What follows belongs to an exercise in optimizing a design on an open flow for small area, a short achievable clock period and few clock cycles per item; a production flow would make more cautious choices. At most, simulation tests tie the RTL to the original design; equivalence was not proved. The series may have gaps, and a smaller design here may also do less where the tests do not look. Only the layout flow was run in runs 2 to 4; the RTL was not checked for function there. Power figures rest on the tool's default switching activity, not on a simulated workload.

Run 1, clock network drawn from the DEF:
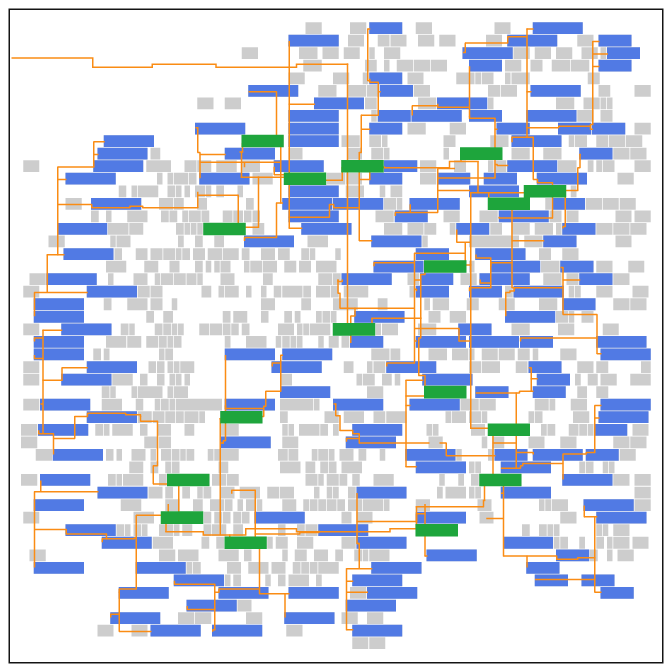
Run 1, routed metal, one colour a layer:
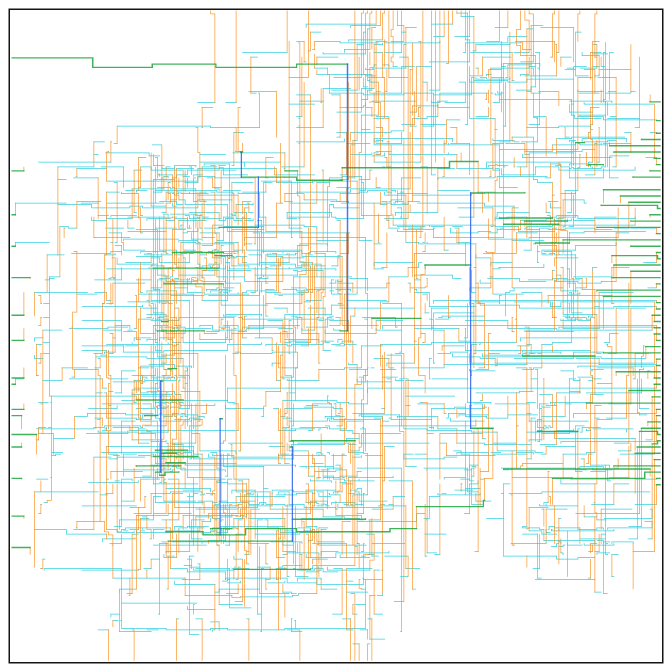
Run 1, the metal 3 layer:
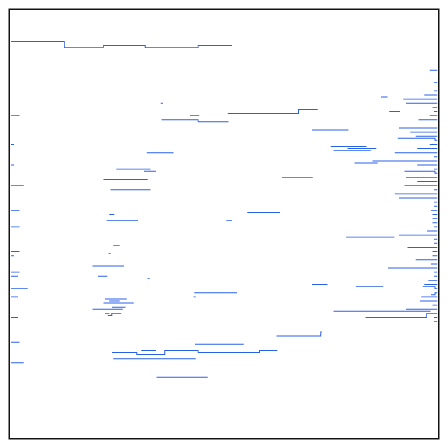
--- design/flow/design.v ---
module sequential_multiplier #(
    parameter WIDTH = 32
) (
    input  logic clk, rst_n,
    input  logic [WIDTH-1:0] op_a, op_b,
    input  logic en,
    output logic ready,
    output logic [2*WIDTH-1:0] res
);
    logic load, add, shift, decrement;
    logic [WIDTH-1:0] M, Q;  
    logic C;  
    logic [WIDTH-1:0] A;     
    logic [$clog2(WIDTH)-1:0] P;  
    always_ff @ (posedge clk) begin
        if (load) begin
            P <= WIDTH;
            A <= 0;
            C <= 0;
            M <= op_a;
            Q <= op_b;
        end
        if (add) {C, A} <= A + M;
        if (shift) {C, A, Q} <= {C, A, Q} >> 1;
        if (decrement) P <= P-1;
    end
    assign res = {A, Q};
    typedef enum logic [1:0] { S_IDLE, S_ADD, S_SHIFT } state_t;
    state_t [2: 0] state, next_state;
    always_ff @(posedge clk) begin
        if (!rst_n) 
            state <= S_IDLE;
        else        
            state <= next_state;
    end
    always_comb begin
        next_state = S_IDLE;
        load = '0;
        add = '0;
        shift = '0;
        decrement = '0;
        ready = '0;
        case (state)
            S_IDLE: begin
                ready = 1'b1;
                if (en) begin
                    load = 1'b1;
                    next_state = S_ADD;
                end else 
                    next_state = S_IDLE;
            end
            S_ADD: begin
                decrement = 1'b1;
                if (Q[0]) add = 1'b1;
                next_state = S_SHIFT;
            end
            S_SHIFT: begin
                shift = 1'b1;
                if (P == 0) 
                    next_state = S_IDLE;
                else 
                    next_state = S_ADD;
            end
            default: next_state = S_IDLE;
        endcase
    end
endmodule
module alu_mul #(
    parameter TAG_WIDTH = 7
) (
    input  logic clk, rst_n,
    input  logic                 in_valid,
    input  logic [3:0]           in_ctrl,
    input  logic [31:0]          in_a,
    input  logic [31:0]          in_b,
    input  logic [TAG_WIDTH-1:0] in_tag,
    output logic free,
    output logic                 cdb_req,
    output logic [TAG_WIDTH-1:0] cdb_tag,
    output logic [31:0]          cdb_data,
    input  logic                 cdb_grant
);
    localparam logic [3:0] ALU_MUL = 4'd1;
    logic [31:0] a, b;
    logic valid_i;
    always_comb begin : u_alias_block
        a = in_a;
        b = in_b;
        valid_i = in_valid;
    end
    logic [31:0] result, result_reg;
    logic [TAG_WIDTH-1:0] tag_out;
    logic valid_out;
    logic [3:0] ctrl_q;
    logic [TAG_WIDTH-1:0] tag_q;
    logic start, load, mul_rdy, busy;
    logic [63:0] product;
    sequential_multiplier #( .WIDTH(32)) u_multiplier (
        .clk(clk), .rst_n(rst_n),
        .op_a(a), .op_b(b),
        .en(start),
        .ready(mul_rdy),
        .res(product)
    );
    always_ff @(posedge clk) begin : r_issue_hold
        if (start) begin
            ctrl_q <= in_ctrl;
            tag_q  <= in_tag;
        end
    end
    always_comb begin : u_alu_mul
        case (ctrl_q)
            ALU_MUL:  result = product[31:0];
            default:  result = 32'b0;
        endcase
    end
    always_ff @(posedge clk) begin : r_result_out
        if (!rst_n) begin
            result_reg <= '0;
            tag_out <= '0;
        end else if (load) begin
            result_reg <= result;
            tag_out <= tag_q;
        end
    end
    always_ff @(posedge clk) begin
        if (!rst_n) begin
            valid_out <= '0;
        end else if (cdb_grant) begin
            valid_out <= '0;
        end else if (load) begin
            valid_out <= '1;
        end
    end
    typedef enum logic [1:0] { S_IDLE, S_EXEC, S_LOAD } state_t;
    state_t [2: 0] state, next_state;
    always_ff @(posedge clk) begin
        if (!rst_n)
            state <= S_IDLE;
        else
            state <= next_state;
    end
    always_comb begin
        next_state = S_IDLE;
        load = 1'b0;
        free = 1'b0;
        start = 1'b0;
        case (state)
            S_IDLE: begin
                free = 1'b1;
                if (valid_i) begin
                    start = 1'b1;
                    next_state = S_EXEC;
                end else begin
                    next_state = S_IDLE;
                end
            end
            S_EXEC: begin
                if (mul_rdy && valid_out == 1'b0) begin
                    next_state = S_LOAD;
                end else begin
                    next_state = S_EXEC;
                end
            end
            S_LOAD: begin
                load = 1'b1;
                next_state = S_IDLE;
            end
            default: next_state = S_IDLE;
        endcase
    end
    always_comb begin : u_cdb_input
        cdb_tag  = tag_out;
        cdb_data = result_reg;
        cdb_req  = valid_out;
    end
endmodule : alu_mul
module mul_fu (
    input  logic        clk,
    input  logic        rst_n,
    input  logic        in_valid,
    input  logic [3:0]  in_ctrl,
    input  logic [31:0] in_a,
    input  logic [31:0] in_b,
    input  logic [6:0]  in_tag,
    output logic        in_ready,
    output logic        out_req,
    output logic [6:0]  out_tag,
    output logic [31:0] out_data,
    input  logic        out_grant
);
    alu_mul #(.TAG_WIDTH(7)) u_alu_mul (
        .clk(clk), .rst_n(rst_n),
        .in_valid(in_valid), .in_ctrl(in_ctrl), .in_a(in_a), .in_b(in_b), .in_tag(in_tag),
        .free(in_ready),
        .cdb_req(out_req), .cdb_tag(out_tag), .cdb_data(out_data), .cdb_grant(out_grant)
    );
endmodule
--- design/flow/run.sh ---
#!/bin/bash
# synth_recipe.tcl (not shown) runs the flow's synth.tcl, then flattens the netlist and writes it again
# the make line also repeats each setting of config.mk as NAME=value (left out here)
make -C /OpenROAD-flow-scripts/flow DESIGN_CONFIG=/design/flow/config.mk WORK_HOME=/design/flow/orfs CLKGATE_MAP_FILE= SYNTH_SCRIPT=/design/flow/synth_recipe.tcl finish
--- design/flow/config.mk ---
export PLATFORM = sky130hd
export DESIGN_NAME = mul_fu
export DESIGN_NICKNAME = mul_fu
export VERILOG_FILES = /design/flow/design.v
export SDC_FILE = /design/flow/constraint.sdc
export NUM_CORES = 4
export LEC_CHECK = 0
export CAP_MARGIN = 20
export CORE_MARGIN = 2
export CORE_UTILIZATION = 40
export SLEW_MARGIN = 20
--- design/flow/constraint.sdc ---
create_clock -name core_clock -period 10.0 [get_ports {clk}]
set_input_delay 2.0000 -clock core_clock [delete_from_list [all_inputs] [get_ports {clk}]]
set_output_delay 2.0000 -clock core_clock [all_outputs]
set_load 0.01 [all_outputs]
==> reports/qor.csv, run 1 <==
stage;metric;value;unit
run_status;status;timing/DRC/antenna clean;
setup_path;critical_path.top_delay_family;simple AND/OR/NAND/NOR gates;
route;drtAntennaViolNets;0;
route;wirelength;17.5;mm
floorplanning;die_h;141;um
cells_and_area;syn_to_final_growth;26.8;%
synthesis;synthDistinctLibCells;59;
cts;cts_buffer_depth;2;
grt;grt_pass1_wl;28.4;mm
place;io_buffers;119;
power_and_ir_drop;p_int;1.28;mW
setup_path;crit_slowest_cell;and2_1;
timing;timing.final.crit_share;38.0;%
setup_path;start_kind;input port;
route;via_per_inst;5.34;
route;firstDrtPassIters;5;
cts;clkTransAtPathRegs;60;ps
floorplanning;num_io_pins;120;
synthesis;synth.avg_cell_area;11.2;sq um
power_and_ir_drop;pwr-share-seq;44.1;%
cts;clkLatencyLatePin;430;ps
timing;hold_violations;0;
cells_and_area;drive_gt1_share;11.0;%
cts;cts.sinks;157;
synthesis;synth-edff-count;112;
grt;grt_util_all_layers;17.9;%
synthesis;synth_ff_type;edfxtp_1;
cts;tritoncts;built;
synthesis;syn_area;7540;sq um
cts;numCtsBuffers;17;
floorplanning;die_area;20000;sq um
power_and_ir_drop;total_power;1.82;mW
floorplanning;rows;50;
setup_path;endpoint_kind;flip-flop;
power_and_ir_drop;switchingPower;0.538;mW
place;place_congestion;0.907;
grt;grt_pass1_vias;5495;
cts;cts_max_level;4;
grt;globalRouteOverflowTotal;0;
route;drt-initial-drc-count;334;
floorplanning;core-area;18600;sq um
cells_and_area;final_area;9560;sq um
power_and_ir_drop;p_per_area;191;nW/um^2
setup_path;crit_type;in2reg;
route;vias;5512;
floorplanning;initial_core_util;40.6;%
setup_path;crit_arrival;3860;ps
power_and_ir_drop;pwr-share-clk;34.7;%
power_and_ir_drop;power_frac_comb;21.2;%
cts;cts_hold_buf;0;
setup_path;path_max_fanout;32;
synthesis;ys.warnings.count;2;
cells_and_area;finalNetCount;898;
route;wire_per_inst;16.9;um
grt;grt_start_max_net_pins;65;
timing;post-route-min-period;3800;ps
setup_path;path_cells;clkdlybuf4s50_1 -> and2_1 -> nor2_1 -> or2_2 -> nand2_1 -> buf_4;
flow_run;max_cap_viol_count;0;
place;placed_cell_area;8980;sq um
cts;cts_resized;0;
cells_and_area;diodes;0;
timing;finalSetupViolations;0;
min_path;hold_path.class;reg2reg;
synthesis;synth_seq_area_share;56.6;%
setup_path;crit_buf_inv;2;
floorplanning;fp.dieW;141;um
timing;max_slew_margin;48.2;%
cells_and_area;final_util;51.4;%
route;drc;0;
synthesis;synthesis.instances;671;
power_and_ir_drop;p_leak;3.44;nW
place;dp_hpwl;12.2;mm
timing;setup_slack;6200;ps
cts;cts_root_buf;clkbuf_16;
cells_and_area;final_cell_mix;clkdlybuf4s50_1 (119), edfxtp_1 (112), nand2_1 (73);
grt;antenna_found_initial;0;
timing;rsz0062_at_grt;false;
timing;fin_skew;13.2;ps
setup_path;required;10070;ps
timing;setup_tns;0;ps
timing;fmax;0.263;GHz
timing;worst_pin_slew;778;ps
cells_and_area;layout_commonest_cell;clkdlybuf4s50_1;
timing;slew_violations;0;
power_and_ir_drop;switching_share;29.6;%
Testbench counts for the RTL of run 1, summed over its fixed seeds: cycles 137,225, items 2,048.
-- 'clock network drawn from the DEF' (at the start) --
flip-flops -> blue  # count 157
clock wires -> orange  # length 1980 um
cells driving clock nets -> green  # count 17
flops lie = all over the die

-- 'routed metal, one colour a layer' (at the start) --
met1 -> cyan  # wire length 8120 um
met4 -> blue  # wire length 190 um
met2 -> orange  # wire length 8250 um
met3 -> green  # wire length 899 um

-- 'the metal 3 layer' (at the start) --
nets with wire on the layer = 101
share of all routed wire = 5.1%

==> run 1: layout make-up <==
type	count	area, sq um
Tap cell	234	293
Sequential cell	157	4260
Fill cell	1641	9020
Timing Repair Buffer	127	1260
Multi-Input combinational cell	470	3120
Inverter	12	45.0
Clock buffer	17	425
Clock inverter	15	149
==> run 1: per-layer routing <==
| metal | vias to the layer above | part of all wire (%) | global-route usage, % | wire [um] |
|---|---|---|---|---|
| met4 | 0 | 1.1 | 4.68 | 190 |
| met1 | 2614 | 47 | 23.8 | 8120 |
| li1 | 2724 | - | - | - |
| met2 | 158 | 47 | 29.5 | 8250 |
| met5 | - | 0 | 0 | 0 |
| met3 | 16 | 5.1 | 4.35 | 899 |
==> run 1: power by group through the flow <==
stage / clock, mW / sequential, mW / combinational [mW]
floorplan: 0 / 0.808 / 0.274
global placement: 0 / 0.814 / 0.377
detailed placement: 0 / 0.817 / 0.384
CTS: 0.647 / 0.803 / 0.387
global route: 0.670 / 0.809 / 0.432
finish: 0.632 / 0.802 / 0.387
==> run 1: worst reg2reg max path, cell delays in order, from the launching register on <==
cell      delay, ps
edfxtp_1        380
ha_1            190
inv_1            60
fa_1            380
nand2b_1        190
a21o_1          200
a21oi_2         170
o21ai_2         130
o41ai_4         480
o21ai_2         200
mux2_4          320
==> run 1: cell usage after synthesis (3+ instances only) <==
master    instances  area (sq um)
edfxtp_1        112          3360
nand2_1          73           274
nor2_1           72           270
dfxtp_1          45           901
a21oi_1          42           210
a22oi_1          33           248
ha_1             33           413
mux2_2           32           360
clkbuf_1         26          97.6
o21ai_0          24           120
xor2_1           19           166
o21ai_1          17          85.1
nand3_1          13          65.1
a21o_1           12          90.1
inv_1            11          41.3
xnor2_1           9          78.8
nor3_1            8          40.0
nand4_1           7          43.8
buf_2             6          30.0
nand2b_1          6          37.5
nor2b_1           5          31.3
or3_1             5          31.3
a31oi_1           4          25.0
o21a_1            4          30.0
a32o_1            3          30.0
a41oi_1           3          26.3
and2_1            3          18.8
nor4_1            3          18.8
o21bai_1          3          22.5
==> run 1: final timing paths <==
path	start	endpoint	slack [ps]	depth (start not counted)
max	in_valid	u_alu_mul.u_multiplier.A[29]	6200	6
min	u_alu_mul.tag_out[4]	u_alu_mul.tag_out[4]	460	2
max reg2reg	u_alu_mul.u_multiplier.M[0]	u_alu_mul.u_multiplier.A[28]	7060	10
min reg2reg	u_alu_mul.tag_out[4]	u_alu_mul.tag_out[4]	460	2
==> run 1: cell families (layout without fill, tap and decap cells) <==
logic type / after synthesis / count (layout) / share of synthesized area (%)
mux: 34 / 34 / 5.11
flops: 157 / 157 / 56.6
compound gates: 171 / 171 / 15.1
fa+ha+maj: 34 / 34 / 5.74
buf+inv: 44 / 171 / 2.29
xor+xnor: 28 / 28 / 3.25
simple gates: 203 / 203 / 11.9
==> run 2: too many edits to list; what changed since run 1 <==
design/flow/design.v: 198 -> 1586 lines; modules unchanged: 0
  mul_core: new, 1509 lines
  mul_fu: edited, 21 -> 77 lines
  removed: sequential_multiplier, alu_mul
==> module mul_fu as of run 2 <==
module mul_fu (
    input  logic        clk,
    input  logic        rst_n,
    input  logic        in_valid,
    input  logic [3:0]  in_ctrl,
    input  logic [31:0] in_a,
    input  logic [31:0] in_b,
    input  logic [6:0]  in_tag,
    output logic        in_ready,
    output logic        out_req,
    output logic [6:0]  out_tag,
    output logic [31:0] out_data,
    input  logic        out_grant
);
    localparam logic [3:0] ALU_MUL = 4'd1;
    localparam int MIDW = 92;
    logic              s1_v, s2_v, q0_v, q1_v;
    logic [31:0]       s1_a, s1_b;
    logic [6:0]        s1_tag, s2_tag, q0_tag, q1_tag;
    logic [MIDW-1:0]   s2_mid;
    logic [31:0]       q0_data, q1_data;
    logic [2:0]        cnt;
    logic              rdy;
    logic [MIDW-1:0]   mid_d;
    logic [31:0]       row0, row1, res;
    mul_core u_core (
        .a(s1_a), .b(s1_b), .mid_d(mid_d), .mid_q(s2_mid), .row0(row0), .row1(row1)
    );
    assign res = row0 + row1;
    logic acc, del, s2_move, s1_en, s2_en, q0_en;
    assign acc     = in_valid & rdy;
    assign del     = q0_v & out_grant;
    assign s2_move = s2_v & ~q1_v;            
    assign s2_en   = ~s2_v | s2_move;
    assign s1_en   = ~s1_v | s2_en;
    assign q0_en   = ~q0_v | del;
    always_ff @(posedge clk) begin
        if (!rst_n) begin
            s1_v <= 1'b0;
            s2_v <= 1'b0;
            q0_v <= 1'b0;
            q1_v <= 1'b0;
            cnt  <= 3'd0;
            rdy  <= 1'b1;
        end else begin
            if (s1_en) s1_v <= acc;
            if (s2_en) s2_v <= s1_v;
            if (q0_en) q0_v <= q1_v | s2_v;
            q1_v <= q1_v ? ~del : (s2_move & q0_v & ~del);
            cnt  <= cnt + {2'b0, acc} - {2'b0, del};
            rdy  <= (cnt + {2'b0, acc} - {2'b0, del}) != 3'd4;
        end
    end
    always_ff @(posedge clk) begin
        if (s1_en) begin
            s1_a   <= (in_ctrl == ALU_MUL) ? in_a : 32'd0;
            s1_b   <= in_b;
            s1_tag <= in_tag;
        end
        if (s2_en) begin
            s2_mid <= mid_d;
            s2_tag <= s1_tag;
        end
        if (!q1_v) begin
            q1_data <= res;
            q1_tag  <= s2_tag;
        end
        if (q0_en) begin
            q0_data <= q1_v ? q1_data : res;
            q0_tag  <= q1_v ? q1_tag  : s2_tag;
        end
    end
    assign in_ready = rdy;
    assign out_req  = q0_v;
    assign out_tag  = q0_tag;
    assign out_data = q0_data;
endmodule
Run 2, clock network drawn from the DEF:
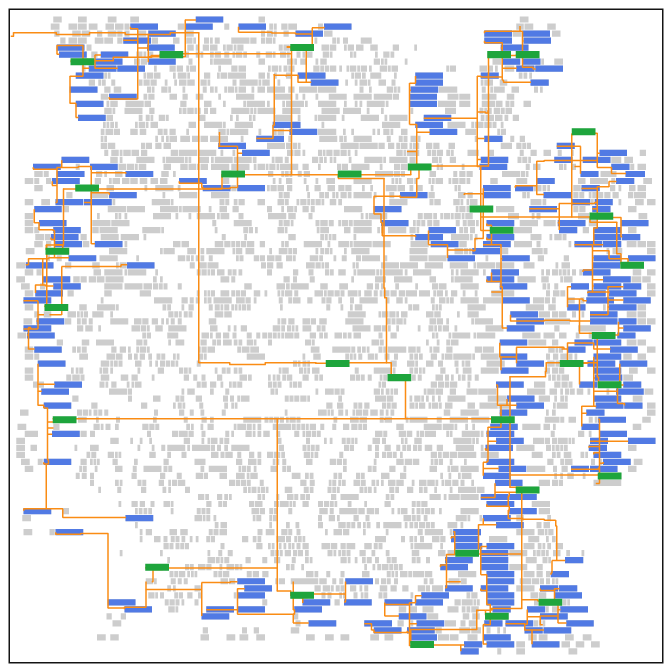
cells driving clock nets -> green  # count 31
clock wires -> orange  # length 3950 um
flip-flops -> blue  # count 256
flops lie = all over the die
routed clock nets = 32
Setup Skew: 13.1 ps
fraction of power consumed by the clock network: 16.5%
Clk Latency, worst-skew pair: 610 ps
Clock net power: 1.16 mW

Run 2, routed metal, one colour a layer:
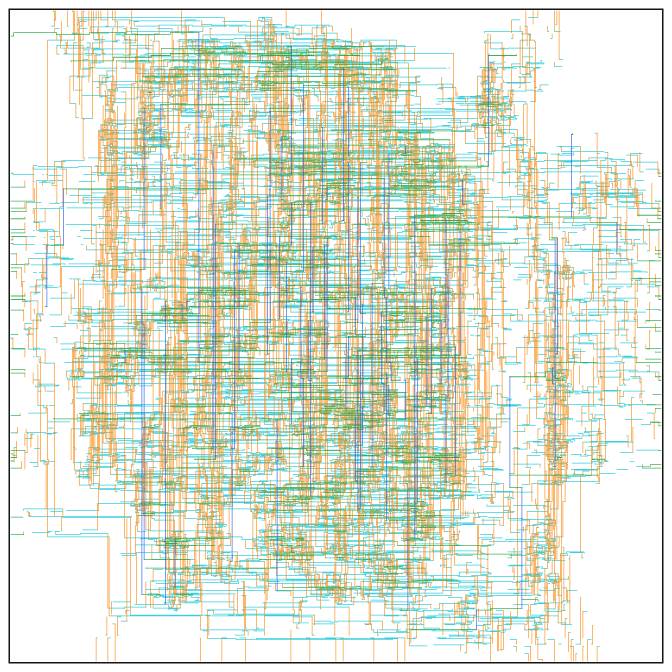
met4 -> blue  # wire length 3600 um
met2 -> orange  # wire length 37.1 mm
met1 -> cyan  # wire length 33.9 mm
met3 -> green  # wire length 6960 um

==> run 2 against run 1 <==
Die area grew to 3.2 times the previous value. Sequential power is 130% higher. Count of clock-buffer cells in the layout rose by 18. Sequential share of layout area shrank 18 points. Synthesized cell count grew to 4.3 times the previous value. First-iteration DRC count grew to 7.4 times the previous value. Critical path type is now reg2reg. Non-clock buffer count rose by 44. Core utilization is 7.2 points lower. Still clean on timing, DRC and antenna. Clock skew is essentially flat. Hold slack worse by 41 ps.
==> reports/qor.csv, run 2 <==
stage;metric;value;unit
run_status;status;timing/DRC/antenna clean;
floorplanning;initial_core_util;40.3;%
cts;numCtsBuffers;31;
grt;grt_pass1_wl;124;mm
synthesis;synth_ff_type;edfxtp_1;
floorplanning;die_area;63800;sq um
setup_path;crit_type;reg2reg;
cts;cts_max_level;1;
timing;post-route-min-period;5570;ps
timing;rsz0062_at_grt;false;
synthesis;synth_top_cell_by_area;edfxtp_1;
cells_and_area;drive_gt1_share;5.38;%
setup_path;critPathMostFrequentCell;fa_1;
grt;grt_start_max_net_pins;91;
setup_path;crit_slowest_cell;edfxtp_1;
floorplanning;num_io_pins;120;
synthesis;synthArstFlopShare;0;%
synthesis;synth-edff-count;209;
grt;globalRouteOverflowTotal;0;
power_and_ir_drop;p_per_area;260;nW/um^2
cts;cts_buffer_depth;3;
synthesis;synthDistinctLibCells;75;
flow_run;max_cap_viol_count;0;
setup_path;crit_buf_inv;2;
place;placed_cell_area;26100;sq um
route;via_per_inst;6.07;
setup_path;required;10360;ps
place;post-place-ws;4550;ps
cells_and_area;layout_commonest_cell;a21oi_1;
route;drtAntennaViolNets;0;
grt;grt_util_all_layers;25.2;%
power_and_ir_drop;p_leak;9.84;nW
place;place_congestion;0.909;
synthesis;synth_seq_area_share;29.2;%
cts;cts_hold_buf;0;
place;dp_hpwl;56.9;mm
timing;setup_slack;4430;ps
cells_and_area;syn_to_final_growth;9.86;%
synthesis;synthesis.instances;2871;
cells_and_area;final_cell_mix;a21oi_1 (388), nand2_1 (235), nor2_1 (230);
setup_path;path_cells;buf_4 -> buf_4 -> nor2b_1 -> nand2_1 -> o21ai_0 -> nand2_1 -> o221ai_1 -> fa_1 -> fa_1 -> fa_1 -> fa_1 -> xnor2_1 -> xnor2_1 -> xnor2_1;
min_path;hold_path.class;reg2reg;
power_and_ir_drop;max-vdd-ir-drop;0.000198;V
cts;cts_root_buf;clkbuf_16;
route;drc;0;
setup_path;endpoint_kind;flip-flop;
cts;tritoncts;built;
timing;max_slew_margin;17.0;%
grt;grt_pass1_vias;19900;
synthesis;ys.warnings.count;1;
route;firstDrtPassIters;6;
cts;cts_resized;0;
synthesis;yosys-top-cells-area;edfxtp_1 (25%), fa_1 (15%), a21oi_1 (7.9%), dfxtp_1 (3.8%), nand2_1 (3.6%);
cells_and_area;finalNetCount;3092;
floorplanning;rows;91;
synthesis;netlist.area_leader.share;25.4;%
setup_path;crit_arrival;5920;ps
synthesis;synthTopCellsByCount;a21oi_1 (388), nand2_1 (236), nor2_1 (231);
cts;clkTransAtPathRegs;60;ps
timing;finalSetupViolations;0;
setup_path;start_kind;flip-flop;
cells_and_area;final_area;27200;sq um
timing;hold_violations;0;
route;wire_per_inst;22.8;um
place;io_buffers;119;
floorplanning;die_h;253;um
synthesis;synth.avg_cell_area;8.61;sq um
route;drt-initial-drc-count;2474;
cells_and_area;largest_reg_flops;92;
cells_and_area;regMostFlops;s2_mid;
timing;fmax;0.180;GHz
synthesis;syn_area;24700;sq um
setup_path;path_max_fanout;53;
timing;worst_pin_slew;1240;ps
power_and_ir_drop;total_power;7.06;mW
synthesis;yosys.cell_count.top_type;a21oi_1;
timing;slew_violations;0;
cts;cts.sinks;256;
floorplanning;fp.dieW;253;um
timing;timing.final.crit_share;55.7;%
cts;postCtsSetupBuffers;0;
floorplanning;core-area;61400;sq um
cells_and_area;diodes;0;
grt;antenna_found_initial;0;
timing;setup_tns;0;ps
setup_path;critical_path.top_delay_family;adder cells;
Run 2, the metal 3 layer:
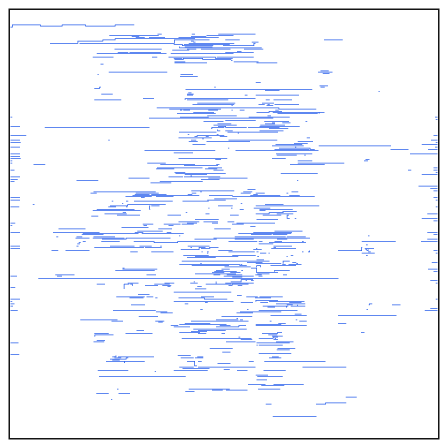
share of all routed wire = 8.5%
longest straight run = 177 um
nets with wire on the layer = 312
main direction = horizontal
met3 Use GR: 3.50%
final wirelength: 81.6 mm
overall via count from detail_route: 21700

Run 2, nets reached from selected ports:
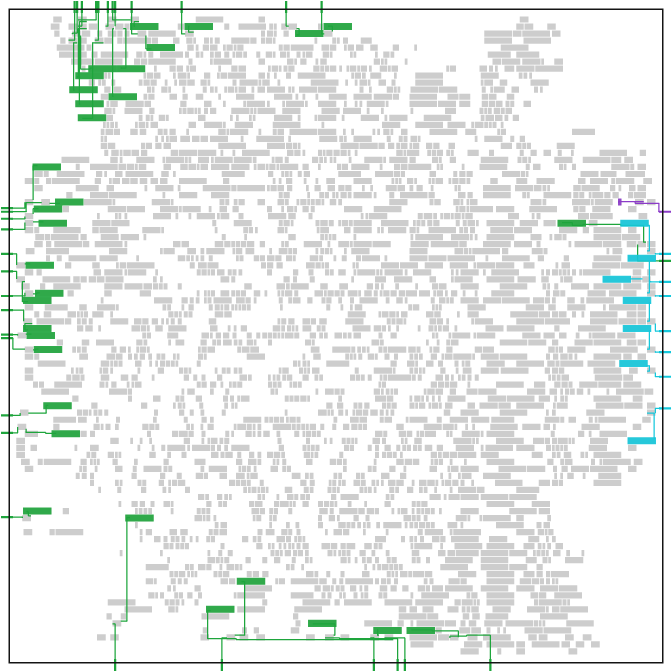
in_b -> green  # bits 32, direction input, end cells 32, buffers 32, wire 853 um
in_valid -> purple  # bits 1, direction input, end cells 1, buffers 1, wire 23.5 um
out_tag -> cyan  # bits 7, direction output, end cells 7, buffers 7, wire 89.3 um

[run 2: cell count changes in the layout (fill, tap and decap cells not counted), moves of 84 or more]
cell / change
edfxtp_1: +97
o21ai_0: +137
inv_1: +165
a21oi_1: +346
fa_1: +188
a211oi_1: +104
xnor2_1: +84
o22ai_1: +85
nor2_1: +159
nand2_1: +162
[run 2: cell type report]
class                   instances  area, sq um
multi-input cells            2114        15600
clock inverters                23          220
repair buffers                171         1580
inverters                     188          706
clock buffers                  35          832
fillers                      5895        34200
flip-flops and latches        256         7220
well taps                     790          988
[run 2: path summary, 6_finish.rpt]
check	depth (start not counted)	start	slack, ps	to
setup / recovery	14	s1_b[5]	4430	s2_mid[91]
hold / removal	0	s1_tag[0]	420	s2_tag[0]
setup reg to reg	14	s1_b[5]	4430	s2_mid[91]
hold reg to reg	0	s1_tag[0]	420	s2_tag[0]
[run 2: per-layer routing]
metal,track usage (%),vias up,share of wire [%]
met5,0,-,0
met4,10.1,0,4.4
met3,3.50,175,8.5
met2,40.1,1135,45
met1,34.6,10400,42
li1,-,9999,-
[run 2: power breakdown]
group | internal [mW] | switching [mW] | total, mW
Sequential | 1.74 | 0.146 | 1.88
Combinational | 1.71 | 2.30 | 4.01
Clock | 0.679 | 0.484 | 1.16
[run 2: logic make-up after synthesis]
logic type,Yosys count,synth area share [%]
AO/OA/AOI/OAI,1051,26.6
XOR/XNOR,133,4.71
adder cells (fa/ha/maj),282,19.7
buffers and inverters,501,7.80
flip-flops,256,29.2
multiplexers,18,0.800
AND/OR/NAND/NOR,630,11.2
[run 2: through the flow]
step | std cells | utilization, %
finish | 3577 | 44.2
global placement | 3519 | 42.5
detailed placement | 3519 | 42.5
CTS | 3577 | 44.2
global route | 3577 | 44.2
floorplan | 2871 | -
==> run 3, diff against run 2 <==
--- a/design/flow/design.v
+++ b/design/flow/design.v
@@ -1,8 +1,8 @@
 module mul_core (
     input  logic [31:0] a,
     input  logic [31:0] b,
-    output logic [92-1:0] mid_d,
-    input  logic [92-1:0] mid_q,
+    output logic [119-1:0] mid_d,
+    input  logic [119-1:0] mid_q,
     output logic [31:0] row0,
     output logic [31:0] row1
 );
@@ -1234,62 +1234,6 @@
     assign fc180 = (fc126 & fc127) | (fc126 & fc128) | (fc127 & fc128);
     assign fs181 = fs129 ^ fs130 ^ fs131;
     assign fc181 = (fs129 & fs130) | (fs129 & fs131) | (fs130 & fs131);
-    assign hs182 = pp0[4] ^ pp1[2];
-    assign hc182 = pp0[4] & pp1[2];
-    assign hs183 = pp0[5] ^ pp1[3];
-    assign hc183 = pp0[5] & pp1[3];
-    assign fs184 = pp2[2] ^ pp3[0] ^ neg3;
-    assign fc184 = (pp2[2] & pp3[0]) | (pp2[2] & neg3) | (pp3[0] & neg3);
-    assign fs185 = hc132 ^ pp2[3] ^ pp3[1];
-    assign fc185 = (hc132 & pp2[3]) | (hc132 & pp3[1]) | (pp2[3] & pp3[1]);
-    assign fs186 = hc133 ^ neg4 ^ fs134;
-    assign fc186 = (hc133 & neg4) | (hc133 & fs134) | (neg4 & fs134);
-    assign fs187 = fc134 ^ hc135 ^ fs136;
-    assign fc187 = (fc134 & hc135) | (fc134 & fs136) | (hc135 & fs136);
-    assign fs188 = fc136 ^ hc137 ^ fs138;
-    assign fc188 = (fc136 & hc137) | (fc136 & fs138) | (hc137 & fs138);
-    assign fs189 = fc138 ^ fc139 ^ fs140;
-    assign fc189 = (fc138 & fc139) | (fc138 & fs140) | (fc139 & fs140);
-    assign fs190 = fc140 ^ fc141 ^ fs142;
-    assign fc190 = (fc140 & fc141) | (fc140 & fs142) | (fc141 & fs142);
-    assign fs191 = fc142 ^ fc143 ^ fs144;
-    assign fc191 = (fc142 & fc143) | (fc142 & fs144) | (fc143 & fs144);
-    assign fs192 = fc144 ^ fc145 ^ fs146;
-    assign fc192 = (fc144 & fc145) | (fc144 & fs146) | (fc145 & fs146);
-    assign fs193 = fc146 ^ fc147 ^ fs148;
-    assign fc193 = (fc146 & fc147) | (fc146 & fs148) | (fc147 & fs148);
-    assign fs194 = fc148 ^ fc149 ^ fs150;
-    assign fc194 = (fc148 & fc149) | (fc148 & fs150) | (fc149 & fs150);
-    assign fs195 = fc150 ^ fc151 ^ fs152;
-    assign fc195 = (fc150 & fc151) | (fc150 & fs152) | (fc151 & fs152);
-    assign fs196 = fc152 ^ fc153 ^ fs154;
-    assign fc196 = (fc152 & fc153) | (fc152 & fs154) | (fc153 & fs154);
-    assign fs197 = fc154 ^ fc155 ^ fs156;
-    assign fc197 = (fc154 & fc155) | (fc154 & fs156) | (fc155 & fs156);
-    assign fs198 = fc156 ^ fc157 ^ fs158;
-    assign fc198 = (fc156 & fc157) | (fc156 & fs158) | (fc157 & fs158);
-    assign fs199 = fc158 ^ fc159 ^ fs160;
-    assign fc199 = (fc158 & fc159) | (fc158 & fs160) | (fc159 & fs160);
-    assign fs200 = fc160 ^ fc161 ^ fs162;
-    assign fc200 = (fc160 & fc161) | (fc160 & fs162) | (fc161 & fs162);
-    assign fs201 = fc162 ^ fc163 ^ fs164;
-    assign fc201 = (fc162 & fc163) | (fc162 & fs164) | (fc163 & fs164);
-    assign fs202 = fc164 ^ fc165 ^ fs166;
-    assign fc202 = (fc164 & fc165) | (fc164 & fs166) | (fc165 & fs166);
-    assign fs203 = fc166 ^ fc167 ^ fs168;
-    assign fc203 = (fc166 & fc167) | (fc166 & fs168) | (fc167 & fs168);
-    assign fs204 = fc168 ^ fc169 ^ fs170;
-    assign fc204 = (fc168 & fc169) | (fc168 & fs170) | (fc169 & fs170);
-    assign fs205 = fc170 ^ fc171 ^ fs172;
-    assign fc205 = (fc170 & fc171) | (fc170 & fs172) | (fc171 & fs172);
-    assign fs206 = fc172 ^ fc173 ^ fs174;
-    assign fc206 = (fc172 & fc173) | (fc172 & fs174) | (fc173 & fs174);
-    assign fs207 = fc174 ^ fc175 ^ fs176;
-    assign fc207 = (fc174 & fc175) | (fc174 & fs176) | (fc175 & fs176);
-    assign fs208 = fc176 ^ fc177 ^ fs178;
-    assign fc208 = (fc176 & fc177) | (fc176 & fs178) | (fc177 & fs178);
-    assign fs209 = fc178 ^ fc179 ^ fs180;
-    assign fc209 = (fc178 & fc179) | (fc178 & fs180) | (fc179 & fs180);
     assign mid_d[0] = pp0[0];
     assign mid_d[1] = neg0;
     assign mid_d[2] = pp0[1];
@@ -1298,150 +1242,233 @@
     assign mid_d[5] = neg1;
     assign mid_d[6] = pp0[3];
     assign mid_d[7] = pp1[1];
-    assign mid_d[8] = pp2[0];
-    assign mid_d[9] = neg2;
-    assign mid_d[10] = hs182;
-    assign mid_d[11] = hc182;
-    assign mid_d[12] = pp2[1];
-    assign mid_d[13] = hs183;
-    assign mid_d[14] = hc183;
-    assign mid_d[15] = hs132;
-    assign mid_d[16] = fs184;
-    assign mid_d[17] = fc184;
-    assign mid_d[18] = hs133;
-    assign mid_d[19] = fs185;
-    assign mid_d[20] = fc185;
-    assign mid_d[21] = hs135;
-    assign mid_d[22] = fs186;
-    assign mid_d[23] = fc186;
-    assign mid_d[24] = hs137;
-    assign mid_d[25] = fs187;
-    assign mid_d[26] = fc187;
-    assign mid_d[27] = fs139;
-    assign mid_d[28] = fs188;
-    assign mid_d[29] = fc188;
-    assign mid_d[30] = fs141;
-    assign mid_d[31] = fs189;
-    assign mid_d[32] = fc189;
-    assign mid_d[33] = fs143;
-    assign mid_d[34] = fs190;
-    assign mid_d[35] = fc190;
-    assign mid_d[36] = fs145;
-    assign mid_d[37] = fs191;
-    assign mid_d[38] = fc191;
-    assign mid_d[39] = fs147;
-    assign mid_d[40] = fs192;
-    assign mid_d[41] = fc192;
-    assign mid_d[42] = fs149;
-    assign mid_d[43] = fs193;
-    assign mid_d[44] = fc193;
-    assign mid_d[45] = fs151;
-    assign mid_d[46] = fs194;
-    assign mid_d[47] = fc194;
-    assign mid_d[48] = fs153;
-    assign mid_d[49] = fs195;
-    assign mid_d[50] = fc195;
-    assign mid_d[51] = fs155;
-    assign mid_d[52] = fs196;
-    assign mid_d[53] = fc196;
-    assign mid_d[54] = fs157;
-    assign mid_d[55] = fs197;
-    assign mid_d[56] = fc197;
-    assign mid_d[57] = fs159;
-    assign mid_d[58] = fs198;
-    assign mid_d[59] = fc198;
-    assign mid_d[60] = fs161;
-    assign mid_d[61] = fs199;
-    assign mid_d[62] = fc199;
-    assign mid_d[63] = fs163;
-    assign mid_d[64] = fs200;
-    assign mid_d[65] = fc200;
-    assign mid_d[66] = fs165;
-    assign mid_d[67] = fs201;
-    assign mid_d[68] = fc201;
-    assign mid_d[69] = fs167;
-    assign mid_d[70] = fs202;
-    assign mid_d[71] = fc202;
-    assign mid_d[72] = fs169;
-    assign mid_d[73] = fs203;
-    assign mid_d[74] = fc203;
-    assign mid_d[75] = fs171;
-    assign mid_d[76] = fs204;
-    assign mid_d[77] = fc204;
-    assign mid_d[78] = fs173;
-    assign mid_d[79] = fs205;
-    assign mid_d[80] = fc205;
-    assign mid_d[81] = fs175;
-    assign mid_d[82] = fs206;
-    assign mid_d[83] = fc206;
-    assign mid_d[84] = fs177;
-    assign mid_d[85] = fs207;
-    assign mid_d[86] = fc207;
-    assign mid_d[87] = fs179;
-    assign mid_d[88] = fs208;
-    assign mid_d[89] = fc208;
-    assign mid_d[90] = fs181;
-    assign mid_d[91] = fs209;
+    assign mid_d[8] = pp0[4];
+    assign mid_d[9] = pp1[2];
+    assign mid_d[10] = pp2[0];
+    assign mid_d[11] = neg2;
+    assign mid_d[12] = pp0[5];
+    assign mid_d[13] = pp1[3];
+    assign mid_d[14] = pp2[1];
+    assign mid_d[15] = pp2[2];
+    assign mid_d[16] = pp3[0];
+    assign mid_d[17] = neg3;
+    assign mid_d[18] = hs132;
+    assign mid_d[19] = hc132;
+    assign mid_d[20] = pp2[3];
+    assign mid_d[21] = pp3[1];
+    assign mid_d[22] = hs133;
+    assign mid_d[23] = hc133;
+    assign mid_d[24] = neg4;
+    assign mid_d[25] = fs134;
+    assign mid_d[26] = hs135;
+    assign mid_d[27] = fc134;
+    assign mid_d[28] = hc135;
+    assign mid_d[29] = fs136;
+    assign mid_d[30] = hs137;
+    assign mid_d[31] = fc136;
+    assign mid_d[32] = hc137;
+    assign mid_d[33] = fs138;
+    assign mid_d[34] = fs139;
+    assign mid_d[35] = fc138;
+    assign mid_d[36] = fc139;
+    assign mid_d[37] = fs140;
+    assign mid_d[38] = fs141;
+    assign mid_d[39] = fc140;
+    assign mid_d[40] = fc141;
+    assign mid_d[41] = fs142;
+    assign mid_d[42] = fs143;
+    assign mid_d[43] = fc142;
+    assign mid_d[44] = fc143;
+    assign mid_d[45] = fs144;
+    assign mid_d[46] = fs145;
+    assign mid_d[47] = fc144;
+    assign mid_d[48] = fc145;
+    assign mid_d[49] = fs146;
+    assign mid_d[50] = fs147;
+    assign mid_d[51] = fc146;
+    assign mid_d[52] = fc147;
+    assign mid_d[53] = fs148;
+    assign mid_d[54] = fs149;
+    assign mid_d[55] = fc148;
+    assign mid_d[56] = fc149;
+    assign mid_d[57] = fs150;
+    assign mid_d[58] = fs151;
+    assign mid_d[59] = fc150;
+    assign mid_d[60] = fc151;
+    assign mid_d[61] = fs152;
+    assign mid_d[62] = fs153;
+    assign mid_d[63] = fc152;
+    assign mid_d[64] = fc153;
+    assign mid_d[65] = fs154;
+    assign mid_d[66] = fs155;
+    assign mid_d[67] = fc154;
+    assign mid_d[68] = fc155;
+    assign mid_d[69] = fs156;
+    assign mid_d[70] = fs157;
+    assign mid_d[71] = fc156;
+    assign mid_d[72] = fc157;
+    assign mid_d[73] = fs158;
+    assign mid_d[74] = fs159;
+    assign mid_d[75] = fc158;
+    assign mid_d[76] = fc159;
+    assign mid_d[77] = fs160;
+    assign mid_d[78] = fs161;
+    assign mid_d[79] = fc160;
+    assign mid_d[80] = fc161;
+    assign mid_d[81] = fs162;
+    assign mid_d[82] = fs163;
+    assign mid_d[83] = fc162;
+    assign mid_d[84] = fc163;
+    assign mid_d[85] = fs164;
+    assign mid_d[86] = fs165;
+    assign mid_d[87] = fc164;
+    assign mid_d[88] = fc165;
+    assign mid_d[89] = fs166;
+    assign mid_d[90] = fs167;
+    assign mid_d[91] = fc166;
+    assign mid_d[92] = fc167;
+    assign mid_d[93] = fs168;
+    assign mid_d[94] = fs169;
+    assign mid_d[95] = fc168;
+    assign mid_d[96] = fc169;
+    assign mid_d[97] = fs170;
+    assign mid_d[98] = fs171;
+    assign mid_d[99] = fc170;
+    assign mid_d[100] = fc171;
+    assign mid_d[101] = fs172;
+    assign mid_d[102] = fs173;
+    assign mid_d[103] = fc172;
+    assign mid_d[104] = fc173;
+    assign mid_d[105] = fs174;
+    assign mid_d[106] = fs175;
+    assign mid_d[107] = fc174;
+    assign mid_d[108] = fc175;
+    assign mid_d[109] = fs176;
+    assign mid_d[110] = fs177;
+    assign mid_d[111] = fc176;
+    assign mid_d[112] = fc177;
+    assign mid_d[113] = fs178;
+    assign mid_d[114] = fs179;
+    assign mid_d[115] = fc178;
+    assign mid_d[116] = fc179;
+    assign mid_d[117] = fs180;
+    assign mid_d[118] = fs181;
+    assign hs182 = mid_q[8] ^ mid_q[9];
+    assign hc182 = mid_q[8] & mid_q[9];
+    assign hs183 = mid_q[12] ^ mid_q[13];
+    assign hc183 = mid_q[12] & mid_q[13];
+    assign fs184 = mid_q[15] ^ mid_q[16] ^ mid_q[17];
+    assign fc184 = (mid_q[15] & mid_q[16]) | (mid_q[15] & mid_q[17]) | (mid_q[16] & mid_q[17]);
+    assign fs185 = mid_q[19] ^ mid_q[20] ^ mid_q[21];
+    assign fc185 = (mid_q[19] & mid_q[20]) | (mid_q[19] & mid_q[21]) | (mid_q[20] & mid_q[21]);
+    assign fs186 = mid_q[23] ^ mid_q[24] ^ mid_q[25];
+    assign fc186 = (mid_q[23] & mid_q[24]) | (mid_q[23] & mid_q[25]) | (mid_q[24] & mid_q[25]);
+    assign fs187 = mid_q[27] ^ mid_q[28] ^ mid_q[29];
+    assign fc187 = (mid_q[27] & mid_q[28]) | (mid_q[27] & mid_q[29]) | (mid_q[28] & mid_q[29]);
+    assign fs188 = mid_q[31] ^ mid_q[32] ^ mid_q[33];
+    assign fc188 = (mid_q[31] & mid_q[32]) | (mid_q[31] & mid_q[33]) | (mid_q[32] & mid_q[33]);
+    assign fs189 = mid_q[35] ^ mid_q[36] ^ mid_q[37];
+    assign fc189 = (mid_q[35] & mid_q[36]) | (mid_q[35] & mid_q[37]) | (mid_q[36] & mid_q[37]);
+    assign fs190 = mid_q[39] ^ mid_q[40] ^ mid_q[41];
+    assign fc190 = (mid_q[39] & mid_q[40]) | (mid_q[39] & mid_q[41]) | (mid_q[40] & mid_q[41]);
+    assign fs191 = mid_q[43] ^ mid_q[44] ^ mid_q[45];
+    assign fc191 = (mid_q[43] & mid_q[44]) | (mid_q[43] & mid_q[45]) | (mid_q[44] & mid_q[45]);
+    assign fs192 = mid_q[47] ^ mid_q[48] ^ mid_q[49];
+    assign fc192 = (mid_q[47] & mid_q[48]) | (mid_q[47] & mid_q[49]) | (mid_q[48] & mid_q[49]);
+    assign fs193 = mid_q[51] ^ mid_q[52] ^ mid_q[53];
+    assign fc193 = (mid_q[51] & mid_q[52]) | (mid_q[51] & mid_q[53]) | (mid_q[52] & mid_q[53]);
+    assign fs194 = mid_q[55] ^ mid_q[56] ^ mid_q[57];
+    assign fc194 = (mid_q[55] & mid_q[56]) | (mid_q[55] & mid_q[57]) | (mid_q[56] & mid_q[57]);
+    assign fs195 = mid_q[59] ^ mid_q[60] ^ mid_q[61];
+    assign fc195 = (mid_q[59] & mid_q[60]) | (mid_q[59] & mid_q[61]) | (mid_q[60] & mid_q[61]);
+    assign fs196 = mid_q[63] ^ mid_q[64] ^ mid_q[65];
+    assign fc196 = (mid_q[63] & mid_q[64]) | (mid_q[63] & mid_q[65]) | (mid_q[64] & mid_q[65]);
+    assign fs197 = mid_q[67] ^ mid_q[68] ^ mid_q[69];
+    assign fc197 = (mid_q[67] & mid_q[68]) | (mid_q[67] & mid_q[69]) | (mid_q[68] & mid_q[69]);
+    assign fs198 = mid_q[71] ^ mid_q[72] ^ mid_q[73];
+    assign fc198 = (mid_q[71] & mid_q[72]) | (mid_q[71] & mid_q[73]) | (mid_q[72] & mid_q[73]);
+    assign fs199 = mid_q[75] ^ mid_q[76] ^ mid_q[77];
+    assign fc199 = (mid_q[75] & mid_q[76]) | (mid_q[75] & mid_q[77]) | (mid_q[76] & mid_q[77]);
+    assign fs200 = mid_q[79] ^ mid_q[80] ^ mid_q[81];
+    assign fc200 = (mid_q[79] & mid_q[80]) | (mid_q[79] & mid_q[81]) | (mid_q[80] & mid_q[81]);
+    assign fs201 = mid_q[83] ^ mid_q[84] ^ mid_q[85];
+    assign fc201 = (mid_q[83] & mid_q[84]) | (mid_q[83] & mid_q[85]) | (mid_q[84] & mid_q[85]);
+    assign fs202 = mid_q[87] ^ mid_q[88] ^ mid_q[89];
+    assign fc202 = (mid_q[87] & mid_q[88]) | (mid_q[87] & mid_q[89]) | (mid_q[88] & mid_q[89]);
+    assign fs203 = mid_q[91] ^ mid_q[92] ^ mid_q[93];
+    assign fc203 = (mid_q[91] & mid_q[92]) | (mid_q[91] & mid_q[93]) | (mid_q[92] & mid_q[93]);
+    assign fs204 = mid_q[95] ^ mid_q[96] ^ mid_q[97];
+    assign fc204 = (mid_q[95] & mid_q[96]) | (mid_q[95] & mid_q[97]) | (mid_q[96] & mid_q[97]);
+    assign fs205 = mid_q[99] ^ mid_q[100] ^ mid_q[101];
+    assign fc205 = (mid_q[99] & mid_q[100]) | (mid_q[99] & mid_q[101]) | (mid_q[100] & mid_q[101]);
+    assign fs206 = mid_q[103] ^ mid_q[104] ^ mid_q[105];
+    assign fc206 = (mid_q[103] & mid_q[104]) | (mid_q[103] & mid_q[105]) | (mid_q[104] & mid_q[105]);
+    assign fs207 = mid_q[107] ^ mid_q[108] ^ mid_q[109];
+    assign fc207 = (mid_q[107] & mid_q[108]) | (mid_q[107] & mid_q[109]) | (mid_q[108] & mid_q[109]);
+    assign fs208 = mid_q[111] ^ mid_q[112] ^ mid_q[113];
+    assign fc208 = (mid_q[111] & mid_q[112]) | (mid_q[111] & mid_q[113]) | (mid_q[112] & mid_q[113]);
+    assign fs209 = mid_q[115] ^ mid_q[116] ^ mid_q[117];
+    assign fc209 = (mid_q[115] & mid_q[116]) | (mid_q[115] & mid_q[117]) | (mid_q[116] & mid_q[117]);
     assign hs210 = mid_q[3] ^ mid_q[4];
     assign hc210 = mid_q[3] & mid_q[4];
     assign hs211 = mid_q[6] ^ mid_q[7];
     assign hc211 = mid_q[6] & mid_q[7];
-    assign fs212 = mid_q[8] ^ mid_q[9] ^ mid_q[10];
-    assign fc212 = (mid_q[8] & mid_q[9]) | (mid_q[8] & mid_q[10]) | (mid_q[9] & mid_q[10]);
-    assign fs213 = mid_q[11] ^ mid_q[12] ^ mid_q[13];
-    assign fc213 = (mid_q[11] & mid_q[12]) | (mid_q[11] & mid_q[13]) | (mid_q[12] & mid_q[13]);
-    assign fs214 = mid_q[14] ^ mid_q[15] ^ mid_q[16];
-    assign fc214 = (mid_q[14] & mid_q[15]) | (mid_q[14] & mid_q[16]) | (mid_q[15] & mid_q[16]);
-    assign fs215 = mid_q[17] ^ mid_q[18] ^ mid_q[19];
-    assign fc215 = (mid_q[17] & mid_q[18]) | (mid_q[17] & mid_q[19]) | (mid_q[18] & mid_q[19]);
-    assign fs216 = mid_q[20] ^ mid_q[21] ^ mid_q[22];
-    assign fc216 = (mid_q[20] & mid_q[21]) | (mid_q[20] & mid_q[22]) | (mid_q[21] & mid_q[22]);
-    assign fs217 = mid_q[23] ^ mid_q[24] ^ mid_q[25];
-    assign fc217 = (mid_q[23] & mid_q[24]) | (mid_q[23] & mid_q[25]) | (mid_q[24] & mid_q[25]);
-    assign fs218 = mid_q[26] ^ mid_q[27] ^ mid_q[28];
-    assign fc218 = (mid_q[26] & mid_q[27]) | (mid_q[26] & mid_q[28]) | (mid_q[27] & mid_q[28]);
-    assign fs219 = mid_q[29] ^ mid_q[30] ^ mid_q[31];
-    assign fc219 = (mid_q[29] & mid_q[30]) | (mid_q[29] & mid_q[31]) | (mid_q[30] & mid_q[31]);
-    assign fs220 = mid_q[32] ^ mid_q[33] ^ mid_q[34];
-    assign fc220 = (mid_q[32] & mid_q[33]) | (mid_q[32] & mid_q[34]) | (mid_q[33] & mid_q[34]);
-    assign fs221 = mid_q[35] ^ mid_q[36] ^ mid_q[37];
-    assign fc221 = (mid_q[35] & mid_q[36]) | (mid_q[35] & mid_q[37]) | (mid_q[36] & mid_q[37]);
-    assign fs222 = mid_q[38] ^ mid_q[39] ^ mid_q[40];
-    assign fc222 = (mid_q[38] & mid_q[39]) | (mid_q[38] & mid_q[40]) | (mid_q[39] & mid_q[40]);
-    assign fs223 = mid_q[41] ^ mid_q[42] ^ mid_q[43];
-    assign fc223 = (mid_q[41] & mid_q[42]) | (mid_q[41] & mid_q[43]) | (mid_q[42] & mid_q[43]);
-    assign fs224 = mid_q[44] ^ mid_q[45] ^ mid_q[46];
-    assign fc224 = (mid_q[44] & mid_q[45]) | (mid_q[44] & mid_q[46]) | (mid_q[45] & mid_q[46]);
-    assign fs225 = mid_q[47] ^ mid_q[48] ^ mid_q[49];
-    assign fc225 = (mid_q[47] & mid_q[48]) | (mid_q[47] & mid_q[49]) | (mid_q[48] & mid_q[49]);
-    assign fs226 = mid_q[50] ^ mid_q[51] ^ mid_q[52];
-    assign fc226 = (mid_q[50] & mid_q[51]) | (mid_q[50] & mid_q[52]) | (mid_q[51] & mid_q[52]);
-    assign fs227 = mid_q[53] ^ mid_q[54] ^ mid_q[55];
-    assign fc227 = (mid_q[53] & mid_q[54]) | (mid_q[53] & mid_q[55]) | (mid_q[54] & mid_q[55]);
-    assign fs228 = mid_q[56] ^ mid_q[57] ^ mid_q[58];
-    assign fc228 = (mid_q[56] & mid_q[57]) | (mid_q[56] & mid_q[58]) | (mid_q[57] & mid_q[58]);
-    assign fs229 = mid_q[59] ^ mid_q[60] ^ mid_q[61];
-    assign fc229 = (mid_q[59] & mid_q[60]) | (mid_q[59] & mid_q[61]) | (mid_q[60] & mid_q[61]);
-    assign fs230 = mid_q[62] ^ mid_q[63] ^ mid_q[64];
-    assign fc230 = (mid_q[62] & mid_q[63]) | (mid_q[62] & mid_q[64]) | (mid_q[63] & mid_q[64]);
-    assign fs231 = mid_q[65] ^ mid_q[66] ^ mid_q[67];
-    assign fc231 = (mid_q[65] & mid_q[66]) | (mid_q[65] & mid_q[67]) | (mid_q[66] & mid_q[67]);
-    assign fs232 = mid_q[68] ^ mid_q[69] ^ mid_q[70];
-    assign fc232 = (mid_q[68] & mid_q[69]) | (mid_q[68] & mid_q[70]) | (mid_q[69] & mid_q[70]);
-    assign fs233 = mid_q[71] ^ mid_q[72] ^ mid_q[73];
-    assign fc233 = (mid_q[71] & mid_q[72]) | (mid_q[71] & mid_q[73]) | (mid_q[72] & mid_q[73]);
-    assign fs234 = mid_q[74] ^ mid_q[75] ^ mid_q[76];
-    assign fc234 = (mid_q[74] & mid_q[75]) | (mid_q[74] & mid_q[76]) | (mid_q[75] & mid_q[76]);
-    assign fs235 = mid_q[77] ^ mid_q[78] ^ mid_q[79];
-    assign fc235 = (mid_q[77] & mid_q[78]) | (mid_q[77] & mid_q[79]) | (mid_q[78] & mid_q[79]);
-    assign fs236 = mid_q[80] ^ mid_q[81] ^ mid_q[82];
-    assign fc236 = (mid_q[80] & mid_q[81]) | (mid_q[80] & mid_q[82]) | (mid_q[81] & mid_q[82]);
-    assign fs237 = mid_q[83] ^ mid_q[84] ^ mid_q[85];
-    assign fc237 = (mid_q[83] & mid_q[84]) | (mid_q[83] & mid_q[85]) | (mid_q[84] & mid_q[85]);
-    assign fs238 = mid_q[86] ^ mid_q[87] ^ mid_q[88];
-    assign fc238 = (mid_q[86] & mid_q[87]) | (mid_q[86] & mid_q[88]) | (mid_q[87] & mid_q[88]);
-    assign fs239 = mid_q[89] ^ mid_q[90] ^ mid_q[91];
-    assign fc239 = (mid_q[89] & mid_q[90]) | (mid_q[89] & mid_q[91]) | (mid_q[90] & mid_q[91]);
+    assign fs212 = mid_q[10] ^ mid_q[11] ^ hs182;
+    assign fc212 = (mid_q[10] & mid_q[11]) | (mid_q[10] & hs182) | (mid_q[11] & hs182);
+    assign fs213 = hc182 ^ mid_q[14] ^ hs183;
+    assign fc213 = (hc182 & mid_q[14]) | (hc182 & hs183) | (mid_q[14] & hs183);
+    assign fs214 = hc183 ^ mid_q[18] ^ fs184;
+    assign fc214 = (hc183 & mid_q[18]) | (hc183 & fs184) | (mid_q[18] & fs184);
+    assign fs215 = fc184 ^ mid_q[22] ^ fs185;
+    assign fc215 = (fc184 & mid_q[22]) | (fc184 & fs185) | (mid_q[22] & fs185);
+    assign fs216 = fc185 ^ mid_q[26] ^ fs186;
+    assign fc216 = (fc185 & mid_q[26]) | (fc185 & fs186) | (mid_q[26] & fs186);
+    assign fs217 = fc186 ^ mid_q[30] ^ fs187;
+    assign fc217 = (fc186 & mid_q[30]) | (fc186 & fs187) | (mid_q[30] & fs187);
+    assign fs218 = fc187 ^ mid_q[34] ^ fs188;
+    assign fc218 = (fc187 & mid_q[34]) | (fc187 & fs188) | (mid_q[34] & fs188);
+    assign fs219 = fc188 ^ mid_q[38] ^ fs189;
+    assign fc219 = (fc188 & mid_q[38]) | (fc188 & fs189) | (mid_q[38] & fs189);
+    assign fs220 = fc189 ^ mid_q[42] ^ fs190;
+    assign fc220 = (fc189 & mid_q[42]) | (fc189 & fs190) | (mid_q[42] & fs190);
+    assign fs221 = fc190 ^ mid_q[46] ^ fs191;
+    assign fc221 = (fc190 & mid_q[46]) | (fc190 & fs191) | (mid_q[46] & fs191);
+    assign fs222 = fc191 ^ mid_q[50] ^ fs192;
+    assign fc222 = (fc191 & mid_q[50]) | (fc191 & fs192) | (mid_q[50] & fs192);
+    assign fs223 = fc192 ^ mid_q[54] ^ fs193;
+    assign fc223 = (fc192 & mid_q[54]) | (fc192 & fs193) | (mid_q[54] & fs193);
+    assign fs224 = fc193 ^ mid_q[58] ^ fs194;
+    assign fc224 = (fc193 & mid_q[58]) | (fc193 & fs194) | (mid_q[58] & fs194);
+    assign fs225 = fc194 ^ mid_q[62] ^ fs195;
+    assign fc225 = (fc194 & mid_q[62]) | (fc194 & fs195) | (mid_q[62] & fs195);
+    assign fs226 = fc195 ^ mid_q[66] ^ fs196;
+    assign fc226 = (fc195 & mid_q[66]) | (fc195 & fs196) | (mid_q[66] & fs196);
+    assign fs227 = fc196 ^ mid_q[70] ^ fs197;
+    assign fc227 = (fc196 & mid_q[70]) | (fc196 & fs197) | (mid_q[70] & fs197);
+    assign fs228 = fc197 ^ mid_q[74] ^ fs198;
+    assign fc228 = (fc197 & mid_q[74]) | (fc197 & fs198) | (mid_q[74] & fs198);
+    assign fs229 = fc198 ^ mid_q[78] ^ fs199;
+    assign fc229 = (fc198 & mid_q[78]) | (fc198 & fs199) | (mid_q[78] & fs199);
+    assign fs230 = fc199 ^ mid_q[82] ^ fs200;
+    assign fc230 = (fc199 & mid_q[82]) | (fc199 & fs200) | (mid_q[82] & fs200);
+    assign fs231 = fc200 ^ mid_q[86] ^ fs201;
+    assign fc231 = (fc200 & mid_q[86]) | (fc200 & fs201) | (mid_q[86] & fs201);
+    assign fs232 = fc201 ^ mid_q[90] ^ fs202;
+    assign fc232 = (fc201 & mid_q[90]) | (fc201 & fs202) | (mid_q[90] & fs202);
+    assign fs233 = fc202 ^ mid_q[94] ^ fs203;
+    assign fc233 = (fc202 & mid_q[94]) | (fc202 & fs203) | (mid_q[94] & fs203);
+    assign fs234 = fc203 ^ mid_q[98] ^ fs204;
+    assign fc234 = (fc203 & mid_q[98]) | (fc203 & fs204) | (mid_q[98] & fs204);
+    assign fs235 = fc204 ^ mid_q[102] ^ fs205;
+    assign fc235 = (fc204 & mid_q[102]) | (fc204 & fs205) | (mid_q[102] & fs205);
+    assign fs236 = fc205 ^ mid_q[106] ^ fs206;
+    assign fc236 = (fc205 & mid_q[106]) | (fc205 & fs206) | (mid_q[106] & fs206);
+    assign fs237 = fc206 ^ mid_q[110] ^ fs207;
+    assign fc237 = (fc206 & mid_q[110]) | (fc206 & fs207) | (mid_q[110] & fs207);
+    assign fs238 = fc207 ^ mid_q[114] ^ fs208;
+    assign fc238 = (fc207 & mid_q[114]) | (fc207 & fs208) | (mid_q[114] & fs208);
+    assign fs239 = fc208 ^ mid_q[118] ^ fs209;
+    assign fc239 = (fc208 & mid_q[118]) | (fc208 & fs209) | (mid_q[118] & fs209);
     assign row0[0] = mid_q[0];
     assign row1[0] = mid_q[1];
     assign row0[1] = mid_q[2];
@@ -1522,7 +1549,7 @@
     input  logic        out_grant
 );
     localparam logic [3:0] ALU_MUL = 4'd1;
-    localparam int MIDW = 92;
+    localparam int MIDW = 119;
     logic              s1_v, s2_v, q0_v, q1_v;
     logic [31:0]       s1_a, s1_b;
     logic [6:0]        s1_tag, s2_tag, q0_tag, q1_tag;
Run 3, clock network drawn from the DEF:
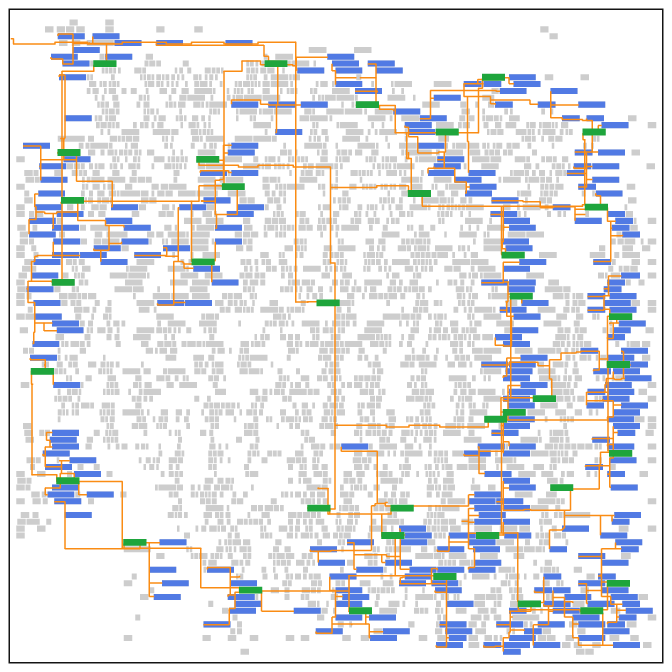
flip-flops -> blue  # count 283
cells driving clock nets -> green  # count 37
clock wires -> orange  # length 4420 um
routed clock nets = 38

Run 3, nets reached from selected ports:
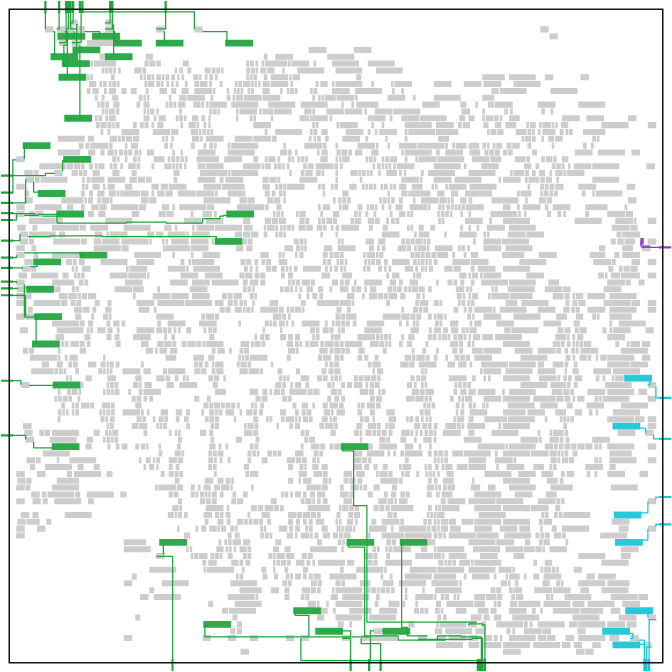
in_valid -> purple  # bits 1, direction input, end cells 1, buffers 1, wire 13.1 um
out_tag -> cyan  # bits 7, direction output, end cells 7, buffers 7, wire 85.3 um
in_b -> green  # bits 32, direction input, end cells 32, buffers 32, wire 1300 um
io pins: 120
# port buffers: 119

==> run 3 against run 2 <==
Setup slack improved by 580 ps. Sequential cell count increased by 27. Synthesized area up 5.5%. Highest routed layer unchanged. Register-to-register slack gained 580 ps. Hold slack improved by 9.5 ps. Power rose by 16%. Core utilization rose by 0.47 points. Critical path type unchanged. Synthesized cell count increased by 6.2%. Critical endpoint is now s2_mid[118]. Count of clock-buffer cells in the layout is 10 higher.
==> reports/qor.csv, run 3 <==
stage;metric;value;unit
cells_and_area;regMostFlops;s2_mid;
cells_and_area;largest_reg_flops;119;
cells_and_area;drive_gt1_share;4.93;%
synthesis;synth_ff_type;edfxtp_1;
cts;tritoncts;built;
power_and_ir_drop;total_power;8.21;mW
synthesis;yosys.area_share.adder;21.2;%
synthesis;yosys-top-cells-area;edfxtp_1 (27%), fa_1 (15%), a21oi_1 (6.4%), nand2_1 (6.4%), o21ai_0 (3.8%);
route;wire_per_inst;20.6;um
timing;setup_tns;0;ps
synthesis;synthMuxAreaShare;0.984;%
setup_path;start_kind;flip-flop;
cts;postCtsSetupBuffers;0;
synthesis;synthesis.instances;3049;
synthesis;netlist.area_leader.share;27.2;%
synthesis;synth-edff-count;236;
place;dp_hpwl;55.5;mm
route;via_per_inst;5.81;
cells_and_area;diodes;0;
setup_path;critPathMostFrequentCell;xnor2_1;
cells_and_area;instances_no_fill;3816;
floorplanning;die_h;259;um
cells_and_area;syn_to_final_growth;10.6;%
setup_path;required;10320;ps
setup_path;crit_slowest_cell;buf_4;
flow_run;max_cap_viol_count;0;
grt;grt_util_all_layers;23.2;%
synthesis;synth_top_family_by_area;compound AO/OA/AOI/OAI gates;
synthesis;ys.warnings.count;1;
cells_and_area;finalNetCount;3264;
cells_and_area;final_area;28800;sq um
setup_path;endpoint_kind;flip-flop;
route;drc;0;
grt;globalRouteOverflowTotal;0;
timing;finalSetupViolations;0;
power_and_ir_drop;max-vdd-ir-drop;0.000309;V
min_path;hold_path.class;reg2reg;
place;place_congestion;0.895;
synthesis;synth_compound_area_share;21.3;%
timing;rsz0062_at_grt;false;
synthesis;syn_area;26100;sq um
timing;post-route-min-period;4990;ps
timing;timing.final.crit_share;49.9;%
synthesis;synthArstFlopShare;0;%
run_status;status;timing/DRC/antenna clean;
place;dp_cells;3748;
synthesis;synth-simple-area-share;14.8;%
cells_and_area;final_util;44.7;%
setup_path;path_cells;buf_4 -> buf_4 -> and2_1 -> a21oi_1 -> o22ai_1 -> a21oi_1 -> fa_1 -> fa_1 -> xnor2_1 -> xnor2_1 -> xnor2_1 -> xnor2_1 -> xnor2_1 -> xnor2_1 -> xnor2_1 -> xnor3_1;
route;firstDrtPassIters;6;
synthesis;synth_top_cell_by_area;edfxtp_1;
cells_and_area;final_cell_mix;nand2_1 (445), a21oi_1 (335), edfxtp_1 (236);
route;drt-initial-drc-count;1965;
synthesis;yosys.cell_count.top_type;nand2_1;
Run 3, routed metal, one colour a layer:
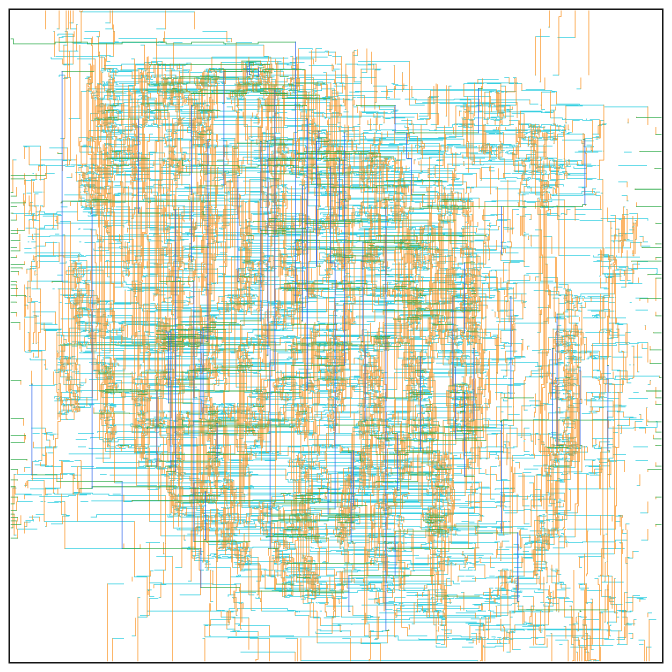
met1 -> cyan  # wire length 34.2 mm
met4 -> blue  # wire length 2810 um
met2 -> orange  # wire length 37.0 mm
met3 -> green  # wire length 4610 um

Run 3, the metal 3 layer:
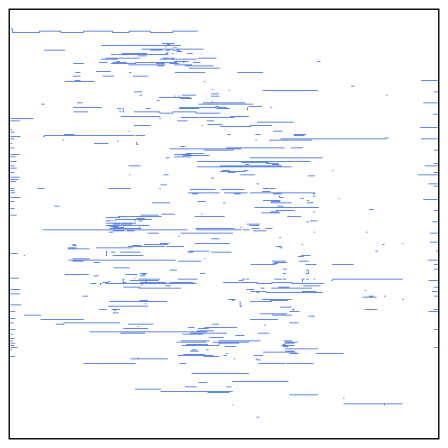
share of all routed wire = 5.9%
nets with wire on the layer = 268
wire length on this layer = 4610 um
longest straight run = 87.4 um
main direction = horizontal
overall via count from detail_route: 22200
final wirelength: 78.6 mm
met3 Use GR: 2.65%

[run 3: cells by family (layout without fill, tap and decap cells)]
logic type,after synthesis,in the layout
and+or+nand+nor,861,861
muxes,24,24
xor gates and xnor gates,98,98
AOI/OAI and AO/OA,916,916
buffers and inverters,520,432
DFF,283,283
adders and majority gates,347,347
[run 3: final cells by class]
class,count,area [sq um],area share (%)
repair buffers,168,1580,5.48
clock inverters,22,302,1.05
flip-flops and latches,283,8030,27.9
clock buffers,45,996,3.46
multi-input cells,2246,16100,55.9
inverters,197,739,2.57
well taps,855,1070,3.71
[run 3: routing by layer]
| metal | wire length (um) | global-route usage, % | vias up |
|---|---|---|---|
| met1 | 34200 | 31.6 | 10800 |
| met2 | 37000 | 38.3 | 824 |
| li1 | - | - | 10400 |
| met5 | 0 | 0 | - |
| met3 | 4610 | 2.65 | 141 |
| met4 | 2810 | 8.35 | 0 |
[run 3: worst paths after layout]
| path | to | cells after the start | slack, ps | from |
|---|---|---|---|---|
| max | s2_mid[118] | 16 | 5010 | s1_b[3] |
| min | s2_tag[6] | 0 | 430 | s1_tag[6] |
| max reg2reg | s2_mid[118] | 16 | 5010 | s1_b[3] |
| min reg2reg | s2_tag[6] | 0 | 430 | s1_tag[6] |
[run 3: power breakdown]
group	internal [mW]	total, mW	switching [mW]
logic	1.98	4.77	2.79
clock network	0.851	1.40	0.552
registers	1.89	2.03	0.143
total	4.72	8.21	3.49
[run 3: metrics by stage]
step / hold WS, ps / setup slack [ps]
after floorplan: 400 / 5700
after global placement: 403 / 5100
after detailed placement: 406 / 5070
after CTS: 420 / 5050
after global routing: 430 / 4640
final: 425 / 5010
[run 3: worst max-delay path, delay by kind of cell (launching register included)]
family                   cells  cell delay, ps
adder cells (fa/ha/maj)      2             940
flip-flops                   1             310
XOR/XNOR                     8            1540
AND/OR/NAND/NOR              1             250
AO/OA/AOI/OAI                3             320
buffers and inverters        2            1320
--- run 4: outline of the changes from run 3 ---
design/flow/design.v: 1613 -> 1276 lines; modules unchanged: 0
  mul_core: edited, 1536 -> 1175 lines
  mul_fu: edited, 77 -> 90 lines
  fa_c: new, 4 lines
  ha_c: new, 4 lines
  bsel: new, 3 lines
==> module fa_c as of run 4 <==
module fa_c (input logic x, y, z, output logic s, c);
    assign s = x ^ y ^ z;
    assign c = (x & y) | (x & z) | (y & z);
endmodule
==> module mul_fu as of run 4 <==
module mul_fu (
    input  logic        clk,
    input  logic        rst_n,
    input  logic        in_valid,
    input  logic [3:0]  in_ctrl,
    input  logic [31:0] in_a,
    input  logic [31:0] in_b,
    input  logic [6:0]  in_tag,
    output logic        in_ready,
    output logic        out_req,
    output logic [6:0]  out_tag,
    output logic [31:0] out_data,
    input  logic        out_grant
);
    localparam logic [3:0] ALU_MUL = 4'd1;
    localparam int MIDW = 92;
    logic              s1_v, s2_v, q0_v, q1_v;
    logic [31:0]       s1_a;
    logic [15:0]       s1_one, s1_two, s1_neg;
    logic [6:0]        s1_tag, s2_tag, q0_tag, q1_tag;
    logic [MIDW-1:0]   s2_mid;
    logic [31:0]       q0_data, q1_data;
    logic [2:0]        cnt;
    logic              rdy;
    logic [MIDW-1:0]   mid_d;
    logic [31:0]       row0, row1, res;
    mul_core u_core (
        .a(s1_a), .one(s1_one), .two(s1_two), .neg(s1_neg), .mid_d(mid_d), .mid_q(s2_mid), .row0(row0), .row1(row1)
    );
    assign res = row0 + row1;
    logic [15:0] enc_one, enc_two, enc_neg;
    logic [32:0] bx;
    assign bx = {in_b, 1'b0};
    always_comb begin
        for (int k = 0; k < 16; k++) begin
            enc_one[k] = bx[2*k+1] ^ bx[2*k];
            enc_two[k] = (bx[2*k+2] & ~bx[2*k+1] & ~bx[2*k]) | (~bx[2*k+2] & bx[2*k+1] & bx[2*k]);
            enc_neg[k] = bx[2*k+2];
        end
    end
    logic acc, del, s2_move, s1_en, s2_en, q0_en;
    assign acc     = in_valid & rdy;
    assign del     = q0_v & out_grant;
    assign s2_move = s2_v & ~q1_v;            
    assign s2_en   = ~s2_v | s2_move;
    assign s1_en   = ~s1_v | s2_en;
    assign q0_en   = ~q0_v | del;
    always_ff @(posedge clk) begin
        if (!rst_n) begin
            s1_v <= 1'b0;
            s2_v <= 1'b0;
            q0_v <= 1'b0;
            q1_v <= 1'b0;
            cnt  <= 3'd0;
            rdy  <= 1'b1;
        end else begin
            if (s1_en) s1_v <= acc;
            if (s2_en) s2_v <= s1_v;
            if (q0_en) q0_v <= q1_v | s2_v;
            q1_v <= q1_v ? ~del : (s2_move & q0_v & ~del);
            cnt  <= cnt + {2'b0, acc} - {2'b0, del};
            rdy  <= (cnt + {2'b0, acc} - {2'b0, del}) != 3'd4;
        end
    end
    always_ff @(posedge clk) begin
        if (s1_en) begin
            s1_a   <= (in_ctrl == ALU_MUL) ? in_a : 32'd0;
            s1_one <= enc_one;
            s1_two <= enc_two;
            s1_neg <= enc_neg;
            s1_tag <= in_tag;
        end
        if (s2_en) begin
            s2_mid <= mid_d;
            s2_tag <= s1_tag;
        end
        if (!q1_v) begin
            q1_data <= res;
            q1_tag  <= s2_tag;
        end
        if (q0_en) begin
            q0_data <= q1_v ? q1_data : res;
            q0_tag  <= q1_v ? q1_tag  : s2_tag;
        end
    end
    assign in_ready = rdy;
    assign out_req  = q0_v;
    assign out_tag  = q0_tag;
    assign out_data = q0_data;
endmodule
==> module bsel as of run 4 <==
module bsel (input logic one, two, neg, a1, a0, output logic p);
    assign p = ((one & a1) | (two & a0)) ^ neg;
endmodule
==> module ha_c as of run 4 <==
module ha_c (input logic x, y, output logic s, c);
    assign s = x ^ y;
    assign c = x & y;
endmodule
--- a/design/flow/config.mk
+++ b/design/flow/config.mk
@@ -6,6 +6,9 @@
 export NUM_CORES = 4
 export LEC_CHECK = 0
+export ABC_CLOCK_PERIOD_IN_PS = 2500
 export CAP_MARGIN = 20
 export CORE_MARGIN = 2
 export CORE_UTILIZATION = 40
 export SLEW_MARGIN = 20
+export SYNTH_HIERARCHICAL = 1
+export SYNTH_MINIMUM_KEEP_SIZE = 0
Run 4, clock network drawn from the DEF:
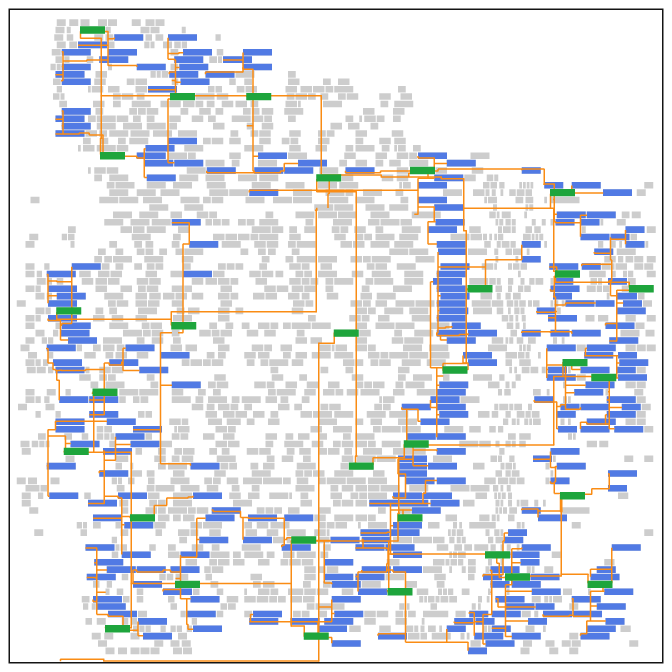
flip-flops -> blue  # count 272
cells driving clock nets -> green  # count 31
clock wires -> orange  # length 3960 um
flops lie = all over the die
Clock net power: 1.20 mW
Setup Skew: 21.8 ps
fraction of power consumed by the clock network: 17.5%

Run 4, routed metal, one colour a layer:
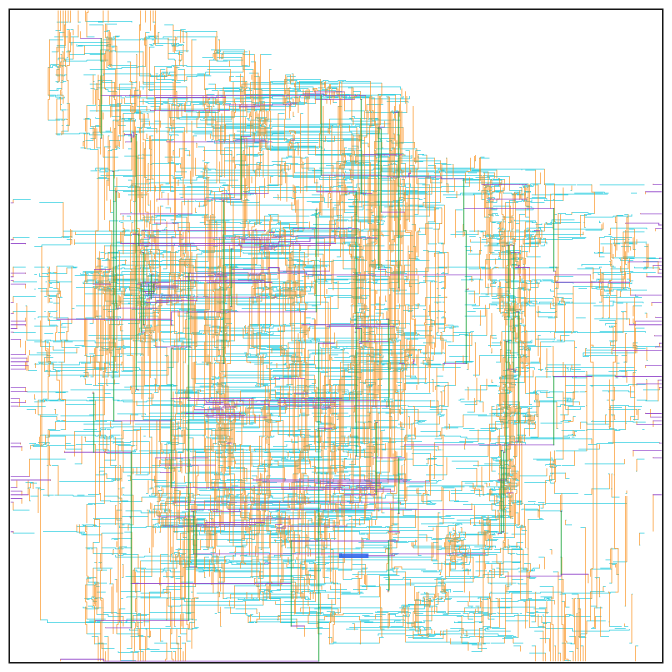
met2 -> orange  # wire length 25.5 mm
met1 -> cyan  # wire length 24.6 mm
met5 -> blue  # wire length 9.20 um
met4 -> green  # wire length 1720 um
met3 -> purple  # wire length 3400 um
Tot GR Track Use: 19.6%
DR WL/cell: 22.3 um
final wirelength: 55.2 mm
overall via count from detail_route: 13300

==> run 4 against run 3 <==
Fmax increased by 18%. Setup slack improved by 750 ps. Largest cell class unchanged. Final cell count decreased by 35%. Core utilization increased by 0.11 points. First-iteration DRC count decreased by 57%. Sequential share of layout area increased by 3.3 points. Critical path depth decreased by 9. Highest routed layer is now met5. Global-route usage decreased by 3.7 points.
==> reports/qor.csv, run 4 <==
stage;metric;value;unit
timing;timing.final.crit_share;42.5;%
power_and_ir_drop;p_per_area;279;nW/um^2
floorplanning;die_area;57600;sq um
timing;finalSetupViolations;0;
grt;globalRouteOverflowTotal;0;
grt;grt_pass1_vias;14100;
cells_and_area;layout_commonest_cell;xnor2_1;
setup_path;crit_arrival;4580;ps
run_status;status;timing/DRC/antenna clean;
cts;tritoncts;built;
setup_path;start_kind;flip-flop;
min_path;hold_path.class;reg2reg;
synthesis;syn_area;22300;sq um
cts;numCtsBuffers;31;
floorplanning;initial_core_util;40.4;%
setup_path;crit_slowest_cell;edfxtp_1;
grt;antenna_found_initial;1;
timing;max_slew_margin;34.0;%
timing;fmax;0.236;GHz
cells_and_area;final_cell_mix;xnor2_1 (285), a22oi_2 (272), edfxtp_1 (225);
timing;rsz0062_at_grt;false;
synthesis;synthTopCellsByCount;xnor2_1 (285), a22oi_2 (272), edfxtp_1 (225);
route;drc;0;
cts;cts.sinks;272;
cells_and_area;final_util;44.8;%
synthesis;synth_seq_area_share;34.6;%
synthesis;synth_top_cell_by_area;edfxtp_1;
route;drt-initial-drc-count;840;
cells_and_area;instances_no_fill;2475;
synthesis;synthArstFlopShare;0;%
timing;hold_violations;0;
cts;clkLatencyLatePin;610;ps
synthesis;synthesis.instances;1665;
grt;grt_start_max_net_pins;93;
synthesis;synth.avg_cell_area;13.4;sq um
cells_and_area;finalNetCount;2056;
cells_and_area;diodes;0;
synthesis;synthDistinctLibCells;59;
place;place_congestion;0.836;
timing;slew_violations;0;
power_and_ir_drop;max-vdd-ir-drop;0.000178;V
floorplanning;rows;86;
floorplanning;num_io_pins;120;
cts;cts_root_buf;clkbuf_16;
grt;grt_pass1_wl;85.5;mm
floorplanning;die_h;240;um
flow_run;max_cap_viol_count;0;
setup_path;critPathMostFrequentCell;fa_1;
synthesis;ys.warnings.count;7;
synthesis;synth-edff-count;225;
cts;cts_hold_buf;0;
floorplanning;fp.dieW;240;um
Run 4, nets reached from selected ports:
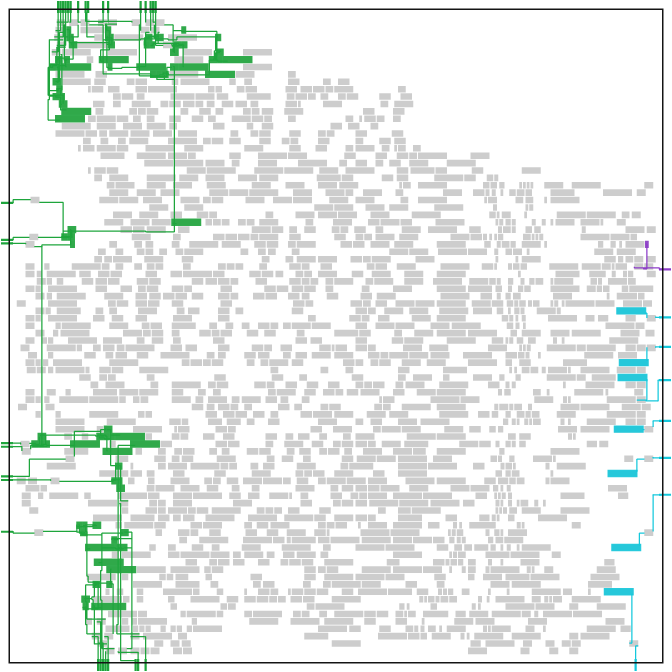
out_tag -> cyan  # bits 7, direction output, end cells 7, buffers 7, wire 102 um
in_b -> green  # bits 32, direction input, end cells 78, buffers 32, wire 1740 um
in_valid -> purple  # bits 1, direction input, end cells 1, buffers 1, wire 21.8 um

Run 4, the metal 3 layer:
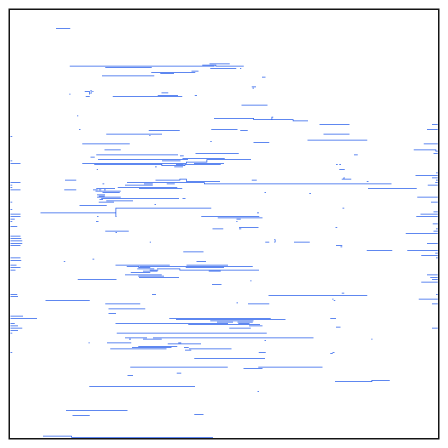
wire length on this layer = 3400 um
share of all routed wire = 6.2%
nets with wire on the layer = 167
met3 Use GR: 3.93%

run 4: power breakdown:
group          internal, mW  leakage, nW  switching, mW  total [mW]
combinational          1.58         4.73           2.14        3.73
sequential             1.79         2.85          0.165        1.96
clock                 0.714        0.522          0.489        1.20
total                  4.09         8.11           2.80        6.89
run 4: layer usage:
metal,vias up,track usage [%],part of all wire (%)
met1,6782,26.2,45
met3,101,3.93,6.2
met5,-,0,0.016
li1,6009,-,-
met2,384,31.9,46
met4,2,6.10,3.1
run 4: cell families (layout without fill, tap and decap cells):
| logic type | after synthesis | count (layout) | synth area share (%) |
|---|---|---|---|
| AO/OA/AOI/OAI | 416 | 416 | 19.6 |
| XOR/XNOR | 310 | 310 | 12.2 |
| adder cells (fa/ha/maj) | 275 | 275 | 22.6 |
| flip-flops | 272 | 272 | 34.6 |
| AND/OR/NAND/NOR | 192 | 192 | 4.68 |
| buffers and inverters | 189 | 235 | 5.82 |
| multiplexers | 10 | 10 | 0.500 |
| other | 1 | 17 | 0.0168 |
run 4: through the flow:
stage               power, mW  setup slack (ps)  area, sq um  hold slack (ps)
floorplan                5.22              5640        22300              400
detailed placement       5.68              5660        23600              406
CTS                      6.91              5640        24600              409
finish                   6.89              5750        24700              407
global route             7.45              5590        24700              427
global placement         5.58              5770        23600              403
run 4: path summary, 6_finish.rpt:
kind	to	depth (start not counted)	from	slack, ps
setup / recovery	s2_mid[91]	7	s1_one[7]	5750
hold / removal	s2_tag[1]	0	s1_tag[1]	410
setup reg to reg	s2_mid[91]	7	s1_one[7]	5750
hold reg to reg	s2_tag[1]	0	s1_tag[1]	410
run 4: final cells by class:
| class | instances | area (sq um) |
|---|---|---|
| Sequential cell | 272 | 7700 |
| Multi-Input combinational cell | 1220 | 13400 |
| Fill cell | 5057 | 30400 |
| Inverter | 13 | 48.8 |
| Timing Repair Buffer | 164 | 1560 |
| Clock buffer | 40 | 860 |
| Clock inverter | 18 | 229 |
| Tap cell | 748 | 936 |
run 4: per-module statistics from Yosys (local to each module, per instance):
module    times used  flip-flops and latches  cell area, sq um
mul_fu             1                     272             10700
mul_core           1                       0              1170
bsel             272                       0              21.3
fa_c             210                       0              20.0
ha_c              30                       0              12.5
run 4: critical path: cells and delay by family, from the launching register on:
kind | cells | cell delay (ps)
AOI/OAI and AO/OA | 1 | 190
xor gates and xnor gates | 1 | 300
adders and majority gates | 5 | 2470
DFF | 1 | 1000

## separate check: timing with driven ports
How much do the figures lean on ideal ports? The routed layouts below were timed once more, with nothing changed but the port constraints. Step 1: set_driving_cell puts a clkbuf_16 on clk and a buf_2 on each other input, an assumption about the parent block. Step 2, shift: input delay + t, output delay - t, t = (earliest + latest rising clock arrival at the registers) / 2. This alone moves slack from input paths to output paths. a / b / c = ideal / step 1 / step 2; a / b = the first two.
run	t, ns	setup WS [ns]	worst setup path after step 2
run 1	0.469	6.204 / 6.208 / 5.739	input to register
run 2	0.668	4.430 / 4.430 / 4.430	register to register
run 3	0.626	5.006 / 5.006 / 5.006	register to register
run 4	0.655	5.754 / 5.754 / 5.754	register to register
After both steps setup and hold are still met in every run listed. For run 1, which loses most, drivers alone change the setup slack by +0.004 ns; drivers and shift together by -0.465 ns.
